What follows belongs to an exercise in optimizing a design on an open flow for small area; a production flow would make more cautious choices. The RTL was checked by simulation tests, not by an equivalence proof against the original design. The series may have gaps, and a smaller design here may also do less where the tests do not look. No activity file was given, so power comes from the tool's default toggle rates.

==> flow/design.v <==
`timescale 1ns / 1ps
module UART_RX #(
parameter  Baud_rate = 115200,  
parameter  clk_frq = 100000000,   
parameter  data_depth = 36   
) 
(
    input  wire clk,              
    input  wire rst,             
    input  wire [3:0] data_bits,  
    input  wire [1:0] stop_bits,  
    input  wire [1:0] parity,     
    output reg  [data_depth*8-1:0] receive_data,  
	 output reg  [data_depth*8-1:0] receive_data_,  
    output reg  [5:0] receive_data_bytes,        
    output reg  [data_depth-1:0] receive_data_check,  
	 output reg  receive_data_check_all,  
    output reg  RX_interrupt,               
    input  wire RX_interrupt_clear,         
    input  wire RX                           
    ); 
    localparam  Baud_rate_division_factor = clk_frq/Baud_rate; 
    localparam  Baud_rate_division_factor_2 = clk_frq/Baud_rate/2;   
    localparam  RX_complete = 3; 
    reg  [3:0] sig_rx;
    always @ (posedge clk )  
    begin  
        if(~rst) sig_rx <= 4'b1111;
        else sig_rx <= {sig_rx[2:0],RX};
    end
    reg [6:0] sig_maoci;
    always @ (posedge clk)  
    begin
        if(~rst) sig_maoci <= 7'b1111111;
        else sig_maoci <= {sig_maoci[5:0],sig_rx[3]};
    end
    wire [2:0] sig_maoci_sum;
    assign sig_maoci_sum = sig_maoci[0] + sig_maoci[1] + sig_maoci[2] +sig_maoci[3]+sig_maoci[4]+sig_maoci[5]+sig_maoci[6];
    wire RX_signal;
    assign RX_signal = (sig_maoci_sum >= 4)? 1'b1:1'b0;
    reg [15:0] counter; 
    reg [5:0]  RX_data_bytes_counter;
    reg [3:0]  RX_data_bits_counter; 
    reg [3:0]  RX_stop_bits_counter; 
    reg        RX_busy;
	 reg        RX_interrupt_;
     reg [2:0] RX_state;
    localparam                     RX_IDLE               = 0, 
                                   RX_START_BIT_DETECTED = 1, 
                                   RX_START_BIT          = 2, 
                                   RX_DATA_BITS          = 3,  
                                   RX_PARITY_BIT         = 4,  
                                   RX_STOP_BIT           = 5; 
    reg [7:0] RX_once_data;
    reg       RX_once_parity_bit;
    wire check_bit; 
    assign check_bit = RX_once_data[0] + RX_once_data[1] + RX_once_data[2] + RX_once_data[3] + RX_once_data[4] + RX_once_data[5] + RX_once_data[6] + RX_once_data[7];
    always @ (posedge clk ) 
    begin
        if(~rst)
        begin
            counter <= 0;
            RX_data_bytes_counter <= 0;
            RX_data_bits_counter  <= 0;
            RX_stop_bits_counter  <= 0;
            RX_state <= RX_IDLE;
            RX_busy <= 0;
            receive_data <= 0;
				receive_data_ <= 0;
            receive_data_bytes <= 0;
            receive_data_check <= 0;
				receive_data_check_all <= 1;
            RX_interrupt <= 0;
				RX_interrupt_ <=0;
        end
        else  if(RX_busy)
        begin
            if(counter == Baud_rate_division_factor - 1)
                counter <= 0;
            else
                counter <= counter + 1;
            if(counter == Baud_rate_division_factor_2-1)
            begin
                if(RX_state == RX_START_BIT_DETECTED) 
                    RX_state <= RX_START_BIT;
                else if(RX_state == RX_START_BIT)
                begin
                    RX_data_bits_counter <= 0; 
                    RX_data_bytes_counter <= RX_data_bytes_counter+1; 
                    RX_state <= RX_DATA_BITS;
                end
                else if(RX_state == RX_DATA_BITS)
                begin
                    if(RX_data_bits_counter == data_bits - 1) 
                    begin
                        RX_data_bits_counter <= 0;
                        if( parity == 2'b01 || parity == 2'b10 )  
                            RX_state <= RX_PARITY_BIT;
                        else
                        begin
                            RX_state <= RX_STOP_BIT;
                            RX_stop_bits_counter  <= 0;
                        end
                    end
                    else
                    begin
                        RX_data_bits_counter <= RX_data_bits_counter + 1; 
                        RX_state <= RX_DATA_BITS;
                    end
                end
                else if(RX_state == RX_PARITY_BIT)
                begin
                    RX_state <= RX_STOP_BIT;
                    RX_stop_bits_counter  <= 0;
                end
                else if(RX_state == RX_STOP_BIT)
                begin
                   RX_stop_bits_counter <= RX_stop_bits_counter + 1;
                   if(RX_stop_bits_counter == RX_complete) 
                   begin
                        RX_busy <= 1'b0; 
                        RX_state <= RX_IDLE; 
								receive_data_ <= receive_data << (data_depth - receive_data_bytes)*8; 
                        RX_interrupt_ <= 1'b1;
                   end
                end
            end
            else  if(counter == Baud_rate_division_factor_2)
            begin
                if(RX_state == RX_DATA_BITS) 
                begin
                    RX_once_data[RX_data_bits_counter] <= RX_signal; 
                end
                else if(RX_state == RX_PARITY_BIT)
                begin
                    RX_once_parity_bit <= RX_signal;
                end
                else if(RX_state == RX_STOP_BIT && RX_stop_bits_counter == 0)
                begin
                    receive_data <= {receive_data[data_depth*8-9 : 0],RX_once_data[7:0]};  
                    receive_data_bytes <= RX_data_bytes_counter;
                    if(parity == 2'b00 || (parity == 2'b01 && RX_once_parity_bit == check_bit) || (parity == 2'b10 && RX_once_parity_bit == ~check_bit) )  
						  begin
                        receive_data_check <= {receive_data_check[data_depth-2 : 0],1'b1};
								receive_data_check_all <= receive_data_check_all && 1'b1;
						  end
                    else                                                                                                                                  
						  begin
                        receive_data_check <= {receive_data_check[data_depth-2 : 0],1'b0};
								receive_data_check_all <= receive_data_check_all && 1'b0;
						  end
                end
            end
            if(RX_state == RX_STOP_BIT) 
            begin
                if(RX_signal == 1'b0)
                begin
                    counter <= 0;
                    RX_state <= RX_START_BIT_DETECTED;
                end
            end
        end
        else  
        begin
            if(RX_state == RX_IDLE && RX_signal == 1'b0) 
            begin
                RX_busy <= 1'b1; 
                RX_data_bytes_counter <= 0;
                RX_data_bits_counter  <= 0;
                receive_data <= 0; 
					 receive_data_ <= 0;
                receive_data_bytes <= 0;
                receive_data_check <= 0;
					 receive_data_check_all <= 1;
                RX_once_data <= 0;  
                RX_once_parity_bit <= 0;  
                counter <= 0;
                RX_state <= RX_START_BIT_DETECTED;
                RX_interrupt <= 0;
					 RX_interrupt_ <= 0;
            end
            else
            begin
					 if(RX_interrupt_ == 1)
					 begin
						RX_interrupt <= 1;
						RX_interrupt_ <= 0;
					 end
					 else
					 begin
						 if(RX_interrupt_clear == 1) 
							  RX_interrupt <= 0;
						 else 
							  RX_interrupt <= RX_interrupt;
					 end
            end
        end
    end
endmodule
`timescale 1ns / 1ps
`timescale 1ns / 1ps
module UART_TX #(
parameter  Baud_rate = 115200,  
parameter  clk_frq = 100000000,   
parameter  data_depth = 36   
) 
(
    input  wire clk,              
    input  wire rst,             
    input  wire [3:0] data_bits,  
    input  wire [1:0] stop_bits,  
    input  wire [1:0] parity,     
    input  wire [data_depth*8-1:0] send_data,  
    input  wire [5:0] send_data_bytes,         
    output wire  TX_ready,                    
    input  wire start_TX,                    
    output reg  TX                          
    ); 
    localparam  Baud_rate_division_factor = clk_frq/Baud_rate;
    localparam  Baud_rate_division_factor_2 = clk_frq/Baud_rate/2;
    reg [15:0] counter;  
    reg [5:0]  send_data_bytes_counter;
    reg [3:0]  send_data_bits_counter; 
    reg [3:0]  send_stop_bits_counter; 
    reg        TX_busy;
    assign TX_ready = ~TX_busy;
    reg [2:0] send_state;
    localparam                     SEND_IDLE       = 0, 
                                   SEND_START_BIT  = 1, 
                                   SEND_DATA_BITS  = 2,  
                                   SEND_PARITY_BIT = 3,  
                                   SEND_STOP_BIT   = 4; 
    always @ (posedge clk) 
    begin
        if(~rst) 
        begin
            counter <= 0;
            send_data_bytes_counter <= 0;
            send_data_bits_counter  <= 0;
            send_stop_bits_counter  <= 0;
            send_state <= SEND_IDLE;
            TX_busy <= 0;
        end
        else  if(TX_busy)
        begin
            if(counter == Baud_rate_division_factor - 1)
                counter <= 0;
            else
                counter <= counter + 1;
            if(counter == 1)
            begin
                if(send_state == SEND_IDLE) 
                    send_state <= SEND_START_BIT;
                else if(send_state == SEND_START_BIT)
                begin
                    send_data_bits_counter <= 0; 
                    send_state <= SEND_DATA_BITS;
                end
                else if(send_state == SEND_DATA_BITS)
                begin
                    if(send_data_bits_counter == data_bits - 1) 
                    begin
                        send_data_bits_counter <= 0;
                        if( parity == 2'b01 || parity == 2'b10 ) 
                            send_state <= SEND_PARITY_BIT;
                        else
                        begin
                            send_state <= SEND_STOP_BIT;
                            send_stop_bits_counter  <= 0;
                        end
                    end
                    else
                    begin
                        send_data_bits_counter <= send_data_bits_counter + 1; 
                        send_state <= SEND_DATA_BITS;
                    end
                end
                else if(send_state == SEND_PARITY_BIT)
                begin
                    send_state <= SEND_STOP_BIT;
                    send_stop_bits_counter  <= 0;
                end
                else if(send_state == SEND_STOP_BIT)
                begin
                    if(stop_bits == 2'b00) 
                    begin
                        if(send_data_bytes_counter == send_data_bytes - 1)
                        begin
                            send_data_bytes_counter <= 0;
                            send_state <= SEND_IDLE;
                            TX_busy <= 1'b0;  
                        end
                        else
                        begin
                            send_data_bytes_counter <= send_data_bytes_counter + 1;
                            send_state <= SEND_START_BIT;
                        end
                    end
                    else if(stop_bits == 2'b01) 
                    begin
                        send_stop_bits_counter <= send_stop_bits_counter + 1;
                    end
                    else if(stop_bits == 2'b10) 
                    begin
                        if(send_stop_bits_counter == 1)
                        begin
                            if(send_data_bytes_counter == send_data_bytes - 1)
                            begin
                                send_data_bytes_counter <= 0;
                                send_state <= SEND_IDLE;
                                TX_busy <= 1'b0;  
                            end
                            else
                            begin
                                send_data_bytes_counter <= send_data_bytes_counter + 1;
                                send_state <= SEND_START_BIT;
                            end
                        end
                        else 
                            send_stop_bits_counter <= send_stop_bits_counter + 1;
                    end
                end
            end
            else if (counter == Baud_rate_division_factor_2 && stop_bits == 2'b01 && send_stop_bits_counter == 1)  
            begin
                counter <= 0;
                send_stop_bits_counter <= 0;
                if(send_data_bytes_counter == send_data_bytes - 1)
                begin
                    send_data_bytes_counter <= 0;
                    send_state <= SEND_IDLE;
                    TX_busy <= 1'b0;  
                end
                else
                begin
                    send_data_bytes_counter <= send_data_bytes_counter + 1;
                    send_state <= SEND_IDLE;
                end
            end
        end
        else  
        begin
            if(start_TX == 1'b1)
            begin
                TX_busy <= 1'b1; 
                send_data_bytes_counter <= 0;
                send_data_bits_counter  <= 0;
                counter <= 0;
                send_state <= SEND_IDLE;
            end
        end
    end
    wire [9:0] send_start_once_addr;
    assign send_start_once_addr = {send_data_bytes - send_data_bytes_counter - 1,3'b000};
    reg check_bit;
    always @(*) 
    begin
      case(data_bits)
      4'h5:check_bit = send_data[send_start_once_addr] + send_data[send_start_once_addr + 1] + send_data[send_start_once_addr + 2] +send_data[send_start_once_addr + 3]
    + send_data[send_start_once_addr + 4] ;
      4'h6:check_bit = send_data[send_start_once_addr] + send_data[send_start_once_addr + 1] + send_data[send_start_once_addr + 2] +send_data[send_start_once_addr + 3]
    + send_data[send_start_once_addr + 4] + send_data[send_start_once_addr + 5] ;
      4'h7:check_bit = send_data[send_start_once_addr] + send_data[send_start_once_addr + 1] + send_data[send_start_once_addr + 2] +send_data[send_start_once_addr + 3]
    + send_data[send_start_once_addr + 4] + send_data[send_start_once_addr + 5] +send_data[send_start_once_addr + 6];
      4'h8:check_bit = send_data[send_start_once_addr] + send_data[send_start_once_addr + 1] + send_data[send_start_once_addr + 2] +send_data[send_start_once_addr + 3]
    + send_data[send_start_once_addr + 4] + send_data[send_start_once_addr + 5] +send_data[send_start_once_addr + 6] +send_data[send_start_once_addr + 7];
      default: check_bit = send_data[send_start_once_addr] + send_data[send_start_once_addr + 1] + send_data[send_start_once_addr + 2] +send_data[send_start_once_addr + 3]
    + send_data[send_start_once_addr + 4] + send_data[send_start_once_addr + 5] +send_data[send_start_once_addr + 6] +send_data[send_start_once_addr + 7];
      endcase
    end
    always @ (*)  
    begin
        if(~rst)
        begin
            TX = 1;
        end
        else 
        case(send_state)
            SEND_IDLE: begin                 
                TX = 1;
            end
            SEND_START_BIT: begin            
                TX = 0;  
            end
            SEND_DATA_BITS: begin           
                TX = send_data[send_start_once_addr + send_data_bits_counter];
            end
            SEND_PARITY_BIT:begin           
                if(parity == 2'b01)  
                    TX = check_bit;
                else                
                    TX = ~check_bit;
            end
            SEND_STOP_BIT: begin            
                TX = 1;  
            end
            default: begin
                TX = 1;
            end
        endcase
    end
endmodule
`timescale 1ns / 1ps
module process
#(
    parameter uart_data_depth = 12
)
(
	input clk,
	input rst_n,
    input tx_ready,
	output reg start_tx,
	output reg [uart_data_depth*8-1:0] send_data,
	output reg [5:0] send_data_bytes,
	input [uart_data_depth*8-1:0] receive_data,
	input RX_interrupt,
	output reg RX_interrupt_clear,
    input spi_ready,
    output reg spi_dir,
    output reg spi_start,
    output reg [23:0] spi_data_tx,
    output reg [7:0] spi_data_depth
);
localparam              PROCESS_RESET    = 0, 
                        UART_DEBUG       = 1;
wire [7:0] rx_byte [uart_data_depth-1:0];
genvar i;
generate 
    for(i=1;i<=uart_data_depth;i=i+1) 
    begin: rx_byte_gen
        assign rx_byte[i-1][7:0]=receive_data[i*8-1-:8];
    end
endgenerate
reg [1:0] process_state;
reg spi_wait;
always @(posedge clk)
if(!rst_n)
begin
    process_state<=PROCESS_RESET;
    RX_interrupt_clear<=0;
    spi_start<=0;
    start_tx<=0;
    spi_wait<=0;
end
else
case(process_state)
PROCESS_RESET:
begin
    RX_interrupt_clear<=0;
    spi_start<=0;
    spi_wait<=0;
    if(rst_n)
        process_state<=UART_DEBUG;   
end
UART_DEBUG:
begin
    if(RX_interrupt)
    begin
        if((rx_byte[10] == 8'h55) && (rx_byte[9] == 8'h5D) 
        && (rx_byte[1] == 8'h0D) && (rx_byte[0] == 8'h0A))  
        begin
            case(rx_byte[8])
            8'h01:  
            if(spi_ready)  
            begin
                spi_dir<=0;
                spi_data_depth<=14;
                spi_data_tx<={rx_byte[7],rx_byte[6]};
                spi_start<=1;   
            end
            8'h02:  
            if(spi_ready)  
            begin
                spi_dir<=0;
                spi_data_depth<=23;
                spi_data_tx<={rx_byte[7],rx_byte[6],rx_byte[5]};
                spi_start<=1;   
            end
            8'hAA: 
            if(tx_ready)  
            begin
                send_data<= 80'h45504741204F4B210D0A; 
                send_data_bytes<=10;
                start_tx<=1;
            end
            endcase
        end
        else if(tx_ready)  
        begin
            send_data<= 64'h6572726F72210D0A;  
            send_data_bytes<=8;
            start_tx<=1;
        end
        RX_interrupt_clear<=1;
    end
    else
    begin
        spi_start<=0;
        RX_interrupt_clear<=0;
        start_tx<=0;
    end 
    if(spi_wait&&spi_ready)  
    begin
        spi_wait<=0;
        spi_start<=1;
    end   
end
endcase
endmodule
`timescale 1ns / 1ps
module spi_master_modify #(
    parameter clk_div=10,
    parameter data_depth=32,
    parameter rx_head_depth=6
)
(
    input clk,
    input rst_n,
    input spi_start,
    input spi_dir,  
    input [7:0] spi_data_depth,
    input spi_miso,
    input [data_depth-1:0] spi_data_tx,
    output reg [data_depth-1:0] spi_data_rx,
    output reg spi_ready,
    output reg spi_sclk,
    output reg spi_read_finish, 
    output reg spi_mosi,
    output reg spi_le
);
reg spi_dir_reg;
reg [data_depth-1:0] spi_data_tx_reg;
reg [2:0] spi_state;
reg [7:0] spi_bit_cnt;
reg [15:0] clk_div_cnt;
reg [1:0] spi_ssc_cnt;
localparam                  SPI_IDLE        = 0, 
                            SPI_SSC         = 1,
                            SPI_WRITE_CLOCK_HIGH  = 2, 
                            SPI_WRITE_CLOCK_LOW  = 3, 
                            SPI_READ_CLOCK_HIGH  = 4, 
                            SPI_READ_CLOCK_LOW  = 5;
always @(posedge clk)
begin
    if(!rst_n)
    begin
        spi_le<=1;
        spi_sclk<=0;
        spi_mosi<=0;
        spi_state<=SPI_IDLE;
        spi_ready<=1;
        spi_read_finish<=0;
        spi_bit_cnt<=0;
        spi_ssc_cnt<=2'd0;
        clk_div_cnt<=0;
    end
    else if(spi_ready) 
    begin
        if(spi_start)
        begin
            spi_ready<=0;
            spi_le<=0;
            spi_dir_reg<=spi_dir;
            spi_data_tx_reg<=spi_data_tx;
            spi_ssc_cnt<=2'd0;
            spi_state<=SPI_SSC;
        end
    end
    else 
    begin
        if(clk_div_cnt!=clk_div-1)
            clk_div_cnt<=clk_div_cnt+1'b1;
        else
        begin
            clk_div_cnt<=0;
            case(spi_state)
            SPI_IDLE:
            begin
                spi_ready<=1;
                spi_le<=1;
                spi_read_finish<=0;
                spi_bit_cnt<=0;
                spi_sclk<=0;
                spi_mosi<=0;
                spi_state<=SPI_IDLE;
            end
            SPI_SSC:
            begin
                spi_sclk<=0;
                if(spi_ssc_cnt==2'd3)
                begin
                    spi_mosi <= 1'd0;
                    spi_ssc_cnt <= 2'd0;      
                    spi_state<=SPI_WRITE_CLOCK_HIGH;          
                end
                else
                if(spi_ssc_cnt==2'd2)
                begin
                    spi_mosi <= 1'd0;
                    spi_ssc_cnt <= spi_ssc_cnt+1'd1;     
                    spi_state<=SPI_SSC;            
                end
                else
                begin
                    spi_mosi <= 1'd1;
                    spi_ssc_cnt <= spi_ssc_cnt+1'd1;     
                    spi_state<=SPI_SSC;              
                end
            end
            SPI_WRITE_CLOCK_HIGH:
            begin
                spi_sclk<=1;
                spi_mosi<=spi_data_tx_reg[spi_data_depth-spi_bit_cnt-1];
                spi_state<=SPI_WRITE_CLOCK_LOW;
            end
            SPI_WRITE_CLOCK_LOW:
            begin
                spi_bit_cnt<=spi_bit_cnt+1'b1;
                spi_sclk<=1'b0;
                if(spi_dir_reg) 
                    if(spi_bit_cnt==rx_head_depth-1)
                        spi_state<=SPI_READ_CLOCK_HIGH;
                    else
                        spi_state<=SPI_WRITE_CLOCK_HIGH;
                else 
                    if(spi_bit_cnt==spi_data_depth-1) 
                    begin
                        spi_state<=SPI_IDLE;
                    end
                    else
                        spi_state<=SPI_WRITE_CLOCK_HIGH;
            end
            SPI_READ_CLOCK_HIGH:
            begin
                spi_sclk<=1;
                spi_state<=SPI_READ_CLOCK_LOW;
            end
            SPI_READ_CLOCK_LOW:
            begin
                spi_bit_cnt<=spi_bit_cnt+1'b1;
                spi_sclk<=1'b0;
                spi_data_rx[spi_data_depth-spi_bit_cnt-1]<=spi_miso;
                if(spi_bit_cnt==spi_data_depth-1) 
                begin
                    spi_state<=SPI_IDLE;
                    spi_read_finish<=1;
                end
                else
                    spi_state<=SPI_READ_CLOCK_HIGH;
            end
            endcase
        end
    end
end
endmodule
`timescale 1ns / 1ps
module uart2rffe_top
(
    input clk,
    input rst_n,
    input  FPGA_RX,
	output FPGA_TX,
    output spi_clk_rffe,
    output spi_sdo_rffe,
    output spi_le_rffe
);
parameter spi_data_depth_max = 24;  
parameter spi_clk_div = 5;   
wire spi_start;
wire spi_ready;
wire spi_dir;
wire [7:0] spi_data_depth;
wire [spi_data_depth_max-1:0] spi_data_tx;
spi_master_modify #(
    .clk_div(spi_clk_div),
    .data_depth(spi_data_depth_max)
)
rffe_spi(
    .clk(clk),
    .rst_n(rst_n),
    .spi_start(spi_start),
    .spi_dir(spi_dir),
    .spi_data_depth(spi_data_depth),
    .spi_miso(1'b0),
    .spi_data_tx(spi_data_tx),
    .spi_data_rx(),
    .spi_ready(spi_ready),
    .spi_sclk(spi_clk_rffe),
    .spi_read_finish(),
    .spi_mosi(spi_sdo_rffe),
    .spi_le(spi_le_rffe)
);
parameter  Baud_rate = 115200;
parameter  clk_frq = 50000000;  
parameter  data_depth = 12;   
parameter  data_bits = 8;
parameter  stop_bits = 2'b00;
parameter  parity = 2'b00;
wire [data_depth*8-1:0] send_data;
wire [5:0] send_data_bytes;
wire TX_ready;
wire start_TX;
UART_TX #(
    .Baud_rate(Baud_rate),
    .clk_frq(clk_frq),
    .data_depth(data_depth)
)
TX (
    .clk(clk),
    .rst(rst_n),
    .data_bits(data_bits),
    .stop_bits(stop_bits),
    .parity(parity),
    .send_data(send_data),
    .send_data_bytes(send_data_bytes),
    .TX_ready(TX_ready),
    .start_TX(start_TX),
    .TX(FPGA_TX)
);
wire [data_depth*8-1:0] receive_data;
wire [data_depth*8-1:0] receive_data_;
wire [5:0] receive_data_bytes;
wire [data_depth-1:0] receive_data_check;
wire receive_data_check_all;
wire RX_interrupt;
wire RX_interrupt_clear;
UART_RX #(
    .Baud_rate(Baud_rate),
    .clk_frq(clk_frq),
    .data_depth(data_depth)
)
RX(
    .clk(clk),
    .rst(rst_n),
    .data_bits(data_bits),
    .stop_bits(stop_bits),
    .parity(parity),
    .receive_data(receive_data),
    .receive_data_(receive_data_),
    .receive_data_bytes(receive_data_bytes),
    .receive_data_check(receive_data_check),
    .receive_data_check_all(receive_data_check_all),
    .RX_interrupt(RX_interrupt),
    .RX_interrupt_clear(RX_interrupt_clear),
    .RX(FPGA_RX)
);
process process(
    .clk(clk),
    .rst_n(rst_n),
    .tx_ready(TX_ready),
    .start_tx(start_TX),
    .send_data(send_data),
    .send_data_bytes(send_data_bytes),
    .RX_interrupt(RX_interrupt),
    .RX_interrupt_clear(RX_interrupt_clear),
    .receive_data(receive_data),
    .spi_ready(spi_ready),
    .spi_dir(spi_dir),
    .spi_start(spi_start),
    .spi_data_tx(spi_data_tx),
    .spi_data_depth(spi_data_depth)
);
endmodule
==> flow/run.sh <==
#!/bin/bash
# synth_recipe.tcl (not shown) runs the flow's synth.tcl, then flattens the netlist and writes it again
# the make line also repeats each setting of config.mk as NAME=value (left out here)
make -C /OpenROAD-flow-scripts/flow DESIGN_CONFIG=/design/flow/config.mk WORK_HOME=/design/flow/orfs CLKGATE_MAP_FILE= SYNTH_SCRIPT=/design/flow/synth_recipe.tcl finish
==> flow/config.mk <==
export PLATFORM = sky130hd
export DESIGN_NAME = uart2rffe_top
export DESIGN_NICKNAME = uart2rffe_top
export VERILOG_FILES = /design/flow/design.v
export SDC_FILE = /design/flow/constraint.sdc
export NUM_CORES = 4
export LEC_CHECK = 0
export CAP_MARGIN = 20
export CORE_MARGIN = 2
export CORE_UTILIZATION = 40
export PLACE_DENSITY = 0.6
export SLEW_MARGIN = 20
==> flow/constraint.sdc <==
create_clock -name core_clock -period 20.0 [get_ports {clk}]
set_input_delay 4.0000 -clock core_clock [delete_from_list [all_inputs] [get_ports {clk}]]
set_output_delay 4.0000 -clock core_clock [all_outputs]
set_load 0.01 [all_outputs]
Figure 1. Sequential cells grouped by signal name (run 1).
Other sequential cells in the stronger grey, the rest of the logic in the fainter grey.
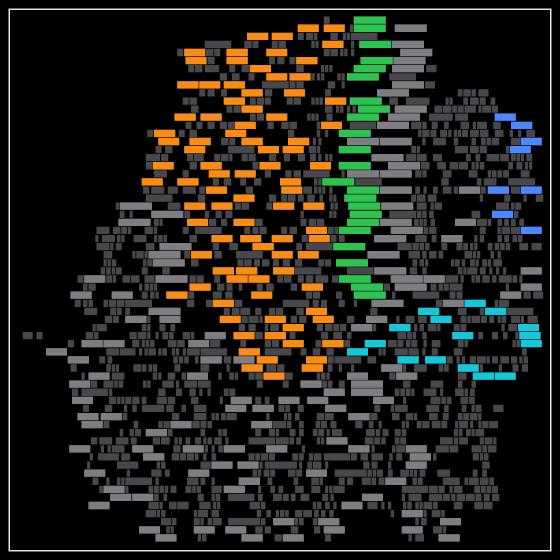
colour	signal	sequential cells
cyan	rffe_spi.clk_div_cnt	16
blue	rffe_spi.spi_bit_cnt	8
orange	RX.receive_data	88
green	process.spi_data_tx	24
P_seq: 0.000531 W
Seq area share: 41.4%
register area: 0.00573 mm²
final core utilization: 44.2%

Figure 2. Nets reached from selected ports (run 1).
The bar under the picture is 50 µm long.
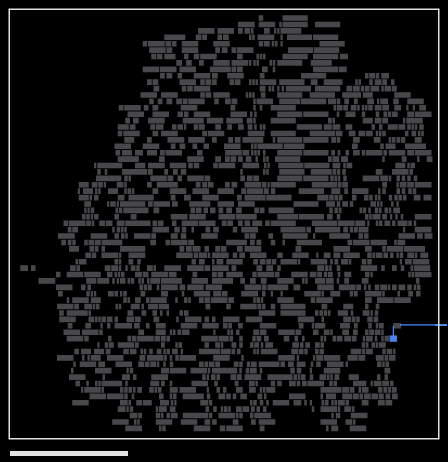
colour	port	bits	direction	end cells	buffers	wire
blue	FPGA_TX	1	output	1	1	20.0 µm
I/O Buffers: 6
IO Count: 7

==> flow_summary.ini, run 1 <==
[outcome]
status = no timing/DRC/antenna violations

[sta]
rsz0062_at_grt = no
tns_ps = 0
min_period_over_period_pct = 46.6
finClkSkew_ps = 27.0
min_period_ps = 9330
max_freq_mhz = 107
setup_violations = 0
finalHoldViolCount = 0
whs_ps = 411

[detailed_routing]
ant_nets = 0
vias = 9601
first_pass_iters = 5
drt-vias-per-instance = 5.41
wl_met3_um = 747
wl_mm = 24.9
dr_wl_met2_mm = 11.8

[final_layout]
fillers = 3014
largest_register_ffs = 88
diodes = 0
drive_above_1_share_pct = 5.82

[synthesis]
synth_nets = 1433
synthMuxAreaShare_pct = 1.47
synthCells = 1393
synthAdderAreaFrac_pct = 3.79
synth_compound_gate_area_share_pct = 16.8
syn_area_mm2 = 0.0126
yosysUniqueCellTypes = 82
yosys_warnings = 6
ys.flop_type = dfxtp_1
synth_top_family_by_area = simple AND/OR/NAND/NOR gates
avgSynthCellArea_um2 = 9.05
synth_enable_flop_cells = 60

[clock_tree]
ctsHoldBuffers = 0
cts-resized-gates = 0
numClockSinks = 256
clock-root-buffer = clkbuf_16
cts_buffers = 29
h-tree-depth = 1
cts_buffer_depth = 3
post_cts_buffers = 0
cts_tree = built

[critical_path]
critPathRequiredTime_ps = 16000
worst_setup_path_start_kind = input port
slowest_stage = buf_4
arrival_ps = 5330
reg2regPathDepth = 12
r2r-end = RX.RX_once_data[2]
cpPeakStageDelay_ps = 500
worst_setup_path_end_kind = output port
reg2reg_slack_ps = 16040
crit_chain = buf_4, nor2b_1, o221ai_1, clkdlybuf4s50_1

[placement]
place.gp.congestion = 0.803
dpl.hpwl_mm = 16.1

[global_route]
grt_pass1_wl_mm = 43.1
grt_pass1_vias = 8988
grt_start_max_net_pins = 114
antenna_found_initial = 0

[power]
p_per_area_mw_per_mm2 = 78.3
p_leak_nw = 4.89

[die]
core_mm2 = 0.0313
die_y_um = 182
dieWidth_um = 182
Figure 3. Sizing map (run 1).
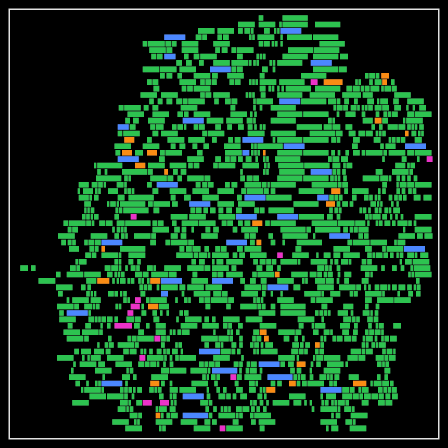
colour	size	cells	most used
blue	x6 and larger	37	clkbuf_16
green	x1 and smaller	1294	dfxtp_1
magenta	x3 and x4	14	buf_4
orange	x2	29	or2_2
Layout area overhead: 9.71%
final std cell area, no fill: 0.0138 mm²
Signal buffers: 14

## run 1: per-layer routing
metal	vias up	global-route usage, %
li1	4912	-
met1	4530	20.2
met2	122	25.6
met3	37	1.97
met4	0	3.93
met5	-	0
## run 1: layout make-up
| type | instances | area (µm²) | share of cell area (%) |
|---|---|---|---|
| Sequential cell | 256 | 5730 | 41.4 |
| Clock buffer | 41 | 801 | 5.79 |
| Clock inverter | 13 | 146 | 1.06 |
| Timing Repair Buffer | 14 | 118 | 0.850 |
| Multi-Input combinational cell | 1006 | 6380 | 46.1 |
| Inverter | 44 | 165 | 1.19 |
| Tap cell | 402 | 503 | 3.63 |
## run 1: cells in the mapped netlist, drive strengths merged, types with 14 or more instances
library cell	count	area, µm²
dfxtp	196	3920
a22oi	92	711
inv	44	165
clkbuf	73	274
nand3	59	295
edfxtp	60	1800
nand4	23	150
and3	19	119
mux2i	14	140
buf	14	85.1
nand2b	20	125
nor2b	114	713
xnor2	24	218
o21ai	59	295
ha	35	438
nor2	94	363
nand2	146	548
xor2	19	166
a21oi	59	295
nor3	35	175
## run 1: where the power goes
group | leakage [nW] | total [W] | internal (W) | switching (W)
Sequential | 2.12 | 0.000531 | 0.000529 | 0.00000261
Clock | 0.463 | 0.000522 | 0.000317 | 0.000205
Combinational | 2.31 | 0.0000308 | 0.0000101 | 0.0000207
## run 1: metrics by stage
stage	total power, W	area (µm²)
final	0.00108	13800
after global routing	0.00112	13800
after CTS	0.00110	13800
after detailed placement	0.000574	12900
after global placement	0.000573	12900
after floorplan	0.000567	12600
## run 1: critical path: cells and delay by family
family	cells	cell delay (ps)
AO/OA/AOI/OAI	1	110
AND/OR/NAND/NOR	1	200
buffers and inverters	2	1000
## run 1: cell usage in the layout, fill, tap and decap left out, types with 20 or more instances in the layout
cell,instances
nand4_1,22
nand3_1,59
dfxtp_1,196
nand2_1,146
a22oi_1,88
o21ai_0,57
clkbuf_16,29
nor3_1,35
nand2b_1,20
ha_1,35
nor2_1,91
edfxtp_1,60
xnor2_1,23
a21oi_1,59
nor2b_1,114
inv_1,43
## run 1: how the worst min path moves through the flow
| stage | startpoint | to | slack, ps | depth (start not counted) |
|---|---|---|---|---|
| floorplan | RX.sig_rx[3] | RX.sig_maoci[0] | 390 | 1 |
| global placement | RX.sig_rx[0] | RX.sig_rx[1] | 400 | 1 |
| detailed placement | RX.sig_rx[0] | RX.sig_rx[1] | 400 | 1 |
| CTS | process.spi_data_tx[15] | rffe_spi.spi_data_tx_reg[15] | 410 | 0 |
| global route | process.spi_data_tx[4] | rffe_spi.spi_data_tx_reg[4] | 420 | 0 |
| finish | RX.sig_rx[0] | RX.sig_rx[1] | 410 | 1 |
## run 1: cell families (layout without fill, tap and decap cells)
family,Yosys count,in the layout
flops,256,256
xor+xnor,44,44
fa+ha+maj,37,37
compound gates,309,309
mux,17,17
simple gates,599,599
buf+inv,131,112
==> run 2: a larger rewrite; changed files in full <==
==> flow/design.v <==
`timescale 1ns / 1ps
module uart2rffe_top
(
    input  clk,
    input  rst_n,
    input  FPGA_RX,
    output FPGA_TX,
    output spi_clk_rffe,
    output spi_sdo_rffe,
    output spi_le_rffe
);
reg [10:0] rxs;
always @(posedge clk)
    if (!rst_n) rxs <= 11'h7ff;
    else        rxs <= {rxs[9:0], FPGA_RX};
wire [2:0] ones = rxs[4] + rxs[5] + rxs[6] + rxs[7] + rxs[8] + rxs[9] + rxs[10];
wire rxd = (ones >= 3'd4);
localparam R_S3 = 4'd3, R_IDLE = 4'd4, R_LOCK = 4'd5, R_SBD = 4'd6, R_START = 4'd7, R_D0 = 4'd8;
reg [3:0] pos;
reg [8:0] rc;        
reg [1:0] ist;       
reg [3:0] n;         
reg [63:0] F;        
reg [2:0] z;         
reg P;               
wire rtick  = (rc == 9'd433);            
wire rsamp  = (rc == 9'd0);              
wire ridle  = (pos[3:1] == 3'b010);      
wire instop = (pos[3:2] == 2'b00);
wire rstart = (pos == R_IDLE) && !rxd;
wire done   = rtick && (pos == R_S3);
always @(posedge clk) begin
    if (!rst_n) begin
        pos <= R_IDLE;
        ist <= 2'd0;
        n   <= 4'd0;
    end else begin
        if (!rxd && (instop || pos == R_IDLE))
            pos <= (done) ? R_LOCK : R_SBD;
        else if (rtick && !ridle)
            pos <= pos + 4'd1;
        if (rstart)
            n <= 4'd0;
        else if (rtick && pos == R_START && n != 4'd11)
            n <= n + 4'd1;
        if (rstart)            ist <= 2'd0;
        else if (done)         ist <= 2'd1;
        else if (ist == 2'd1)  ist <= 2'd2;
        else if (ist == 2'd2)  ist <= 2'd3;
        else                   ist <= 2'd0;
    end
end
always @(posedge clk)
    if (!rxd && (instop || pos == R_IDLE)) rc <= 9'd217;
    else if (rtick)                        rc <= 9'd0;
    else                                   rc <= rc + 9'd1;
wire [7:0] b7 = F[7:0];
always @(posedge clk)
    if (rsamp && pos[3]) begin
        F <= {rxd, F[63:1]};
        if (pos == R_D0) begin
            P <= (z == 3'd5);
            z <= (b7 == 8'h01) ? 3'd1 :
                 (b7 == 8'h02) ? 3'd2 :
                 (b7 == 8'hAA) ? 3'd3 :
                 (b7 == 8'h55) ? 3'd4 :
                 (b7 == 8'h5D && z == 3'd4) ? 3'd5 : 3'd0;
        end
    end
wire act   = ist[1];
wire valid = (n == 4'd11) && P && (F[63:56] == 8'h0A) && (F[55:48] == 8'h0D);
wire [1:0] cmd = z[2] ? 2'd0 : z[1:0];
reg sbusy, spend;
reg [2:0] pres;
reg [5:0] d;         
wire m23 = (cmd == 2'd2);
wire spi_go = act && valid && (cmd == 2'd1 || cmd == 2'd2) && !sbusy;
always @(posedge clk) begin
    if (!rst_n) begin
        sbusy <= 1'b0;
        spend <= 1'b0;
    end else begin
        spend <= spi_go;
        if (!sbusy) begin
            if (spend) sbusy <= 1'b1;
        end else if (pres == 3'd4 && d == (m23 ? 6'd0 : 6'd16))
            sbusy <= 1'b0;
    end
    pres <= (sbusy && pres != 3'd4) ? pres + 3'd1 : 3'd0;
    if (!sbusy) d <= m23 ? 6'd50 : 6'd48;
    else if (pres == 3'd4) d <= d - 6'd1;
end
wire [22:0] W = {F[6:0], F[15:8], F[23:16]};
wire wbit  = W[d[5:1]];
wire ssc12 = m23 ? (d == 6'd49 || d == 6'd48) : (d == 6'd47 || d == 6'd46);
wire datap = m23 ? (d <= 6'd45) : (d <= 6'd43);
assign spi_le_rffe  = !sbusy;
assign spi_clk_rffe = sbusy && datap && d[0];
assign spi_sdo_rffe = sbusy && (ssc12 || (datap && wbit));
localparam T_STOP = 4'd0, T_IDLE = 4'd1, T_PEND = 4'd2, T_PRE = 4'd6, T_START = 4'd7;
reg [3:0] q;
reg [3:0] p;         
reg [8:0] tc;        
wire ttick = (tc == 9'd433);
wire tx_ready = (q == T_IDLE) || (q == T_PEND);
wire tx_go = act && tx_ready && (!valid || cmd == 2'd3);
always @(posedge clk) begin
    if (!rst_n)
        q <= T_IDLE;
    else if (q == T_IDLE) begin
        if (tx_go) q <= T_PEND;
    end else if (q == T_PEND)
        q <= T_PRE;
    else if (ttick) begin
        if (q == T_STOP) q <= (p == 4'd0) ? T_IDLE : T_START;
        else             q <= q + 4'd1;
    end
    if (tx_go)
        p <= valid ? 4'd14 : 4'd7;
    else if (ttick && q == T_STOP)
        p <= (p == 4'd8) ? 4'd2 : p - 4'd1;
    if (q == T_PEND)  tc <= 9'd432;
    else if (ttick)   tc <= 9'd0;
    else              tc <= tc + 9'd1;
end
reg [7:0] ch;
always @(*)
    case (p)
    4'd0:  ch = 8'h0A;
    4'd1:  ch = 8'h0D;
    4'd2:  ch = 8'h21;
    4'd3:  ch = 8'h72;
    4'd4:  ch = 8'h6F;
    4'd5:  ch = 8'h72;
    4'd6:  ch = 8'h72;
    4'd7:  ch = 8'h65;
    4'd8:  ch = 8'h4B;
    4'd9:  ch = 8'h4F;
    4'd10: ch = 8'h20;
    4'd11: ch = 8'h41;
    4'd12: ch = 8'h47;
    4'd13: ch = 8'h50;
    4'd14: ch = 8'h45;
    default: ch = 8'hxx;
    endcase
wire txb = (q == T_START) ? 1'b0 : q[3] ? ch[q[2:0]] : 1'b1;
assign FPGA_TX = !rst_n || txb;
endmodule
==> flow/config.mk <==
export PLATFORM = sky130hd
export DESIGN_NAME = uart2rffe_top
export DESIGN_NICKNAME = uart2rffe_top
export VERILOG_FILES = /design/flow/design.v
export SDC_FILE = /design/flow/constraint.sdc
export NUM_CORES = 4
export LEC_CHECK = 0
export CAP_MARGIN = 20
export CORE_MARGIN = 2
export CORE_UTILIZATION = 40
export CTS_BUF_LIST = sky130_fd_sc_hd__clkbuf_4
export CTS_CLUSTER_DIAMETER = 200
export CTS_CLUSTER_SIZE = 50
export PLACE_DENSITY = 0.6
export SLEW_MARGIN = 20
Figure 4. Signal wires on met2 (run 2).
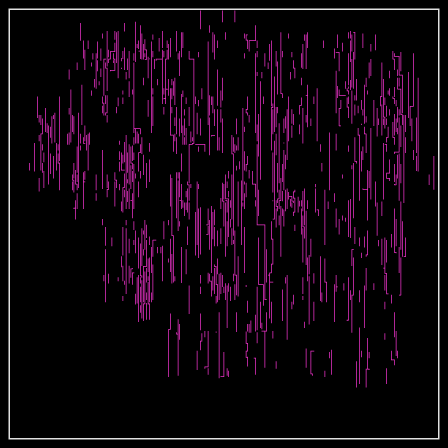
wire length on this layer	4290 µm
nets with wire on the layer	434
main direction	vertical
share of all routed wire	46%
final WL: 9.40 mm
total number of vias: 3472
grt met2 use: 20.2%

Figure 5. Wires after detailed routing (run 2).
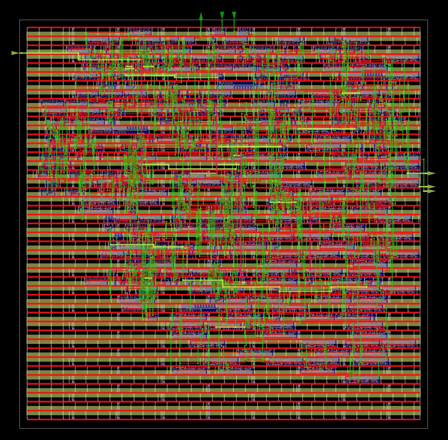
met1 wire length: 4.71 mm
routed wl met2: 4.29 mm

==> flow_summary.ini, run 2 <==
[outcome]
status = no timing/DRC/antenna violations

[critical_path]
slowest_stage = clkdlybuf4s50_1
worst_setup_path_start_kind = input port
cp_num_buf_inv = 2
cpPeakStageDelay_ps = 960
arrival_ps = 5580
path_delay_family = buffers and inverters
worst_setup_path_end_kind = output port

[synthesis]
synth_area_leaders = edfxtp_1, dfxtp_1, ha_1, mux4_2, nor2_1
yosys_warnings = 1
synthAdderAreaFrac_pct = 7.34
synth_top_family_by_area = simple AND/OR/NAND/NOR gates
synth_top_area_cell = edfxtp_1
yosysMostFrequentCell = edfxtp_1
synth_enable_flop_cells = 78
synthXorXnorAreaFrac_pct = 3.61
synthTopCellsByCount = edfxtp_1, dfxtp_1, nor2_1
yosysTopAreaCellShare_pct = 40.2
ys.flop_type = edfxtp_1
synthMuxAreaShare_pct = 4.68
synth_compound_gate_area_share_pct = 8.22
avgSynthCellArea_um2 = 12.2
syn_area_mm2 = 0.00583

[global_route]
grt_pass1_wl_mm = 16.7
grt_start_max_net_pins = 66
antenna_found_initial = 0
grt_pass1_vias = 3507

[die]
io_pins = 7
dieWidth_um = 125
die_y_um = 125
core_mm2 = 0.0144

[sta]
max_freq_mhz = 104
finClkSkew_ps = 22.2
rsz0062_at_grt = no
setup_violations = 0
finalHoldViolCount = 0
min_period_over_period_pct = 47.9
min_period_ps = 9580
tns_ps = 0

[power]
p_leak_nw = 2.41
clock_power_share_pct = 37.3
comb_power_share_pct = 4.4
p_per_area_mw_per_mm2 = 82.4
swShare_pct = 22.5
power_switching_w = 0.000118
p_int_w = 0.000408

[clock_tree]
ctsHoldBuffers = 0
cts_buffer_depth = 2
cts-resized-gates = 0
h-tree-depth = 4
clock-root-buffer = clkbuf_4
cts_tree = built
post_cts_buffers = 0
numClockSinks = 133

[placement]
place.gp.congestion = 0.791
io_buffers = 6
placed_cell_area_mm2 = 0.00607
dpl.hpwl_mm = 6.28

[detailed_routing]
ant_nets = 0
first_pass_iters = 6

[final_layout]
drive_above_1_share_pct = 9.78
largest_register_ffs = 64
mostFrequentLayoutCells = edfxtp_1, dfxtp_1, nor2_1
fillers = 1312
diodes = 0
layout_commonest_cell = edfxtp_1
Figure 6. Sizing map (run 2).
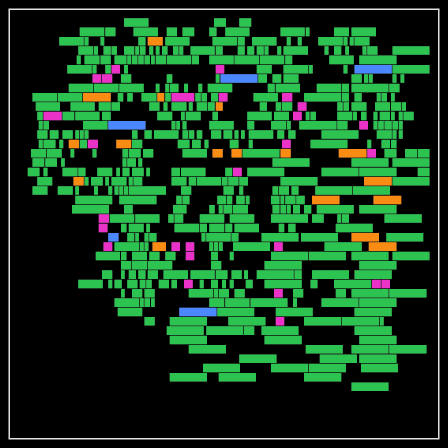
colour	size	cells	most used
orange	x2	17	mux4_2
magenta	x3 and x4	27	clkbuf_4
blue	x6 and larger	5	bufinv_16
green	x1 and smaller	452	edfxtp_1
final std cell area, no fill: 0.00638 mm²
Layout area overhead: 9.56%
worst setup margin: 10420 ps
Signal buffers: 7

-- run 2: cell count changes after synthesis, moves of 50 or more --
| cell | before | now |
|---|---|---|
| clkbuf_1 | 73 | 8 |
| nand2_1 | 146 | 33 |
| nor2_1 | 92 | 39 |
| nand3_1 | 59 | 9 |
| nor2b_1 | 114 | 5 |
| a22oi_1 | 88 | 0 |
| dfxtp_1 | 196 | 55 |
-- run 2: power groups by stage --
| stage | Combinational [W] | Clock (W) | Sequential (W) |
|---|---|---|---|
| after CTS | 0.0000237 | 0.000203 | 0.000306 |
| after global placement | 0.0000223 | 0 | 0.000312 |
| after detailed placement | 0.0000233 | 0 | 0.000313 |
| after floorplan | 0.0000195 | 0 | 0.000310 |
| final | 0.0000234 | 0.000196 | 0.000307 |
| after global routing | 0.0000279 | 0.000218 | 0.000308 |
-- run 2: routing by layer --
layer / routed length (µm) / vias up / global-route usage [%] / part of all wire (%)
met5: 0 / - / 0 / 0
met2: 4290 / 38 / 20.2 / 46
met1: 4710 / 1676 / 17.6 / 50
li1: - / 1746 / - / -
met4: 131 / 0 / 4.30 / 1.4
met3: 274 / 12 / 4.81 / 2.9
-- run 2: path summary, 6_finish.rpt --
| check | startpoint | depth (start not counted) | slack, ps | end |
|---|---|---|---|---|
| max | rst_n | 3 | 10420 | FPGA_TX |
| min | rxs[1] | 1 | 420 | rxs[2] |
| max reg2reg | rxs[4] | 9 | 16960 | n[0] |
| min reg2reg | rxs[1] | 1 | 420 | rxs[2] |
-- run 2: area by class of cell --
cell class	instances	area (µm²)	area share, %
flip-flops and latches	133	3440	53.9
inverters	33	124	1.94
well taps	184	230	3.61
clock inverters	13	181	2.84
multi-input cells	297	2200	34.5
repair buffers	7	67.6	1.06
clock buffers	18	135	2.12
-- run 2: kinds of logic (layout without fill, tap and decap cells) --
family	after synthesis	after routing
AND/OR/NAND/NOR	151	151
XOR/XNOR	24	24
flip-flops	133	133
buffers and inverters	46	71
AO/OA/AOI/OAI	71	71
multiplexers	18	18
adder cells (fa/ha/maj)	33	33
-- run 2: stage by stage --
step	util (%)	total power (W)	worst slack [ps]	instances	hold slack (ps)
after floorplan	-	0.000329	11650	476	386
after global placement	42.2	0.000335	10420	654	392
after detailed placement	42.2	0.000336	10380	654	393
after CTS	44.4	0.000533	10380	685	421
after global routing	44.4	0.000555	10300	685	417
final	44.4	0.000526	10420	685	418
==> run 2 -> run 3 <==
--- a/flow/config.mk
+++ b/flow/config.mk
@@ -10,5 +10,2 @@
 export CORE_UTILIZATION = 40
-export CTS_BUF_LIST = sky130_fd_sc_hd__clkbuf_4
-export CTS_CLUSTER_DIAMETER = 200
-export CTS_CLUSTER_SIZE = 50
 export PLACE_DENSITY = 0.6
Figure 7. Sizing map (run 3).
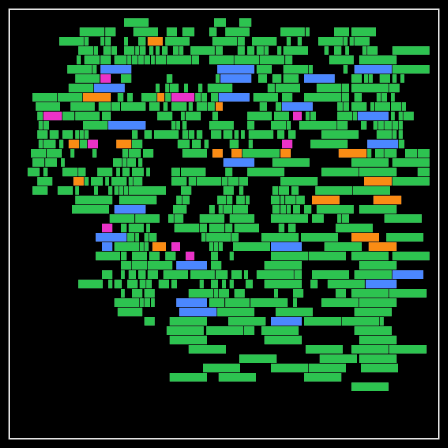
colour	size	cells	most used
magenta	x3 and x4	9	clkinv_4
blue	x6 and larger	22	clkbuf_16
orange	x2	17	mux4_2
green	x1 and smaller	453	edfxtp_1
worst setup margin: 10420 ps
final std cell area, no fill: 0.00668 mm²

Figure 8. Nets reached from selected ports (run 3).
The bar under the picture is 20 µm long.
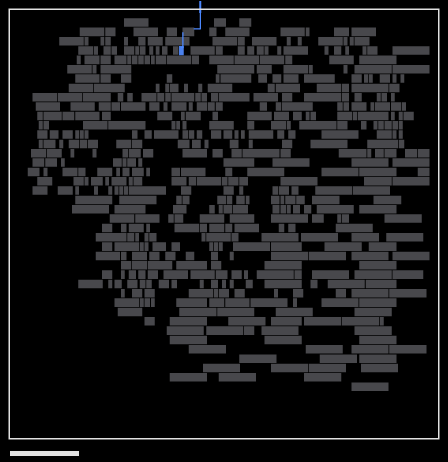
colour	port	bits	direction	end cells	buffers	wire
blue	FPGA_TX	1	output	1	1	12.0 µm

==> flow_summary.ini, run 3 <==
[die]
dieWidth_um = 125
fp-row-count = 44
io_pins = 7
core_mm2 = 0.0144
initial_core_util_pct = 40.6
die_y_um = 125

[synthesis]
synth_area_leaders = edfxtp_1, dfxtp_1, ha_1, mux4_2, nor2_1
synth_top_area_cell = edfxtp_1
yosys_warnings = 1
yosysMostFrequentCell = edfxtp_1
yosysTopAreaCellShare_pct = 40.2
syn_area_mm2 = 0.00583
synthTopCellsByCount = edfxtp_1, dfxtp_1, nor2_1
ys.flop_type = edfxtp_1
avgSynthCellArea_um2 = 12.2
ys_async_sr_fraction_pct = 0
synthCells = 476
synth_enable_flop_cells = 78

[sta]
min_period_ps = 9580
tns_ps = 0
setup_violations = 0
min_period_over_period_pct = 47.9
rsz0062_at_grt = no
max_freq_mhz = 104
relSlewSlack_pct = 46.0
finalHoldViolCount = 0

[worst_hold_path]
min_from = rxs[1]
min_to = rxs[2]
whs_path_depth = 1

[critical_path]
rr_startpoint = rxs[4]
arrival_ps = 5580
worst_setup_path_start_kind = input port
worst_setup_path_end_kind = output port
reg2regPathDepth = 9
r2r-end = n[3]
reg2reg_slack_ps = 16960

[global_route]
grt_pass1_vias = 3551
antenna_found_initial = 0
grt_pass1_wl_mm = 16.8
grt_start_max_net_pins = 66

[final_layout]
largest_register_ffs = 64
mostFrequentLayoutCells = edfxtp_1, dfxtp_1, nor2_1
area_growth_pct = 14.6
finalNonFillerCells = 685
diodes = 0
layout_commonest_cell = edfxtp_1
fillers = 1268
drive_above_1_share_pct = 9.58

[clock_tree]
numClockSinks = 133
h-tree-depth = 4
ctsHoldBuffers = 0
post_cts_buffers = 0
cts-resized-gates = 0
clock-root-buffer = clkbuf_16
cts_tree = built
cts_buffer_depth = 2

[power]
p_per_area_mw_per_mm2 = 97.3
p_leak_nw = 2.53
finalPower_w = 0.000650

[detailed_routing]
ant_nets = 0
vias = 3499
wl_mm = 9.49
first_pass_iters = 4

[placement]
placedCellCount = 654
post-place-ws_ps = 10380
dpl.hpwl_mm = 6.28
io_buffers = 6
place.gp.congestion = 0.791

[job]
maxCapViolations = 0

[outcome]
status = no timing/DRC/antenna violations
Figure 9. Sequential cells grouped by signal name (run 3).
Other sequential cells in the stronger grey, the rest of the logic in the fainter grey.
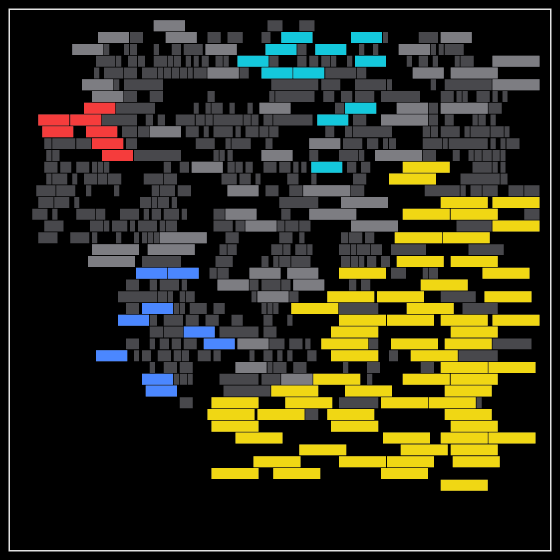
colour	signal	sequential cells
blue	rc	9
red	ch	7
yellow	F	64
cyan	rxs	11
not coloured	42
final core utilization: 46.5%
Seq area share: 51.6%
P_seq: 0.000307 W
register area: 0.00344 mm²

## run 3: cell counts after synthesis
No cell type changed its count.
## run 3: worst max-delay path, stage by stage
cell,delay [ps]
clkdlybuf4s50_1,960
nand2_1,110
clkdlybuf4s50_1,510
## run 3: how the worst max path moves through the flow
stage,from,end,slack [ps],cells past startpoint
CTS,rst_n,FPGA_TX,10380,3
finish,rst_n,FPGA_TX,10420,3
global route,rst_n,FPGA_TX,10300,3
global placement,rst_n,FPGA_TX,10420,3
detailed placement,rst_n,FPGA_TX,10380,3
floorplan,rst_n,FPGA_TX,11650,2
## run 3: layout make-up
cell class | instances | area, µm² | share of cell area, %
inverters | 33 | 124 | 1.85
repair buffers | 7 | 67.6 | 1.01
clock buffers | 18 | 429 | 6.43
multi-input cells | 297 | 2200 | 33.0
clock inverters | 13 | 181 | 2.72
flip-flops and latches | 133 | 3440 | 51.6
well taps | 184 | 230 | 3.45
## run 3: metrics by stage
step / hold slack, ps / utilization (%) / cell area, µm²
finish: 405 / 46.5 / 6680
global route: 417 / 46.5 / 6680
CTS: 407 / 46.5 / 6680
detailed placement: 393 / 42.2 / 6070
global placement: 392 / 42.2 / 6070
floorplan: 386 / - / 5830
## run 3: power breakdown
| group | total, W | internal, W | switching [W] |
|---|---|---|---|
| combinational | 0.0000233 | 0.0000122 | 0.0000111 |
| clock | 0.000319 | 0.000207 | 0.000112 |
| sequential | 0.000307 | 0.000297 | 0.0000106 |
| total | 0.000650 | 0.000516 | 0.000134 |
## run 3: cells by family (layout without fill, tap and decap cells)
kind of cell,count (synthesis),in the layout,synth area share [%]
DFF,133,133,59.1
adders and majority gates,33,33,7.34
buffers and inverters,46,71,3.14
xor gates and xnor gates,24,24,3.61
AOI/OAI and AO/OA,71,71,8.22
and+or+nand+nor,151,151,13.9
muxes,18,18,4.68
## run 3: routing by layer
metal	GRT usage, %	vias to the layer above	wire [µm]
met4	5.68	0	146
met3	4.47	14	258
met2	20.3	34	4400
li1	-	1750	-
met1	17.3	1701	4680
met5	0	-	0
==> run 3 -> run 4 <==
--- a/flow/config.mk
+++ b/flow/config.mk
@@ -9,4 +9,7 @@
 export CORE_MARGIN = 2
-export CORE_UTILIZATION = 40
-export PLACE_DENSITY = 0.6
+export CORE_UTILIZATION = 60
+export CTS_BUF_LIST = sky130_fd_sc_hd__clkbuf_8
+export CTS_CLUSTER_DIAMETER = 100
+export CTS_CLUSTER_SIZE = 30
+export PLACE_DENSITY = 0.7
 export SLEW_MARGIN = 20
Figure 10. Signal wires on met2 (run 4).
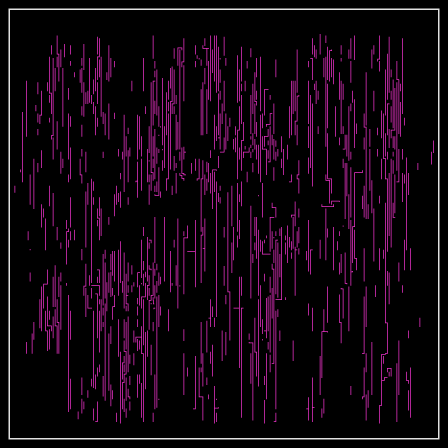
share of all routed wire	47%
longest straight run	32.3 µm
main direction	vertical
wire length on this layer	4320 µm
nets with wire on the layer	442
total number of vias: 3513
grt met2 use: 30.8%
final WL: 9.24 mm

Figure 11. Sequential cells grouped by signal name (run 4).
Other sequential cells in the stronger grey, the rest of the logic in the fainter grey.
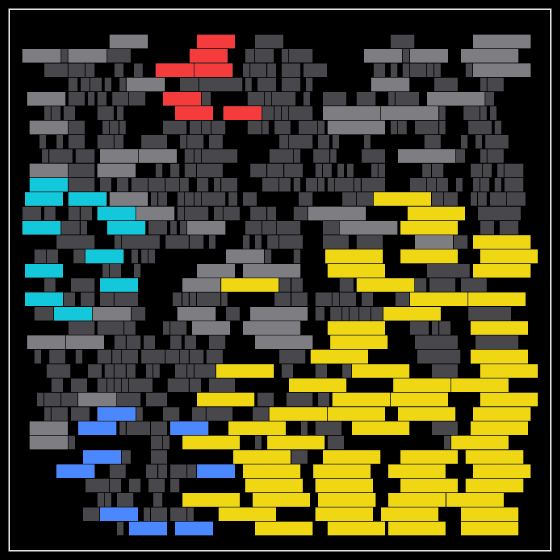
colour	signal	sequential cells
yellow	F	64
red	ch	7
blue	rc	9
cyan	rxs	11
final core utilization: 68.1%
Seq area share: 54.2%

==> flow_summary.ini, run 4 <==
[clock_tree]
worst_skew_pair.late_latency_ps = 430
ctsHoldBuffers = 0
clk_pin_slew_worst_paths_ps = 80
numClockSinks = 133
clock-root-buffer = clkbuf_8
post_cts_buffers = 0
cts_buffers = 17
cts_buffer_depth = 2
h-tree-depth = 4
cts-resized-gates = 0
cts_tree = built

[die]
initial_core_util_pct = 62.5
die-area_mm2 = 0.0105
dieWidth_um = 103
fp-row-count = 35
core_mm2 = 0.00933
die_y_um = 103
io_pins = 7

[worst_hold_path]
min_path_type = flop to flop

[synthesis]
ys.flop_type = edfxtp_1
synth_nets = 512
synthTopCellsByCount = edfxtp_1, dfxtp_1, nor2_1
syn_area_mm2 = 0.00583
yosysUniqueCellTypes = 61
synth_top_area_cell = edfxtp_1
avgSynthCellArea_um2 = 12.2
synth_enable_flop_cells = 78
synth_area_leaders = edfxtp_1, dfxtp_1, ha_1, mux4_2, nor2_1
yosysTopAreaCellShare_pct = 40.2
yosysSeqAreaShare_pct = 59.1
yosysMostFrequentCell = edfxtp_1
ys_async_sr_fraction_pct = 0
ys_ff_latch = 133
yosys_warnings = 1
synthCells = 476

[final_layout]
diodes = 0
largest_register_ffs = 64
top_regs = F x64, rxs x11
mostFrequentLayoutCells = edfxtp_1, dfxtp_1, nor2_1
layout_commonest_cell = edfxtp_1
finalNonFillerCells = 631
largest_register = F
fillers = 695
num-nets-final = 525
drive_above_1_share_pct = 10.2

[global_route]
grt_pass1_vias = 3413
grt.overflow.total = 0
grt_use_total_pct = 19.9
grt_pass1_wl_mm = 16.0
grt_start_max_net_pins = 66
antenna_found_initial = 0

[detailed_routing]
first_pass_iters = 5
drc_errors = 0
avgRoutedWirePerCell_um = 14.6
ant_nets = 0
drt-vias-per-instance = 5.57
initialDrtViolationCount = 220

[sta]
worst_pin_slew_ps = 762
min_period_ps = 9590
tns_ps = 0
finalHoldViolCount = 0
min_period_over_period_pct = 47.9
relSlewSlack_pct = 48.8
finClkSkew_ps = 9.11
rsz0062_at_grt = no
slew_violations = 0
setup_violations = 0
max_freq_mhz = 104

[placement]
dpl.hpwl_mm = 6.17
io_buffers = 6
placedCellCount = 599
place.gp.congestion = 0.831

[critical_path]
worst_setup_path_end_kind = output port
worstSetupPathType = input port to output port
cp_max_fo = 23
arrival_ps = 5590
worst_setup_path_start_kind = input port
critPathRequiredTime_ps = 16000

[job]
maxCapViolations = 0

[outcome]
status = no timing/DRC/antenna violations

[power]
p_leak_nw = 2.42
finalPower_w = 0.000529
p_per_area_mw_per_mm2 = 83.3
vdd_drop_max_mv = 0.0895
Figure 12. Sizing map (run 4).
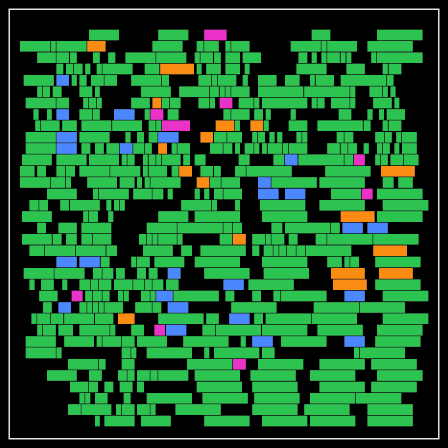
colour	size	cells	most used
green	x1 and smaller	451	edfxtp_1
magenta	x3 and x4	9	clkinvlp_4
blue	x6 and larger	25	clkbuf_8
orange	x2	17	mux4_2
Layout area overhead: 9.02%
final std cell area, no fill: 0.00635 mm²

-- run 4: kinds of logic (layout without fill, tap and decap cells) --
| family | after synthesis | count (layout) | share of synthesized area [%] |
|---|---|---|---|
| flip-flops | 133 | 133 | 59.1 |
| multiplexers | 18 | 18 | 4.68 |
| AND/OR/NAND/NOR | 151 | 151 | 13.9 |
| AO/OA/AOI/OAI | 71 | 71 | 8.22 |
| buffers and inverters | 46 | 72 | 3.14 |
| XOR/XNOR | 24 | 24 | 3.61 |
| adder cells (fa/ha/maj) | 33 | 33 | 7.34 |
-- run 4: critical path, cell delays in order --
cell,delay [ps]
clkdlybuf4s50_1,960
nand2_1,110
clkdlybuf4s50_1,520
-- run 4: per-layer routing --
metal	share of wire [%]	vias to the layer above	track usage, %
met5	0	-	0
met4	1.1	0	7.38
met3	3.5	8	5.29
met2	47	64	30.8
met1	49	1702	27.2
li1	-	1739	-
-- run 4: final timing paths --
path / start / end / slack [ps] / cells after the start
worst max-delay path: rst_n / FPGA_TX / 10410 / 3
worst min-delay path: rxs[2] / rxs[3] / 420 / 1
worst max register to register: rxs[4] / n[2] / 17000 / 9
worst min register to register: rxs[2] / rxs[3] / 420 / 1
-- run 4: cell type report --
| type | count | area [µm²] | share of cell area, % |
|---|---|---|---|
| well taps | 129 | 161 | 2.54 |
| clock inverters | 15 | 120 | 1.89 |
| flip-flops and latches | 133 | 3440 | 54.2 |
| repair buffers | 7 | 67.6 | 1.06 |
| inverters | 33 | 124 | 1.95 |
| clock buffers | 17 | 234 | 3.68 |
| multi-input cells | 297 | 2200 | 34.7 |
-- run 4: stage by stage --
stage / util (%) / worst slack, ps / cell area [µm²] / hold slack, ps
3_5_place_dp: 64.3 / 10430 / 6000 / 402
3_3_place_gp: 64.3 / 10450 / 6000 / 391
6_report: 68.1 / 10410 / 6350 / 416
2_1_floorplan: - / 11650 / 5830 / 386
4_1_cts: 68.1 / 10420 / 6350 / 415
5_1_grt: 68.1 / 10270 / 6350 / 425
-- run 4: power by group --
group          switching, W  internal, W
logic             0.0000111    0.0000124
registers         0.0000107     0.000296
clock network      0.000110    0.0000886
total              0.000132     0.000397
==> run 4 -> run 5 <==
--- a/flow/design.v
+++ b/flow/design.v
@@ -25,4 +25,8 @@
 reg P;               
-wire rtick  = (rc == 9'd433);            
-wire rsamp  = (rc == 9'd0);              
+localparam [8:0] U0 = 9'h055, U217 = 9'h0fa, U432 = 9'h115, U433 = 9'h02a;
+function [8:0] lfsr(input [8:0] s);
+    lfsr = {s[7:0], s[8] ^ s[4]};
+endfunction
+wire rtick  = (rc == U433);              
+wire rsamp  = (rc == U0);                
 wire ridle  = (pos[3:1] == 3'b010);      
@@ -53,5 +57,5 @@
 always @(posedge clk)
-    if (!rxd && (instop || pos == R_IDLE)) rc <= 9'd217;
-    else if (rtick)                        rc <= 9'd0;
-    else                                   rc <= rc + 9'd1;
+    if (!rxd && (instop || pos == R_IDLE)) rc <= U217;
+    else if (rtick)                        rc <= U0;
+    else                                   rc <= lfsr(rc);
 wire [7:0] b7 = F[7:0];
@@ -103,3 +107,3 @@
 reg [8:0] tc;        
-wire ttick = (tc == 9'd433);
+wire ttick = (tc == U433);
 wire tx_ready = (q == T_IDLE) || (q == T_PEND);
@@ -121,5 +125,5 @@
         p <= (p == 4'd8) ? 4'd2 : p - 4'd1;
-    if (q == T_PEND)  tc <= 9'd432;
-    else if (ttick)   tc <= 9'd0;
-    else              tc <= tc + 9'd1;
+    if (q == T_PEND)  tc <= U432;
+    else if (ttick)   tc <= U0;
+    else              tc <= lfsr(tc);
 end
==> flow/flow/run.sh (new file) <==
#!/bin/bash
# The standard layout, with clock tree synthesis told not to add dummy loads
# for balancing. Make's full output goes to standard_flow.log; ORFS keeps each
# step's own log under orfs/logs/.
set -euo pipefail
export CTS_ARGS="-sink_clustering_enable -repair_clock_nets -sink_clustering_size 50 -sink_clustering_max_diameter 200 -buf_list sky130_fd_sc_hd__clkbuf_4 -dont_use_dummy_load"
bash standard.sh > standard_flow.log 2>&1
==> flow/standard.sh (new file) <==
#!/bin/bash
# synth_recipe.tcl (not shown) runs the flow's synth.tcl, then flattens the netlist and writes it again
# the make line also repeats each setting of config.mk as NAME=value (left out here)
make -C /OpenROAD-flow-scripts/flow DESIGN_CONFIG=/design/flow/config.mk WORK_HOME=/design/flow/orfs CLKGATE_MAP_FILE= SYNTH_SCRIPT=/design/flow/synth_recipe.tcl "${@:-finish}"
--- a/flow/config.mk
+++ b/flow/config.mk
@@ -9,7 +9,7 @@
 export CORE_MARGIN = 2
-export CORE_UTILIZATION = 60
-export CTS_BUF_LIST = sky130_fd_sc_hd__clkbuf_8
-export CTS_CLUSTER_DIAMETER = 100
-export CTS_CLUSTER_SIZE = 30
-export PLACE_DENSITY = 0.7
+export CORE_UTILIZATION = 40
+export CTS_BUF_LIST = sky130_fd_sc_hd__clkbuf_4
+export CTS_CLUSTER_DIAMETER = 200
+export CTS_CLUSTER_SIZE = 50
+export PLACE_DENSITY = 0.6
 export SLEW_MARGIN = 20
removed: flow/run.sh
Figure 13. Wires after detailed routing (run 5).
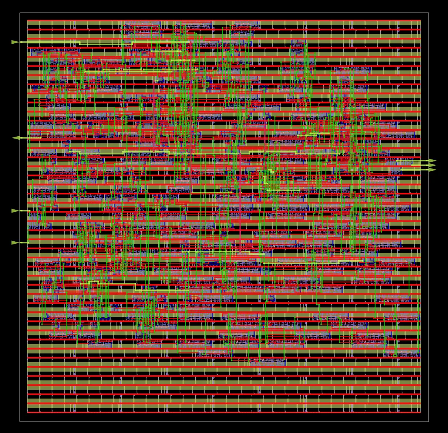
gr usage total: 13.2%
met1 wire length: 4.41 mm
WL per Instance: 14.0 µm
final WL: 8.78 mm

Figure 14. Signal wires on met2 (run 5).
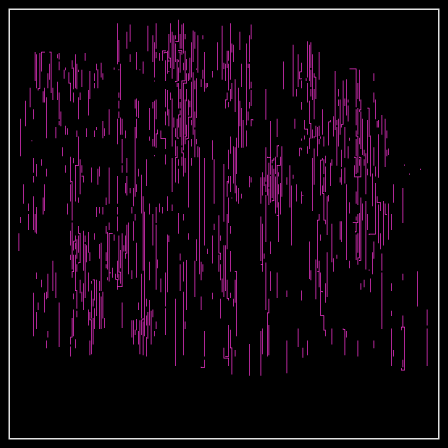
wire length on this layer	3900 µm
share of all routed wire	44%
longest straight run	36.0 µm
nets with wire on the layer	402
main direction	vertical
grt met2 use: 19.0%
total number of vias: 3202

==> flow_summary.ini, run 5 <==
[outcome]
status = no timing/DRC/antenna violations

[sta]
max_freq_mhz = 105
finalHoldViolCount = 0
tns_ps = 0
slew_violations = 0
finClkSkew_ps = 33.9
min_period_ps = 9540
min_period_over_period_pct = 47.7
relSlewSlack_pct = 46.9
rsz0062_at_grt = no
worst_pin_slew_ps = 796
setup_violations = 0

[synthesis]
syn_area_mm2 = 0.00557
synth_top_area_cell = edfxtp_1
yosysMostFrequentCell = edfxtp_1
synthMuxAreaShare_pct = 5.14
synthCells = 433
synth_compound_gate_area_share_pct = 6.65
synth_area_leaders = edfxtp_1, dfxtp_1, ha_1, mux4_2, nor2_1
synth_nets = 464
ys_async_sr_fraction_pct = 0
synth_enable_flop_cells = 78
synth_top_family_by_area = simple AND/OR/NAND/NOR gates
yosys_warnings = 1
ys_ff_latch = 133
yosysSeqAreaShare_pct = 61.8
synthAdderAreaFrac_pct = 6.56
synth-simple-area-share_pct = 14.7
avgSynthCellArea_um2 = 12.9
synthXorXnorAreaFrac_pct = 2.20
yosysTopAreaCellShare_pct = 42.0
yosysUniqueCellTypes = 64
synthTopCellsByCount = edfxtp_1, dfxtp_1, nor2_1
ys.flop_type = edfxtp_1

[final_layout]
largest_register = F
seq_area_mm2 = 0.00344
drive_above_1_share_pct = 11.6
finalNonFillerCells = 627
diodes = 0
final_area_mm2 = 0.00595
mostFrequentLayoutCells = edfxtp_1, dfxtp_1, nor2_1
largest_register_ffs = 64
area_growth_pct = 6.76
multi_input_area_mm2 = 0.00197
fillers = 1294
top_regs = F x64, rxs x11
layout_commonest_cell = edfxtp_1
num-nets-final = 480

[clock_tree]
post_cts_buffers = 0
h-tree-depth = 4
cts_tree = built
ctsHoldBuffers = 0
cts_buffer_depth = 2
cts_buffers = 17
numClockSinks = 133
cts-resized-gates = 0
worst_skew_pair.late_latency_ps = 520
clock-root-buffer = clkbuf_4
clk_pin_slew_worst_paths_ps = 100

[critical_path]
r2r-end = pos[0]
reg2reg_slack_ps = 16890
worst_setup_path_end_kind = output port
cp_max_fo = 17
reg2regPathDepth = 11
critPathRequiredTime_ps = 16000
arrival_ps = 5540
worstSetupPathType = input port to output port
worst_setup_path_start_kind = input port
rr_startpoint = rxs[4]

[die]
core_mm2 = 0.0137
io_pins = 7
die_y_um = 122
die-area_mm2 = 0.0149
initial_core_util_pct = 40.6
fp-row-count = 43
dieWidth_um = 122

[power]
power_frac_seq_pct = 69.8
swShare_pct = 20.9
clock_power_share_pct = 26.8
p_per_area_mw_per_mm2 = 73.4
finalPower_w = 0.000436
p_leak_nw = 2.10
vdd_drop_max_mv = 0.0560
p_int_w = 0.000345
comb_power_share_pct = 3.4
power_switching_w = 0.0000913

[detailed_routing]
initialDrtViolationCount = 289
drt-vias-per-instance = 5.11
ant_nets = 0
drc_errors = 0
first_pass_iters = 4

[placement]
placed_cell_area_mm2 = 0.00582
io_buffers = 6
place.gp.congestion = 0.817
placedCellCount = 610
dpl.hpwl_mm = 5.85

[global_route]
grt_start_max_net_pins = 66
antenna_found_initial = 0
grt_pass1_wl_mm = 15.1
grt.overflow.total = 0
grt_pass1_vias = 3176

[job]
maxCapViolations = 0

[worst_hold_path]
min_from = rxs[3]
min_path_type = flop to flop
min_to = rxs[4]
whs_path_depth = 1
Figure 15. Sequential cells grouped by signal name (run 5).
Other sequential cells in the stronger grey, the rest of the logic in the fainter grey.
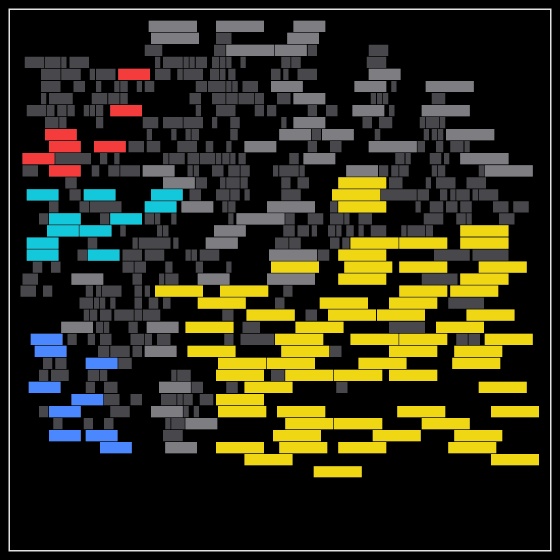
colour	signal	sequential cells
blue	rc	9
yellow	F	64
red	ch	7
cyan	rxs	11
Seq area share: 57.9%
final core utilization: 43.3%
P_seq: 0.000305 W

[run 5: metrics by stage]
| stage | utilization [%] | setup slack (ps) | hold slack (ps) |
|---|---|---|---|
| final | 43.3 | 10460 | 398 |
| after global routing | 43.3 | 10310 | 414 |
| after CTS | 43.3 | 10400 | 399 |
| after detailed placement | 42.4 | 10430 | 396 |
| after global placement | 42.4 | 10500 | 393 |
| after floorplan | - | 11550 | 386 |
[run 5: power groups by stage]
stage	clock, W	combinational [W]	sequential, W
after floorplan	0	0.0000126	0.000308
after global routing	0.000133	0.0000166	0.000306
after global placement	0	0.0000144	0.000310
after detailed placement	0	0.0000148	0.000311
after CTS	0.000124	0.0000150	0.000305
final	0.000117	0.0000148	0.000305
[run 5: area by class of cell]
cell class / count / share of cell area [%]
clock buffer: 17 / 2.15
inverter: 29 / 1.83
multi-input combinational: 260 / 33.1
sequential: 133 / 57.9
tap: 180 / 3.79
timing repair buffer: 8 / 1.22
[run 5: metal layers]
| layer | GRT usage (%) | vias up | wire [µm] |
|---|---|---|---|
| li1 | - | 1583 | - |
| met1 | 18.2 | 1564 | 4410 |
| met2 | 19.0 | 46 | 3900 |
| met3 | 4.78 | 9 | 365 |
| met4 | 5.17 | 0 | 105 |
| met5 | 0 | - | 0 |
[run 5: worst max-delay path by stage]
| stage | start | end | slack, ps | depth (start not counted) |
|---|---|---|---|---|
| after floorplan | rst_n | FPGA_TX | 11550 | 2 |
| after global routing | rst_n | FPGA_TX | 10310 | 3 |
| final | rst_n | FPGA_TX | 10460 | 3 |
| after detailed placement | rst_n | FPGA_TX | 10430 | 3 |
| after global placement | rst_n | FPGA_TX | 10500 | 3 |
| after CTS | rst_n | FPGA_TX | 10400 | 3 |
[run 5: worst max-delay path, stage by stage]
cell and delay (ps):
clkdlybuf4s50_1 810, o21ai_0 210, clkdlybuf4s50_1 520
[run 5: cell families (layout without fill, tap and decap cells)]
family	count (synthesis)	in the layout
AND/OR/NAND/NOR	144	144
flip-flops	133	133
AO/OA/AOI/OAI	55	55
buffers and inverters	40	54
adder cells (fa/ha/maj)	28	28
multiplexers	19	19
XOR/XNOR	14	14
==> run 5 -> run 6 <==
==> flow/flow/run.sh (replaced) <==
#!/bin/bash
# The standard layout, with clock tree synthesis told not to add dummy loads
# for balancing. Make's full output goes to standard_flow.log; ORFS keeps each
# step's own log under orfs/logs/.
set -euo pipefail
export CTS_ARGS="-sink_clustering_enable -repair_clock_nets -sink_clustering_size 50 -sink_clustering_max_diameter 200 -buf_list sky130_fd_sc_hd__clkbuf_8 -dont_use_dummy_load"
bash standard.sh > standard_flow.log 2>&1
--- a/flow/config.mk
+++ b/flow/config.mk
@@ -10,3 +10,3 @@
 export CORE_UTILIZATION = 40
-export CTS_BUF_LIST = sky130_fd_sc_hd__clkbuf_4
+export CTS_BUF_LIST = sky130_fd_sc_hd__clkbuf_8
 export CTS_CLUSTER_DIAMETER = 200
Figure 16. Nets reached from selected ports (run 6).
The bar under the picture is 20 µm long.
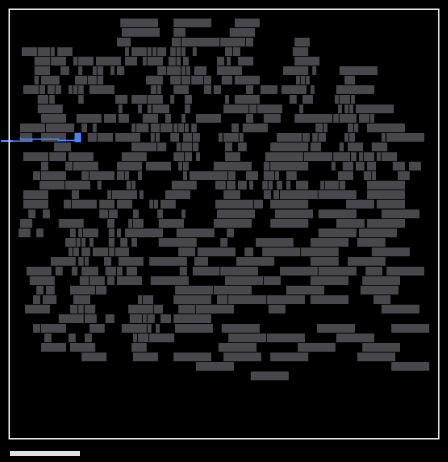
colour	port	bits	direction	end cells	buffers	wire
blue	FPGA_TX	1	output	1	1	23.6 µm

Figure 17. Signal wires on met2 (run 6).
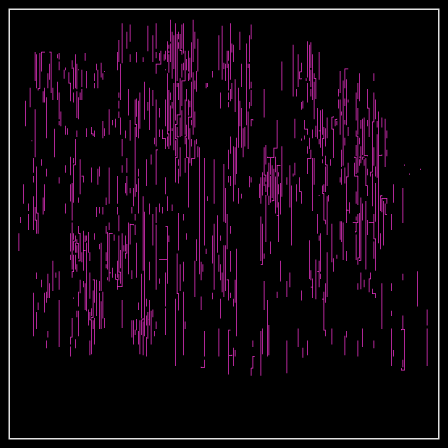
longest straight run	37.4 µm
nets with wire on the layer	403
wire length on this layer	4000 µm
main direction	vertical
total number of vias: 3189
final WL: 8.79 mm
grt met2 use: 19.2%

==> flow_summary.ini, run 6 <==
[sta]
max_freq_mhz = 105
finClkSkew_ps = 18.9
worst_pin_slew_ps = 799
tns_ps = 0
min_period_ps = 9560
min_period_over_period_pct = 47.8
slew_violations = 0
relSlewSlack_pct = 46.7
finalHoldViolCount = 0
setup_ws_ps = 10440
rsz0062_at_grt = no
setup_violations = 0

[placement]
place.gp.congestion = 0.817
dpl.hpwl_mm = 5.85
post-place-ws_ps = 10430
io_buffers = 6

[critical_path]
worst-path-stages = 3
critPathRequiredTime_ps = 16000
reg2reg_slack_ps = 16880
arrival_ps = 5560
slowest_stage = clkdlybuf4s50_1
worstSetupPathType = input port to output port
crit_chain = clkdlybuf4s50_1, o21ai_0, clkdlybuf4s50_1
cpMostUsedCell = clkdlybuf4s50_1
r2r-end = pos[0]
path_delay_family = buffers and inverters
worst_setup_path_end_kind = output port
worst_setup_path_start_kind = input port
cp_num_buf_inv = 2
cp_max_fo = 17
reg2regPathDepth = 11
rr_startpoint = rxs[4]
cpPeakStageDelay_ps = 820

[synthesis]
synth_nets = 464
yosysUniqueCellTypes = 64
ys.flop_type = edfxtp_1
yosysTopAreaCellShare_pct = 42.0
yosysMostFrequentCell = edfxtp_1
yosys_warnings = 1
avgSynthCellArea_um2 = 12.9
ys_async_sr_fraction_pct = 0
synthCells = 433
synth_area_leaders = edfxtp_1, dfxtp_1, ha_1, mux4_2, nor2_1
synthTopCellsByCount = edfxtp_1, dfxtp_1, nor2_1
synth_enable_flop_cells = 78
ys_ff_latch = 133
synth_top_area_cell = edfxtp_1
yosysSeqAreaShare_pct = 61.8
syn_area_mm2 = 0.00557

[detailed_routing]
first_pass_iters = 4
drt-vias-per-instance = 5.09
ant_nets = 0
drc_errors = 0
initialDrtViolationCount = 316

[global_route]
grt.overflow.total = 0
antenna_found_initial = 0
grt_use_total_pct = 13.3
grt_pass1_vias = 3182
grt_start_max_net_pins = 66
grt_pass1_wl_mm = 15.2

[power]
vdd_drop_max_mv = 0.0667
power_frac_seq_pct = 63.8
p_int_w = 0.000382
p_per_area_mw_per_mm2 = 79.0
clock_power_share_pct = 33.2
finalPower_w = 0.000479
comb_power_share_pct = 3.1
power_switching_w = 0.0000970
swShare_pct = 20.3
p_leak_nw = 2.15

[clock_tree]
worst_skew_pair.late_latency_ps = 430
clock-root-buffer = clkbuf_8
cts_buffers = 17
cts_tree = built
numClockSinks = 133
clk_pin_slew_worst_paths_ps = 60
h-tree-depth = 4
post_cts_buffers = 0
cts-resized-gates = 0
ctsHoldBuffers = 0
cts_buffer_depth = 2

[die]
fp-row-count = 43
io_pins = 7
initial_core_util_pct = 40.6
die_y_um = 122
core_mm2 = 0.0137
dieWidth_um = 122
die-area_mm2 = 0.0149

[worst_hold_path]
min_path_type = flop to flop
whs_path_depth = 1
min_from = rxs[3]
min_to = rxs[4]

[final_layout]
mostFrequentLayoutCells = edfxtp_1, dfxtp_1, nor2_1
postLayoutCoreUtil_pct = 44.1
drive_above_1_share_pct = 11.6
top_regs = F x64, rxs x11
diodes = 0
largest_register = F
area_growth_pct = 8.67
layout_commonest_cell = edfxtp_1
largest_register_ffs = 64
num-nets-final = 480

[job]
maxCapViolations = 0

[outcome]
status = no timing/DRC/antenna violations
Figure 18. Wires after detailed routing (run 6).
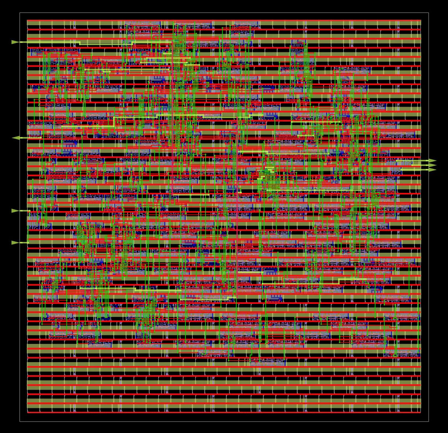
Top Layer Used: met4
WL per Instance: 14.0 µm
met1 wire length: 4.31 mm

-- run 6: cell counts after synthesis --
Identical to the previous run, type by type.
-- run 6: routing by layer --
metal  track usage [%]  vias to the layer above  part of all wire, %
met2              19.2                       46                   45
met3              4.78                        7                  4.4
met1              18.2                     1557                   49
li1                  -                     1579                    -
met5                 0                        -                    0
met4              5.39                        0                  1.1
-- run 6: area by class of cell --
cell class              count  area (µm²)
inverters                  29         109
clock buffers              17         234
flip-flops and latches    133        3440
multi-input cells         260        1970
well taps                 180         225
fillers                  1271        7670
repair buffers              8        72.6
-- run 6: kinds of logic after synthesis --
kind of cell    Yosys count  share of synthesized area, %
buf+inv                  40                          2.94
simple gates            144                          14.7
mux                      19                          5.14
fa+ha+maj                28                          6.56
xor+xnor                 14                          2.20
flops                   133                          61.8
compound gates           55                          6.65
-- run 6: worst max-delay path by stage --
stage                     startpoint       to  slack [ps]
final                          rst_n  FPGA_TX       10440
after CTS                      rst_n  FPGA_TX       10400
after floorplan                rst_n  FPGA_TX       11550
after detailed placement       rst_n  FPGA_TX       10430
after global routing           rst_n  FPGA_TX       10310
after global placement         rst_n  FPGA_TX       10500
-- run 6: power groups by stage --
stage               Clock (W)  Sequential (W)  Combinational [W]
finish               0.000159        0.000305          0.0000147
global route         0.000175        0.000306          0.0000166
CTS                  0.000165        0.000305          0.0000150
detailed placement          0        0.000311          0.0000148
global placement            0        0.000310          0.0000144
floorplan                   0        0.000308          0.0000126
-- run 6: per-stage QoR --
step                cell area, µm²  instances  hold slack, ps
floorplan                     5570        433             386
global placement              5810        609             393
detailed placement            5820        610             396
CTS                           6050        627             400
global route                  6050        627             412
finish                        6050        627             396
-- run 6: worst register-to-register path, delay by kind of cell, from the launching register on --
kind / cells / cell delay [ps]
buffers and inverters: 2 / 90
DFF: 1 / 320
and+or+nand+nor: 2 / 550
AOI/OAI and AO/OA: 4 / 780
adders and majority gates: 3 / 1260
==> run 6 -> run 7 <==
==> flow/flow/run.sh (replaced) <==
#!/bin/bash
# The standard layout, with clock tree synthesis told not to add dummy loads
# for balancing. Make's full output goes to standard_flow.log; ORFS keeps each
# step's own log under orfs/logs/.
set -euo pipefail
export CTS_ARGS='-sink_clustering_enable -repair_clock_nets -sink_clustering_size 50 -sink_clustering_max_diameter 200 -buf_list {sky130_fd_sc_hd__clkbuf_4 sky130_fd_sc_hd__clkbuf_8} -dont_use_dummy_load'
bash standard.sh > standard_flow.log 2>&1
Figure 19. Sizing map (run 7).
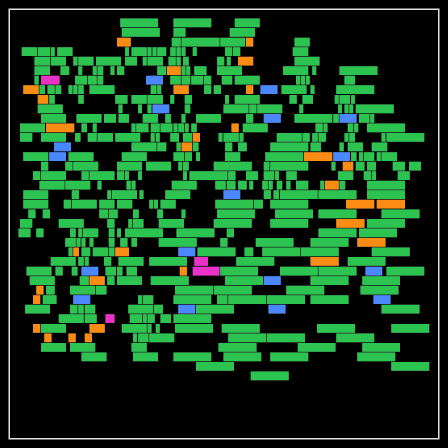
colour	size	cells
blue	x6 and larger	17
green	x1 and smaller	395
magenta	x3 and x4	4
orange	x2	31
final std cell area, no fill: 0.00605 mm²
worst setup margin: 10440 ps

==> flow_summary.ini, run 7 <==
[detailed_routing]
wl_mm = 8.79
ant_nets = 0
first_pass_iters = 4
drc_errors = 0
initialDrtViolationCount = 316
drt-vias-per-instance = 5.09
avgRoutedWirePerCell_um = 14.0
vias = 3189

[synthesis]
yosysUniqueCellTypes = 64
yosysSeqAreaShare_pct = 61.8
ys_ff_latch = 133
synthTopCellsByCount = edfxtp_1, dfxtp_1, nor2_1
synth_enable_flop_cells = 78
yosysTopAreaCellShare_pct = 42.0
ys_async_sr_fraction_pct = 0
synth_nets = 464
synth_area_leaders = edfxtp_1, dfxtp_1, ha_1, mux4_2, nor2_1
ys.flop_type = edfxtp_1
synthCells = 433
yosys_warnings = 1
yosysMostFrequentCell = edfxtp_1
avgSynthCellArea_um2 = 12.9
synth_top_area_cell = edfxtp_1
syn_area_mm2 = 0.00557

[final_layout]
diodes = 0
layout_commonest_cell = edfxtp_1
drive_above_1_share_pct = 11.6
largest_register = F
area_growth_pct = 8.67
largest_register_ffs = 64
seq_area_mm2 = 0.00344
multi_input_area_mm2 = 0.00197
num-nets-final = 480
mostFrequentLayoutCells = edfxtp_1, dfxtp_1, nor2_1
top_regs = F x64, rxs x11
fillers = 1271

[global_route]
grt_use_total_pct = 13.3
antenna_found_initial = 0
grt_pass1_vias = 3182
grt.overflow.total = 0
grt_start_max_net_pins = 66
grt_pass1_wl_mm = 15.2

[sta]
min_period_over_period_pct = 47.8
tns_ps = 0
finalHoldViolCount = 0
setup_violations = 0
relSlewSlack_pct = 46.7
min_period_ps = 9560
max_freq_mhz = 105
finClkSkew_ps = 18.9
worst_pin_slew_ps = 799
slew_violations = 0
rsz0062_at_grt = no

[worst_hold_path]
min_path_type = flop to flop
min_from = rxs[3]

[power]
p_int_w = 0.000382
p_leak_nw = 2.15
p_per_area_mw_per_mm2 = 79.0
comb_power_share_pct = 3.1
vdd_drop_max_mv = 0.0667
clock_power_share_pct = 33.2
power_frac_seq_pct = 63.8
power_switching_w = 0.0000970
swShare_pct = 20.3

[placement]
io_buffers = 6
placed_cell_area_mm2 = 0.00582
dpl.hpwl_mm = 5.85
place.gp.congestion = 0.817

[clock_tree]
cts-resized-gates = 0
h-tree-depth = 4
post_cts_buffers = 0
cts_tree = built
cts_buffer_depth = 2
numClockSinks = 133
ctsHoldBuffers = 0
cts_buffers = 17
clock-root-buffer = clkbuf_8
clk_pin_slew_worst_paths_ps = 60
worst_skew_pair.late_latency_ps = 430

[job]
maxCapViolations = 0

[critical_path]
arrival_ps = 5560
worst_setup_path_end_kind = output port
reg2reg_slack_ps = 16880
worst_setup_path_start_kind = input port
critPathRequiredTime_ps = 16000
crit_path_start = rst_n
cp_max_fo = 17
worstSetupPathType = input port to output port
rr_startpoint = rxs[4]

[die]
die-area_mm2 = 0.0149
initial_core_util_pct = 40.6
io_pins = 7
core_mm2 = 0.0137
fp-row-count = 43
die_y_um = 122
dieWidth_um = 122

[outcome]
status = no timing/DRC/antenna violations
Figure 20. Sequential cells grouped by signal name (run 7).
Other sequential cells in the stronger grey, the rest of the logic in the fainter grey.
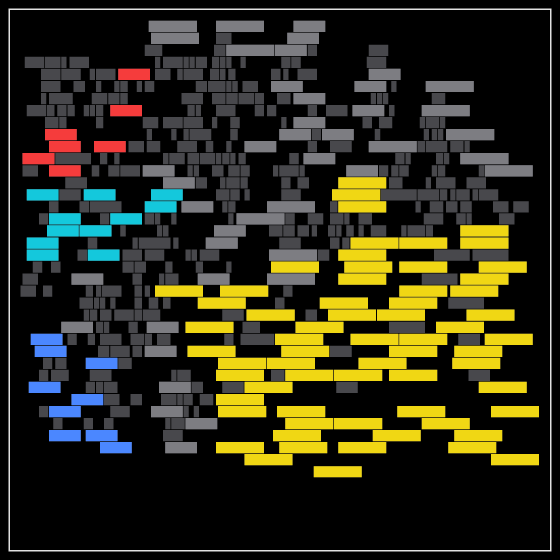
colour	signal	sequential cells
blue	rc	9
yellow	F	64
red	ch	7
cyan	rxs	11
Seq area share: 56.9%
final core utilization: 44.1%

-- run 7: final timing paths --
check                               end  cells past startpoint
worst min-delay path             rxs[4]                      1
worst max register to register   pos[0]                     11
worst min register to register   rxs[4]                      1
worst max-delay path            FPGA_TX                      3
-- run 7: routing by layer --
layer  share of wire (%)  GRT usage, %
met5                   0             0
met4                 1.1          5.39
met3                 4.4          4.78
met2                  45          19.2
met1                  49          18.2
-- run 7: through the flow --
step | instances | power, W | hold slack, ps | util [%] | setup WS [ps]
3_5_place_dp | 610 | 0.000326 | 396 | 42.4 | 10430
3_3_place_gp | 609 | 0.000325 | 393 | 42.4 | 10500
4_1_cts | 627 | 0.000485 | 400 | 44.1 | 10400
2_1_floorplan | 433 | 0.000321 | 386 | - | 11550
5_1_grt | 627 | 0.000498 | 412 | 44.1 | 10310
6_report | 627 | 0.000479 | 396 | 44.1 | 10440
-- run 7: area by class of cell --
cell class	count	area share (%)
flip-flops and latches	133	56.9
inverters	29	1.80
well taps	180	3.72
repair buffers	8	1.20
multi-input cells	260	32.5
clock buffers	17	3.87
-- run 7: critical path, cell delays in order --
cell             delay (ps)
clkdlybuf4s50_1         820
o21ai_0                 210
clkdlybuf4s50_1         520
-- run 7: cells by family (layout without fill, tap and decap cells) --
kind of cell               after synthesis  count (layout)  share of synthesized area, %
DFF                                    133             133                          61.8
AOI/OAI and AO/OA                       55              55                          6.65
xor gates and xnor gates                14              14                          2.20
adders and majority gates               28              28                          6.56
buffers and inverters                   40              54                          2.94
muxes                                   19              19                          5.14
and+or+nand+nor                        144             144                          14.7
-- run 7: power by group through the flow --
stage	Clock (W)	Sequential, W	Combinational, W
2_1_floorplan	0	0.000308	0.0000126
3_3_place_gp	0	0.000310	0.0000144
3_5_place_dp	0	0.000311	0.0000148
4_1_cts	0.000165	0.000305	0.0000150
5_1_grt	0.000175	0.000306	0.0000166
6_report	0.000159	0.000305	0.0000147
==> run 7 -> run 8 <==
==> flow/flow/run.sh (replaced) <==
#!/bin/bash
# The standard layout, with clock tree synthesis told not to add dummy loads
# for balancing. Make's full output goes to standard_flow.log; ORFS keeps each
# step's own log under orfs/logs/.
set -euo pipefail
export CTS_ARGS='-sink_clustering_enable -repair_clock_nets -sink_clustering_size 50 -sink_clustering_max_diameter 200 -root_buf sky130_fd_sc_hd__clkbuf_16 -buf_list sky130_fd_sc_hd__clkbuf_4 -dont_use_dummy_load'
bash standard.sh > standard_flow.log 2>&1
--- a/flow/config.mk
+++ b/flow/config.mk
@@ -10,3 +10,3 @@
 export CORE_UTILIZATION = 40
-export CTS_BUF_LIST = sky130_fd_sc_hd__clkbuf_8
+export CTS_BUF_LIST = sky130_fd_sc_hd__clkbuf_4
 export CTS_CLUSTER_DIAMETER = 200
Figure 21. Sizing map (run 8).
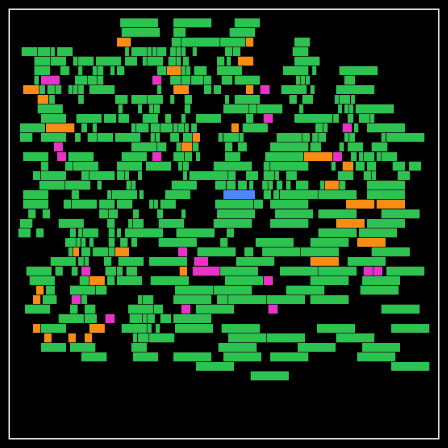
colour	size	cells	most used
green	x1 and smaller	395	edfxtp_1
blue	x6 and larger	1	clkbuf_16
magenta	x3 and x4	20	clkbuf_4
orange	x2	31	or2_2
Layout area overhead: 7.08%
worst setup margin: 10460 ps
final std cell area, no fill: 0.00596 mm²

Figure 22. Sequential cells grouped by signal name (run 8).
Other sequential cells in the stronger grey, the rest of the logic in the fainter grey.
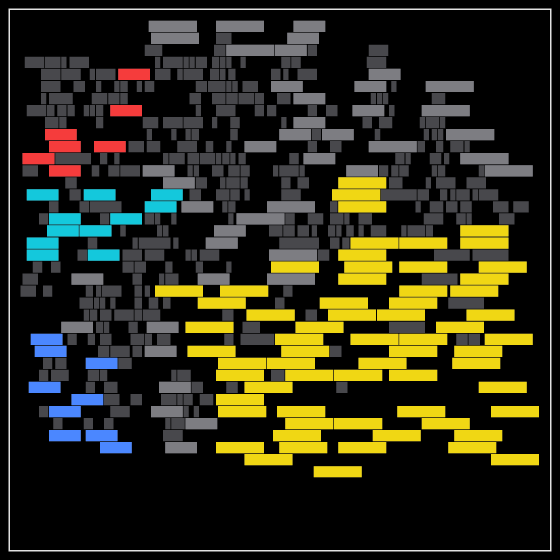
colour	signal	sequential cells
cyan	rxs	11
yellow	F	64
blue	rc	9
red	ch	7
final core utilization: 43.5%
Seq area share: 57.7%

==> flow_summary.ini, run 8 <==
[placement]
place.gp.congestion = 0.817
io_buffers = 6
dpl.hpwl_mm = 5.85

[sta]
finalHoldViolCount = 0
tns_ps = 0
relSlewSlack_pct = 46.3
slew_violations = 0
max_freq_mhz = 105
min_period_over_period_pct = 47.7
min_period_ps = 9540
whs_ps = 398
rsz0062_at_grt = no
setup_violations = 0
worst_pin_slew_ps = 806

[synthesis]
yosysMostFrequentCell = edfxtp_1
ys_async_sr_fraction_pct = 0
synth_nets = 464
synth_top_area_cell = edfxtp_1
yosys_warnings = 1
syn_area_mm2 = 0.00557
synth_area_leaders = edfxtp_1, dfxtp_1, ha_1, mux4_2, nor2_1
yosysTopAreaCellShare_pct = 42.0
synthTopCellsByCount = edfxtp_1, dfxtp_1, nor2_1
yosysUniqueCellTypes = 64
avgSynthCellArea_um2 = 12.9
synthCells = 433
ys.flop_type = edfxtp_1
ys_ff_latch = 133
yosysSeqAreaShare_pct = 61.8
synth_enable_flop_cells = 78

[detailed_routing]
avgRoutedWirePerCell_um = 14.0
initialDrtViolationCount = 346
ant_nets = 0
first_pass_iters = 4
drt-vias-per-instance = 5.10

[final_layout]
top_regs = F x64, rxs x11
num-nets-final = 480
diodes = 0
drive_above_1_share_pct = 11.6
mostFrequentLayoutCells = edfxtp_1, dfxtp_1, nor2_1
multi_input_area_mm2 = 0.00197
fillers = 1294
largest_register_ffs = 64
layout_commonest_cell = edfxtp_1
largest_register = F

[worst_hold_path]
min_path_type = flop to flop
min_to = rxs[4]
min_from = rxs[3]
whs_path_depth = 1

[clock_tree]
cts-resized-gates = 0
cts_tree = built
clock-root-buffer = clkbuf_16
ctsHoldBuffers = 0
h-tree-depth = 4
post_cts_buffers = 0
cts_buffer_depth = 2
clk_pin_slew_worst_paths_ps = 100
cts_buffers = 17
numClockSinks = 133

[critical_path]
worstSetupPathType = input port to output port
cp_max_fo = 17
arrival_ps = 5540
worst_setup_path_end_kind = output port
r2r-end = pos[0]
slowest_stage = clkdlybuf4s50_1
crit_path_start = rst_n
crit_chain = clkdlybuf4s50_1, o21ai_0, clkdlybuf4s50_1
critPathRequiredTime_ps = 16000
worst_setup_path_start_kind = input port
reg2regPathDepth = 11
reg2reg_slack_ps = 16880
cpPeakStageDelay_ps = 810
cpMostUsedCell = clkdlybuf4s50_1
rr_startpoint = rxs[4]

[die]
io_pins = 7
core_mm2 = 0.0137
die-area_mm2 = 0.0149
initial_core_util_pct = 40.6
fp-row-count = 43
dieWidth_um = 122
die_y_um = 122

[power]
p_per_area_mw_per_mm2 = 74.4
p_leak_nw = 2.11

[global_route]
grt_pass1_wl_mm = 15.1
grt.overflow.total = 0
grt_start_max_net_pins = 66
grt_use_total_pct = 13.2
antenna_found_initial = 0

[job]
maxCapViolations = 0

[outcome]
status = no timing/DRC/antenna violations
Figure 23. Signal wires on met2 (run 8).
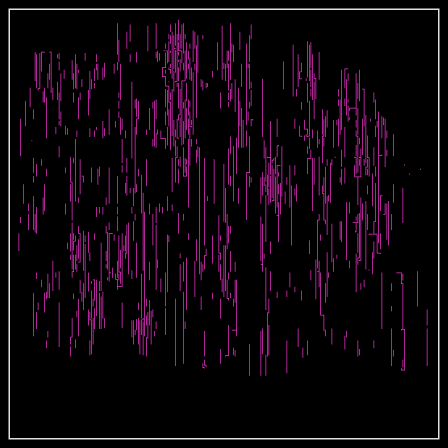
longest straight run	37.4 µm
wire length on this layer	3950 µm
grt met2 use: 19.0%
final WL: 8.79 mm
total number of vias: 3199

run 8: cells by family (layout without fill, tap and decap cells):
family | count (synthesis) | in the layout | synth area share, %
adders and majority gates | 28 | 28 | 6.56
and+or+nand+nor | 144 | 144 | 14.7
muxes | 19 | 19 | 5.14
DFF | 133 | 133 | 61.8
xor gates and xnor gates | 14 | 14 | 2.20
buffers and inverters | 40 | 54 | 2.94
AOI/OAI and AO/OA | 55 | 55 | 6.65
run 8: critical path, delay by kind of cell:
family / cells / cell delay (ps)
AO/OA/AOI/OAI: 1 / 210
buffers and inverters: 2 / 1330
run 8: power by group:
group          internal [W]  total (W)  switching (W)
Sequential         0.000296   0.000305     0.00000810
Clock             0.0000465   0.000124      0.0000780
Combinational    0.00000990  0.0000148     0.00000489
run 8: layout make-up:
type	instances	area share (%)
sequential	133	57.7
clock buffer	17	2.43
inverter	29	1.83
timing repair buffer	8	1.22
multi-input combinational	260	33.0
tap	180	3.78
run 8: worst max path at each step:
stage | slack [ps] | endpoint | depth (start not counted)
4_1_cts | 10400 | FPGA_TX | 3
5_1_grt | 10310 | FPGA_TX | 3
2_1_floorplan | 11550 | FPGA_TX | 2
3_3_place_gp | 10500 | FPGA_TX | 3
3_5_place_dp | 10430 | FPGA_TX | 3
6_report | 10460 | FPGA_TX | 3
run 8: layer usage:
layer | track usage (%) | vias to the layer above | share of wire, %
met5 | 0 | - | 0
met4 | 5.17 | 0 | 0.67
met3 | 4.63 | 5 | 3.8
met2 | 19.0 | 46 | 45
met1 | 18.2 | 1565 | 51
li1 | - | 1583 | -
run 8: per-stage QoR:
| step | instances | power, W | area (µm²) | utilization, % | setup WS, ps |
|---|---|---|---|---|---|
| 2_1_floorplan | 433 | 0.000321 | 5570 | - | 11550 |
| 3_3_place_gp | 609 | 0.000325 | 5810 | 42.4 | 10500 |
| 3_5_place_dp | 610 | 0.000326 | 5820 | 42.4 | 10430 |
| 4_1_cts | 627 | 0.000451 | 5960 | 43.5 | 10400 |
| 5_1_grt | 627 | 0.000464 | 5960 | 43.5 | 10310 |
| 6_report | 627 | 0.000444 | 5960 | 43.5 | 10460 |
==> run 8 -> run 9 <==
==> flow/flow/run.sh (replaced) <==
#!/bin/bash
# The standard layout, with clock tree synthesis told not to add dummy loads
# for balancing. Make's full output goes to standard_flow.log; ORFS keeps each
# step's own log under orfs/logs/.
set -euo pipefail
export CTS_ARGS='-sink_clustering_enable -repair_clock_nets -sink_clustering_size 50 -sink_clustering_max_diameter 200 -root_buf sky130_fd_sc_hd__clkbuf_8 -buf_list sky130_fd_sc_hd__clkbuf_4 -dont_use_dummy_load'
bash standard.sh > standard_flow.log 2>&1
Figure 24. Sequential cells grouped by signal name (run 9).
Other sequential cells in the stronger grey, the rest of the logic in the fainter grey.
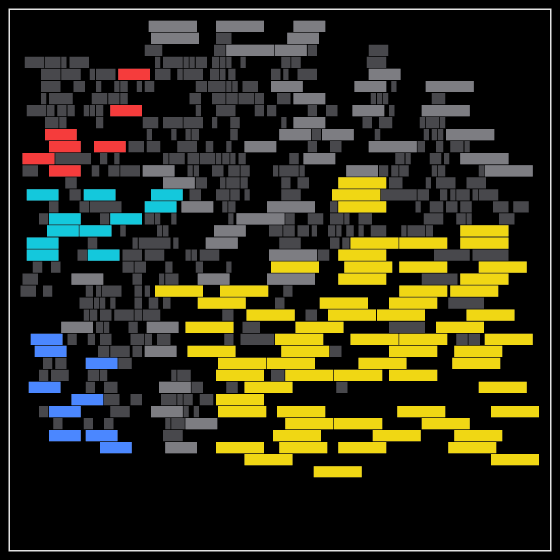
colour	signal	sequential cells
yellow	F	64
blue	rc	9
red	ch	7
cyan	rxs	11
not coloured	42
final core utilization: 43.4%
Seq area share: 57.8%

Figure 25. Sizing map (run 9).
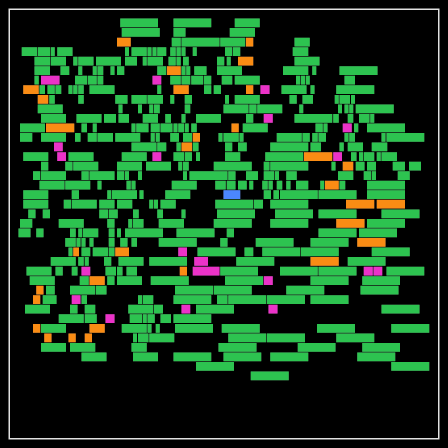
colour	size	cells	most used
blue	x6 and larger	1	clkbuf_8
green	x1 and smaller	395	edfxtp_1
orange	x2	31	or2_2
magenta	x3 and x4	20	clkbuf_4
final std cell area, no fill: 0.00595 mm²
Signal buffers: 8
Layout area overhead: 6.87%
worst setup margin: 10450 ps

==> flow_summary.ini, run 9 <==
[die]
dieWidth_um = 122
die-area_mm2 = 0.0149
initial_core_util_pct = 40.6
core_mm2 = 0.0137
fp-row-count = 43
die_y_um = 122
io_pins = 7

[worst_hold_path]
min_path_type = flop to flop

[detailed_routing]
drt-vias-per-instance = 5.10
first_pass_iters = 4
highest_layer = met4
wl_mm = 8.77
dr_wl_met2_mm = 3.89
drc_errors = 0
initialDrtViolationCount = 343
avgRoutedWirePerCell_um = 14.0
ant_nets = 0

[clock_tree]
h-tree-depth = 4
cts_buffer_depth = 2
clk_pin_slew_worst_paths_ps = 100
cts-resized-gates = 0
numClockSinks = 133
clock-root-buffer = clkbuf_8
cts_buffers = 17
post_cts_buffers = 0
worst_skew_pair.late_latency_ps = 410
ctsHoldBuffers = 0
cts_tree = built

[synthesis]
yosysTopAreaCellShare_pct = 42.0
synth_nets = 464
yosys_warnings = 1
synth_area_leaders = edfxtp_1, dfxtp_1, ha_1, mux4_2, nor2_1
avgSynthCellArea_um2 = 12.9
synth_top_area_cell = edfxtp_1
ys.flop_type = edfxtp_1
synthCells = 433
syn_area_mm2 = 0.00557
ys_ff_latch = 133
yosysMostFrequentCell = edfxtp_1
synthTopCellsByCount = edfxtp_1, dfxtp_1, nor2_1
yosysUniqueCellTypes = 64
ys_async_sr_fraction_pct = 0
synth_enable_flop_cells = 78
yosysSeqAreaShare_pct = 61.8

[critical_path]
critPathRequiredTime_ps = 16000
worst_setup_path_end_kind = output port
worstSetupPathType = input port to output port
arrival_ps = 5550
reg2reg_slack_ps = 16880
worst_setup_path_start_kind = input port
cp_max_fo = 17

[sta]
tns_ps = 0
setup_violations = 0
worst_pin_slew_ps = 806
finClkSkew_ps = 33.2
finalHoldViolCount = 0
min_period_over_period_pct = 47.7
rsz0062_at_grt = no
max_freq_mhz = 105
relSlewSlack_pct = 46.3
slew_violations = 0
min_period_ps = 9550
whs_ps = 398

[final_layout]
diodes = 0
largest_register_ffs = 64
num-nets-final = 480
drive_above_1_share_pct = 11.6
largest_register = F
top_regs = F x64, rxs x11
layout_commonest_cell = edfxtp_1
finalNonFillerCells = 627
mostFrequentLayoutCells = edfxtp_1, dfxtp_1, nor2_1
fillers = 1294

[outcome]
status = no timing/DRC/antenna violations

[power]
p_per_area_mw_per_mm2 = 73.8
p_leak_nw = 2.11
vdd_drop_max_mv = 0.0561

[placement]
placedCellCount = 610
io_buffers = 6
dpl.hpwl_mm = 5.85
placed_cell_area_mm2 = 0.00582
place.gp.congestion = 0.817

[global_route]
grt_pass1_vias = 3172
grt.overflow.total = 0
grt_pass1_wl_mm = 15.1
grt_start_max_net_pins = 66
antenna_found_initial = 0
grt_use_total_pct = 13.2

[job]
maxCapViolations = 0
Figure 26. Wires after detailed routing (run 9).
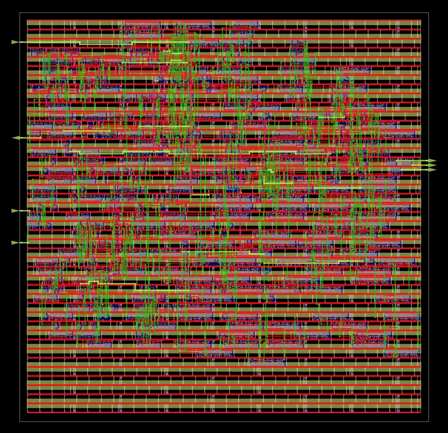
WL met3: 351 µm
total number of vias: 3198
met1 wire length: 4.43 mm

-- run 9: layout make-up --
type	count	area [µm²]	area share, %
sequential	133	3440	57.8
multi-input combinational	260	1970	33.1
tap	180	225	3.78
clock buffer	17	134	2.25
inverter	29	109	1.83
timing repair buffer	8	72.6	1.22
-- run 9: critical path: stages --
cell,delay [ps]
clkdlybuf4s50_1,810
o21ai_0,210
clkdlybuf4s50_1,520
-- run 9: metrics by stage --
stage	worst slack, ps	total power [W]
after global routing	10310	0.000459
final	10450	0.000439
after global placement	10500	0.000325
after detailed placement	10430	0.000326
after CTS	10400	0.000446
after floorplan	11550	0.000321
-- run 9: kinds of logic (layout without fill, tap and decap cells) --
kind of cell	Yosys count	after routing	synth area share, %
buffers and inverters	40	54	2.94
AOI/OAI and AO/OA	55	55	6.65
adders and majority gates	28	28	6.56
and+or+nand+nor	144	144	14.7
xor gates and xnor gates	14	14	2.20
muxes	19	19	5.14
DFF	133	133	61.8
-- run 9: final timing paths --
path,depth (start not counted),to,start
max reg2reg,11,pos[0],rxs[4]
min,1,rxs[4],rxs[3]
min reg2reg,1,rxs[4],rxs[3]
max,3,FPGA_TX,rst_n
-- run 9: where the power goes --
part	internal, W	switching [W]
Combinational	0.00000990	0.00000489
Clock	0.0000417	0.0000781
Sequential	0.000296	0.00000810
Total	0.000348	0.0000911
-- run 9: per-layer routing --
metal,track usage (%),up-vias
met5,0,-
li1,-,1583
met1,18.2,1563
met2,19.0,43
met4,5.17,0
met3,4.63,9
==> run 9 -> run 10 <==
==> flow/flow/run.sh (replaced) <==
#!/bin/bash
# The standard layout, with clock tree synthesis told not to add dummy loads
# for balancing. Make's full output goes to standard_flow.log; ORFS keeps each
# step's own log under orfs/logs/.
set -euo pipefail
export CTS_ARGS='-sink_clustering_enable -repair_clock_nets -sink_clustering_size 40 -sink_clustering_max_diameter 300 -sink_clustering_levels 1 -buf_list sky130_fd_sc_hd__clkbuf_8 -dont_use_dummy_load'
bash standard.sh > standard_flow.log 2>&1
==> flow_summary.ini, run 10 <==
[synthesis]
ys_ff_latch = 133
yosysUniqueCellTypes = 64
ys_async_sr_fraction_pct = 0
yosys_warnings = 1
synth_area_leaders = edfxtp_1, dfxtp_1, ha_1, mux4_2, nor2_1
synth_top_area_cell = edfxtp_1
yosysTopAreaCellShare_pct = 42.0
synth_enable_flop_cells = 78
synthCells = 433
syn_area_mm2 = 0.00557
synthTopCellsByCount = edfxtp_1, dfxtp_1, nor2_1
yosysSeqAreaShare_pct = 61.8
yosysMostFrequentCell = edfxtp_1
ys.flop_type = edfxtp_1
avgSynthCellArea_um2 = 12.9
synth_nets = 464

[critical_path]
slowest_stage = clkdlybuf4s50_1
rr_startpoint = rxs[4]
reg2reg_slack_ps = 16880
cp_max_fo = 17
worst_setup_path_end_kind = output port
critPathRequiredTime_ps = 16000
reg2regPathDepth = 11
worst-path-stages = 3
crit_chain = clkdlybuf4s50_1, o21ai_0, clkdlybuf4s50_1
cpMostUsedCell = clkdlybuf4s50_1
r2r-end = pos[0]
path_delay_family = buffers and inverters
worst_setup_path_start_kind = input port
arrival_ps = 5560
cpPeakStageDelay_ps = 820
worstSetupPathType = input port to output port
cp_num_buf_inv = 2

[clock_tree]
ctsHoldBuffers = 0
post_cts_buffers = 0
worst_skew_pair.late_latency_ps = 430
clock-root-buffer = clkbuf_8
cts_buffers = 17
cts_tree = built
cts_buffer_depth = 2
cts-resized-gates = 0
clk_pin_slew_worst_paths_ps = 60
numClockSinks = 133
h-tree-depth = 4

[worst_hold_path]
min_to = rxs[4]
whs_path_depth = 1
min_from = rxs[3]
min_path_type = flop to flop

[sta]
whs_ps = 396
worst_pin_slew_ps = 799
min_period_over_period_pct = 47.8
slew_violations = 0
min_period_ps = 9560
setup_violations = 0
tns_ps = 0
max_freq_mhz = 105
finalHoldViolCount = 0
rsz0062_at_grt = no
relSlewSlack_pct = 46.7
setup_ws_ps = 10440
finClkSkew_ps = 18.9

[placement]
dpl.hpwl_mm = 5.85
placed_cell_area_mm2 = 0.00582
io_buffers = 6
place.gp.congestion = 0.817
post-place-ws_ps = 10430

[final_layout]
final_area_mm2 = 0.00605
layout_commonest_cell = edfxtp_1
num-nets-final = 480
mostFrequentLayoutCells = edfxtp_1, dfxtp_1, nor2_1
largest_register = F
postLayoutCoreUtil_pct = 44.1
largest_register_ffs = 64
diodes = 0
area_growth_pct = 8.67
drive_above_1_share_pct = 11.6
top_regs = F x64, rxs x11

[die]
die-area_mm2 = 0.0149
initial_core_util_pct = 40.6
io_pins = 7
core_mm2 = 0.0137
dieWidth_um = 122
die_y_um = 122
fp-row-count = 43

[detailed_routing]
drc_errors = 0
ant_nets = 0
initialDrtViolationCount = 316
vias = 3189
first_pass_iters = 4
avgRoutedWirePerCell_um = 14.0
drt-vias-per-instance = 5.09
wl_mm = 8.79

[global_route]
grt.overflow.total = 0
antenna_found_initial = 0
grt_start_max_net_pins = 66
grt_pass1_vias = 3182
grt_pass1_wl_mm = 15.2
grt_use_total_pct = 13.3

[power]
p_per_area_mw_per_mm2 = 79.0
vdd_drop_max_mv = 0.0667
p_leak_nw = 2.15

[outcome]
status = no timing/DRC/antenna violations

[job]
maxCapViolations = 0
run 10: cell families after synthesis:
group | synth area share (%)
DFF | 61.8
buffers and inverters | 2.94
muxes | 5.14
AOI/OAI and AO/OA | 6.65
adders and majority gates | 6.56
xor gates and xnor gates | 2.20
and+or+nand+nor | 14.7
run 10: area by class of cell:
class	instances	area, µm²
fill	1271	7670
sequential	133	3440
multi-input combinational	260	1970
clock buffer	17	234
tap	180	225
inverter	29	109
timing repair buffer	8	72.6
run 10: power breakdown:
group	internal (W)	switching (W)	leakage [nW]
registers	0.000297	0.00000818	1.12
logic	0.00000990	0.00000483	0.903
clock network	0.0000746	0.0000840	0.122
run 10: metal layers:
metal	track usage, %	share of wire (%)
met1	18.2	49
met2	19.2	45
met3	4.78	4.4
met4	5.39	1.1
met5	0	0
run 10: metrics by stage:
stage	instances	total power, W
3_5_place_dp	610	0.000326
3_3_place_gp	609	0.000325
6_report	627	0.000479
4_1_cts	627	0.000485
5_1_grt	627	0.000498
2_1_floorplan	433	0.000321
run 10: worst max path at each step:
stage,start,to,slack (ps)
2_1_floorplan,rst_n,FPGA_TX,11550
6_report,rst_n,FPGA_TX,10440
5_1_grt,rst_n,FPGA_TX,10310
4_1_cts,rst_n,FPGA_TX,10400
3_3_place_gp,rst_n,FPGA_TX,10500
3_5_place_dp,rst_n,FPGA_TX,10430

==> gallery <==
Wires after detailed routing.
(a)
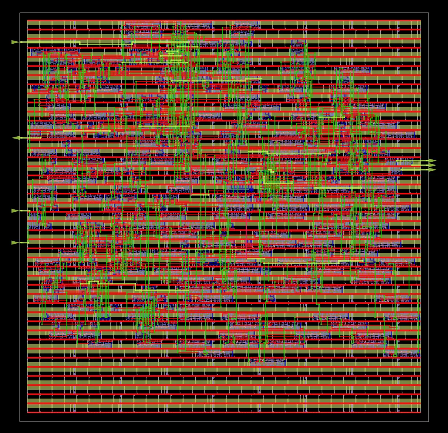
(b)
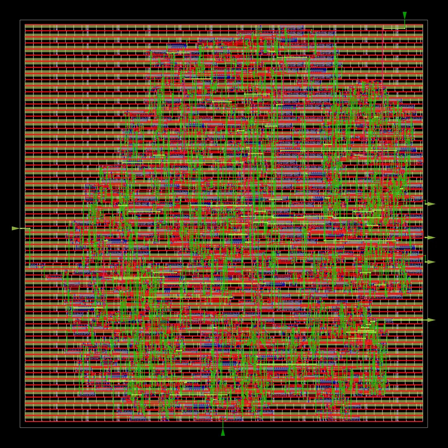
(c)
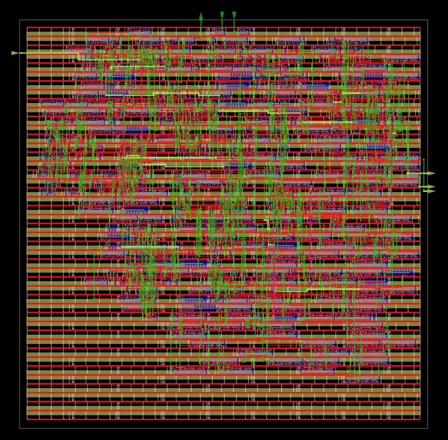
(b): run 1
(a): run 8
(c): run 3
Of these, most wire: (b)


==> gallery <==
Signal wires on met2.
Plate I
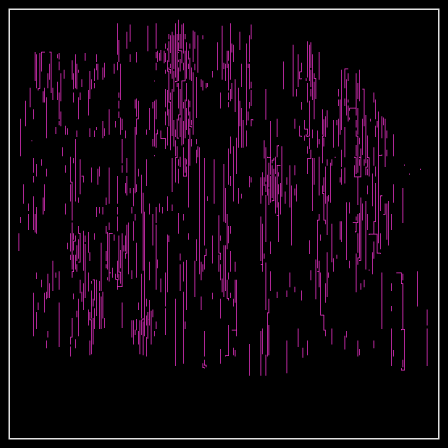
Plate II
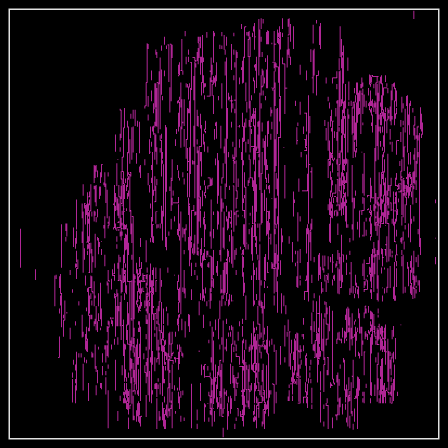
Plate III
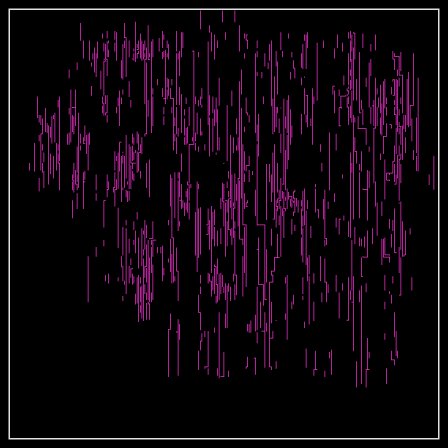
For run 1, see Plate II.
For run 9, see Plate I.
For run 3, see Plate III.

==> separate check: timing with driven ports <==
The flow's constraints put no driver on any port. The routed layouts listed below were extracted and timed again, unchanged, in two steps. Step 1 assumes that a clkbuf_16 drives the clock port and a buf_2 every other input. Step 2 moves the port delays by t, midway between the first and last clock arrival at a register: inputs arrive t later, outputs are due t later. That takes back most of the time a late clock gives input paths. Three values: ideal ports, drivers, drivers and shift; two values: the first two.
| run | shift t [ns] | slack for setup (ns) | slew at the worst register clock pin (ns) | worst slew at a driven data input, ns | cell pins on the clock port's net |
|---|---|---|---|---|---|
| run 1 | 0.583 | 10.673 / 10.648 / 10.648 | 0.06 / 0.06 | 0.03 | 1 |
| run 2 | 0.535 | 10.420 / 10.398 / 10.398 | 0.12 / 0.12 | 0.03 | 1 |
| run 3 | 0.443 | 10.423 / 10.401 / 10.401 | 0.06 / 0.06 | 0.03 | 1 |
| run 4 | 0.457 | 10.413 / 10.391 / 10.391 | 0.08 / 0.08 | 0.03 | 1 |
| run 5 | 0.538 | 10.457 / 10.435 / 10.435 | 0.12 / 0.12 | 0.03 | 1 |
| run 6 | 0.462 | 10.445 / 10.423 / 10.423 | 0.07 / 0.07 | 0.03 | 1 |
| run 7 | 0.462 | 10.445 / 10.423 / 10.423 | 0.07 / 0.07 | 0.03 | 1 |
| run 8 | 0.387 | 10.455 / 10.433 / 10.433 | 0.12 / 0.12 | 0.03 | 1 |
| run 9 | 0.432 | 10.454 / 10.432 / 10.432 | 0.12 / 0.12 | 0.03 | 1 |
| run 10 | 0.462 | 10.445 / 10.423 / 10.423 | 0.07 / 0.07 | 0.03 | 1 |
After both steps setup and hold are still met in every run listed. The setup slack of run 1, which loses most, moves by -0.025 ns with the drivers and by -0.025 ns with both steps.
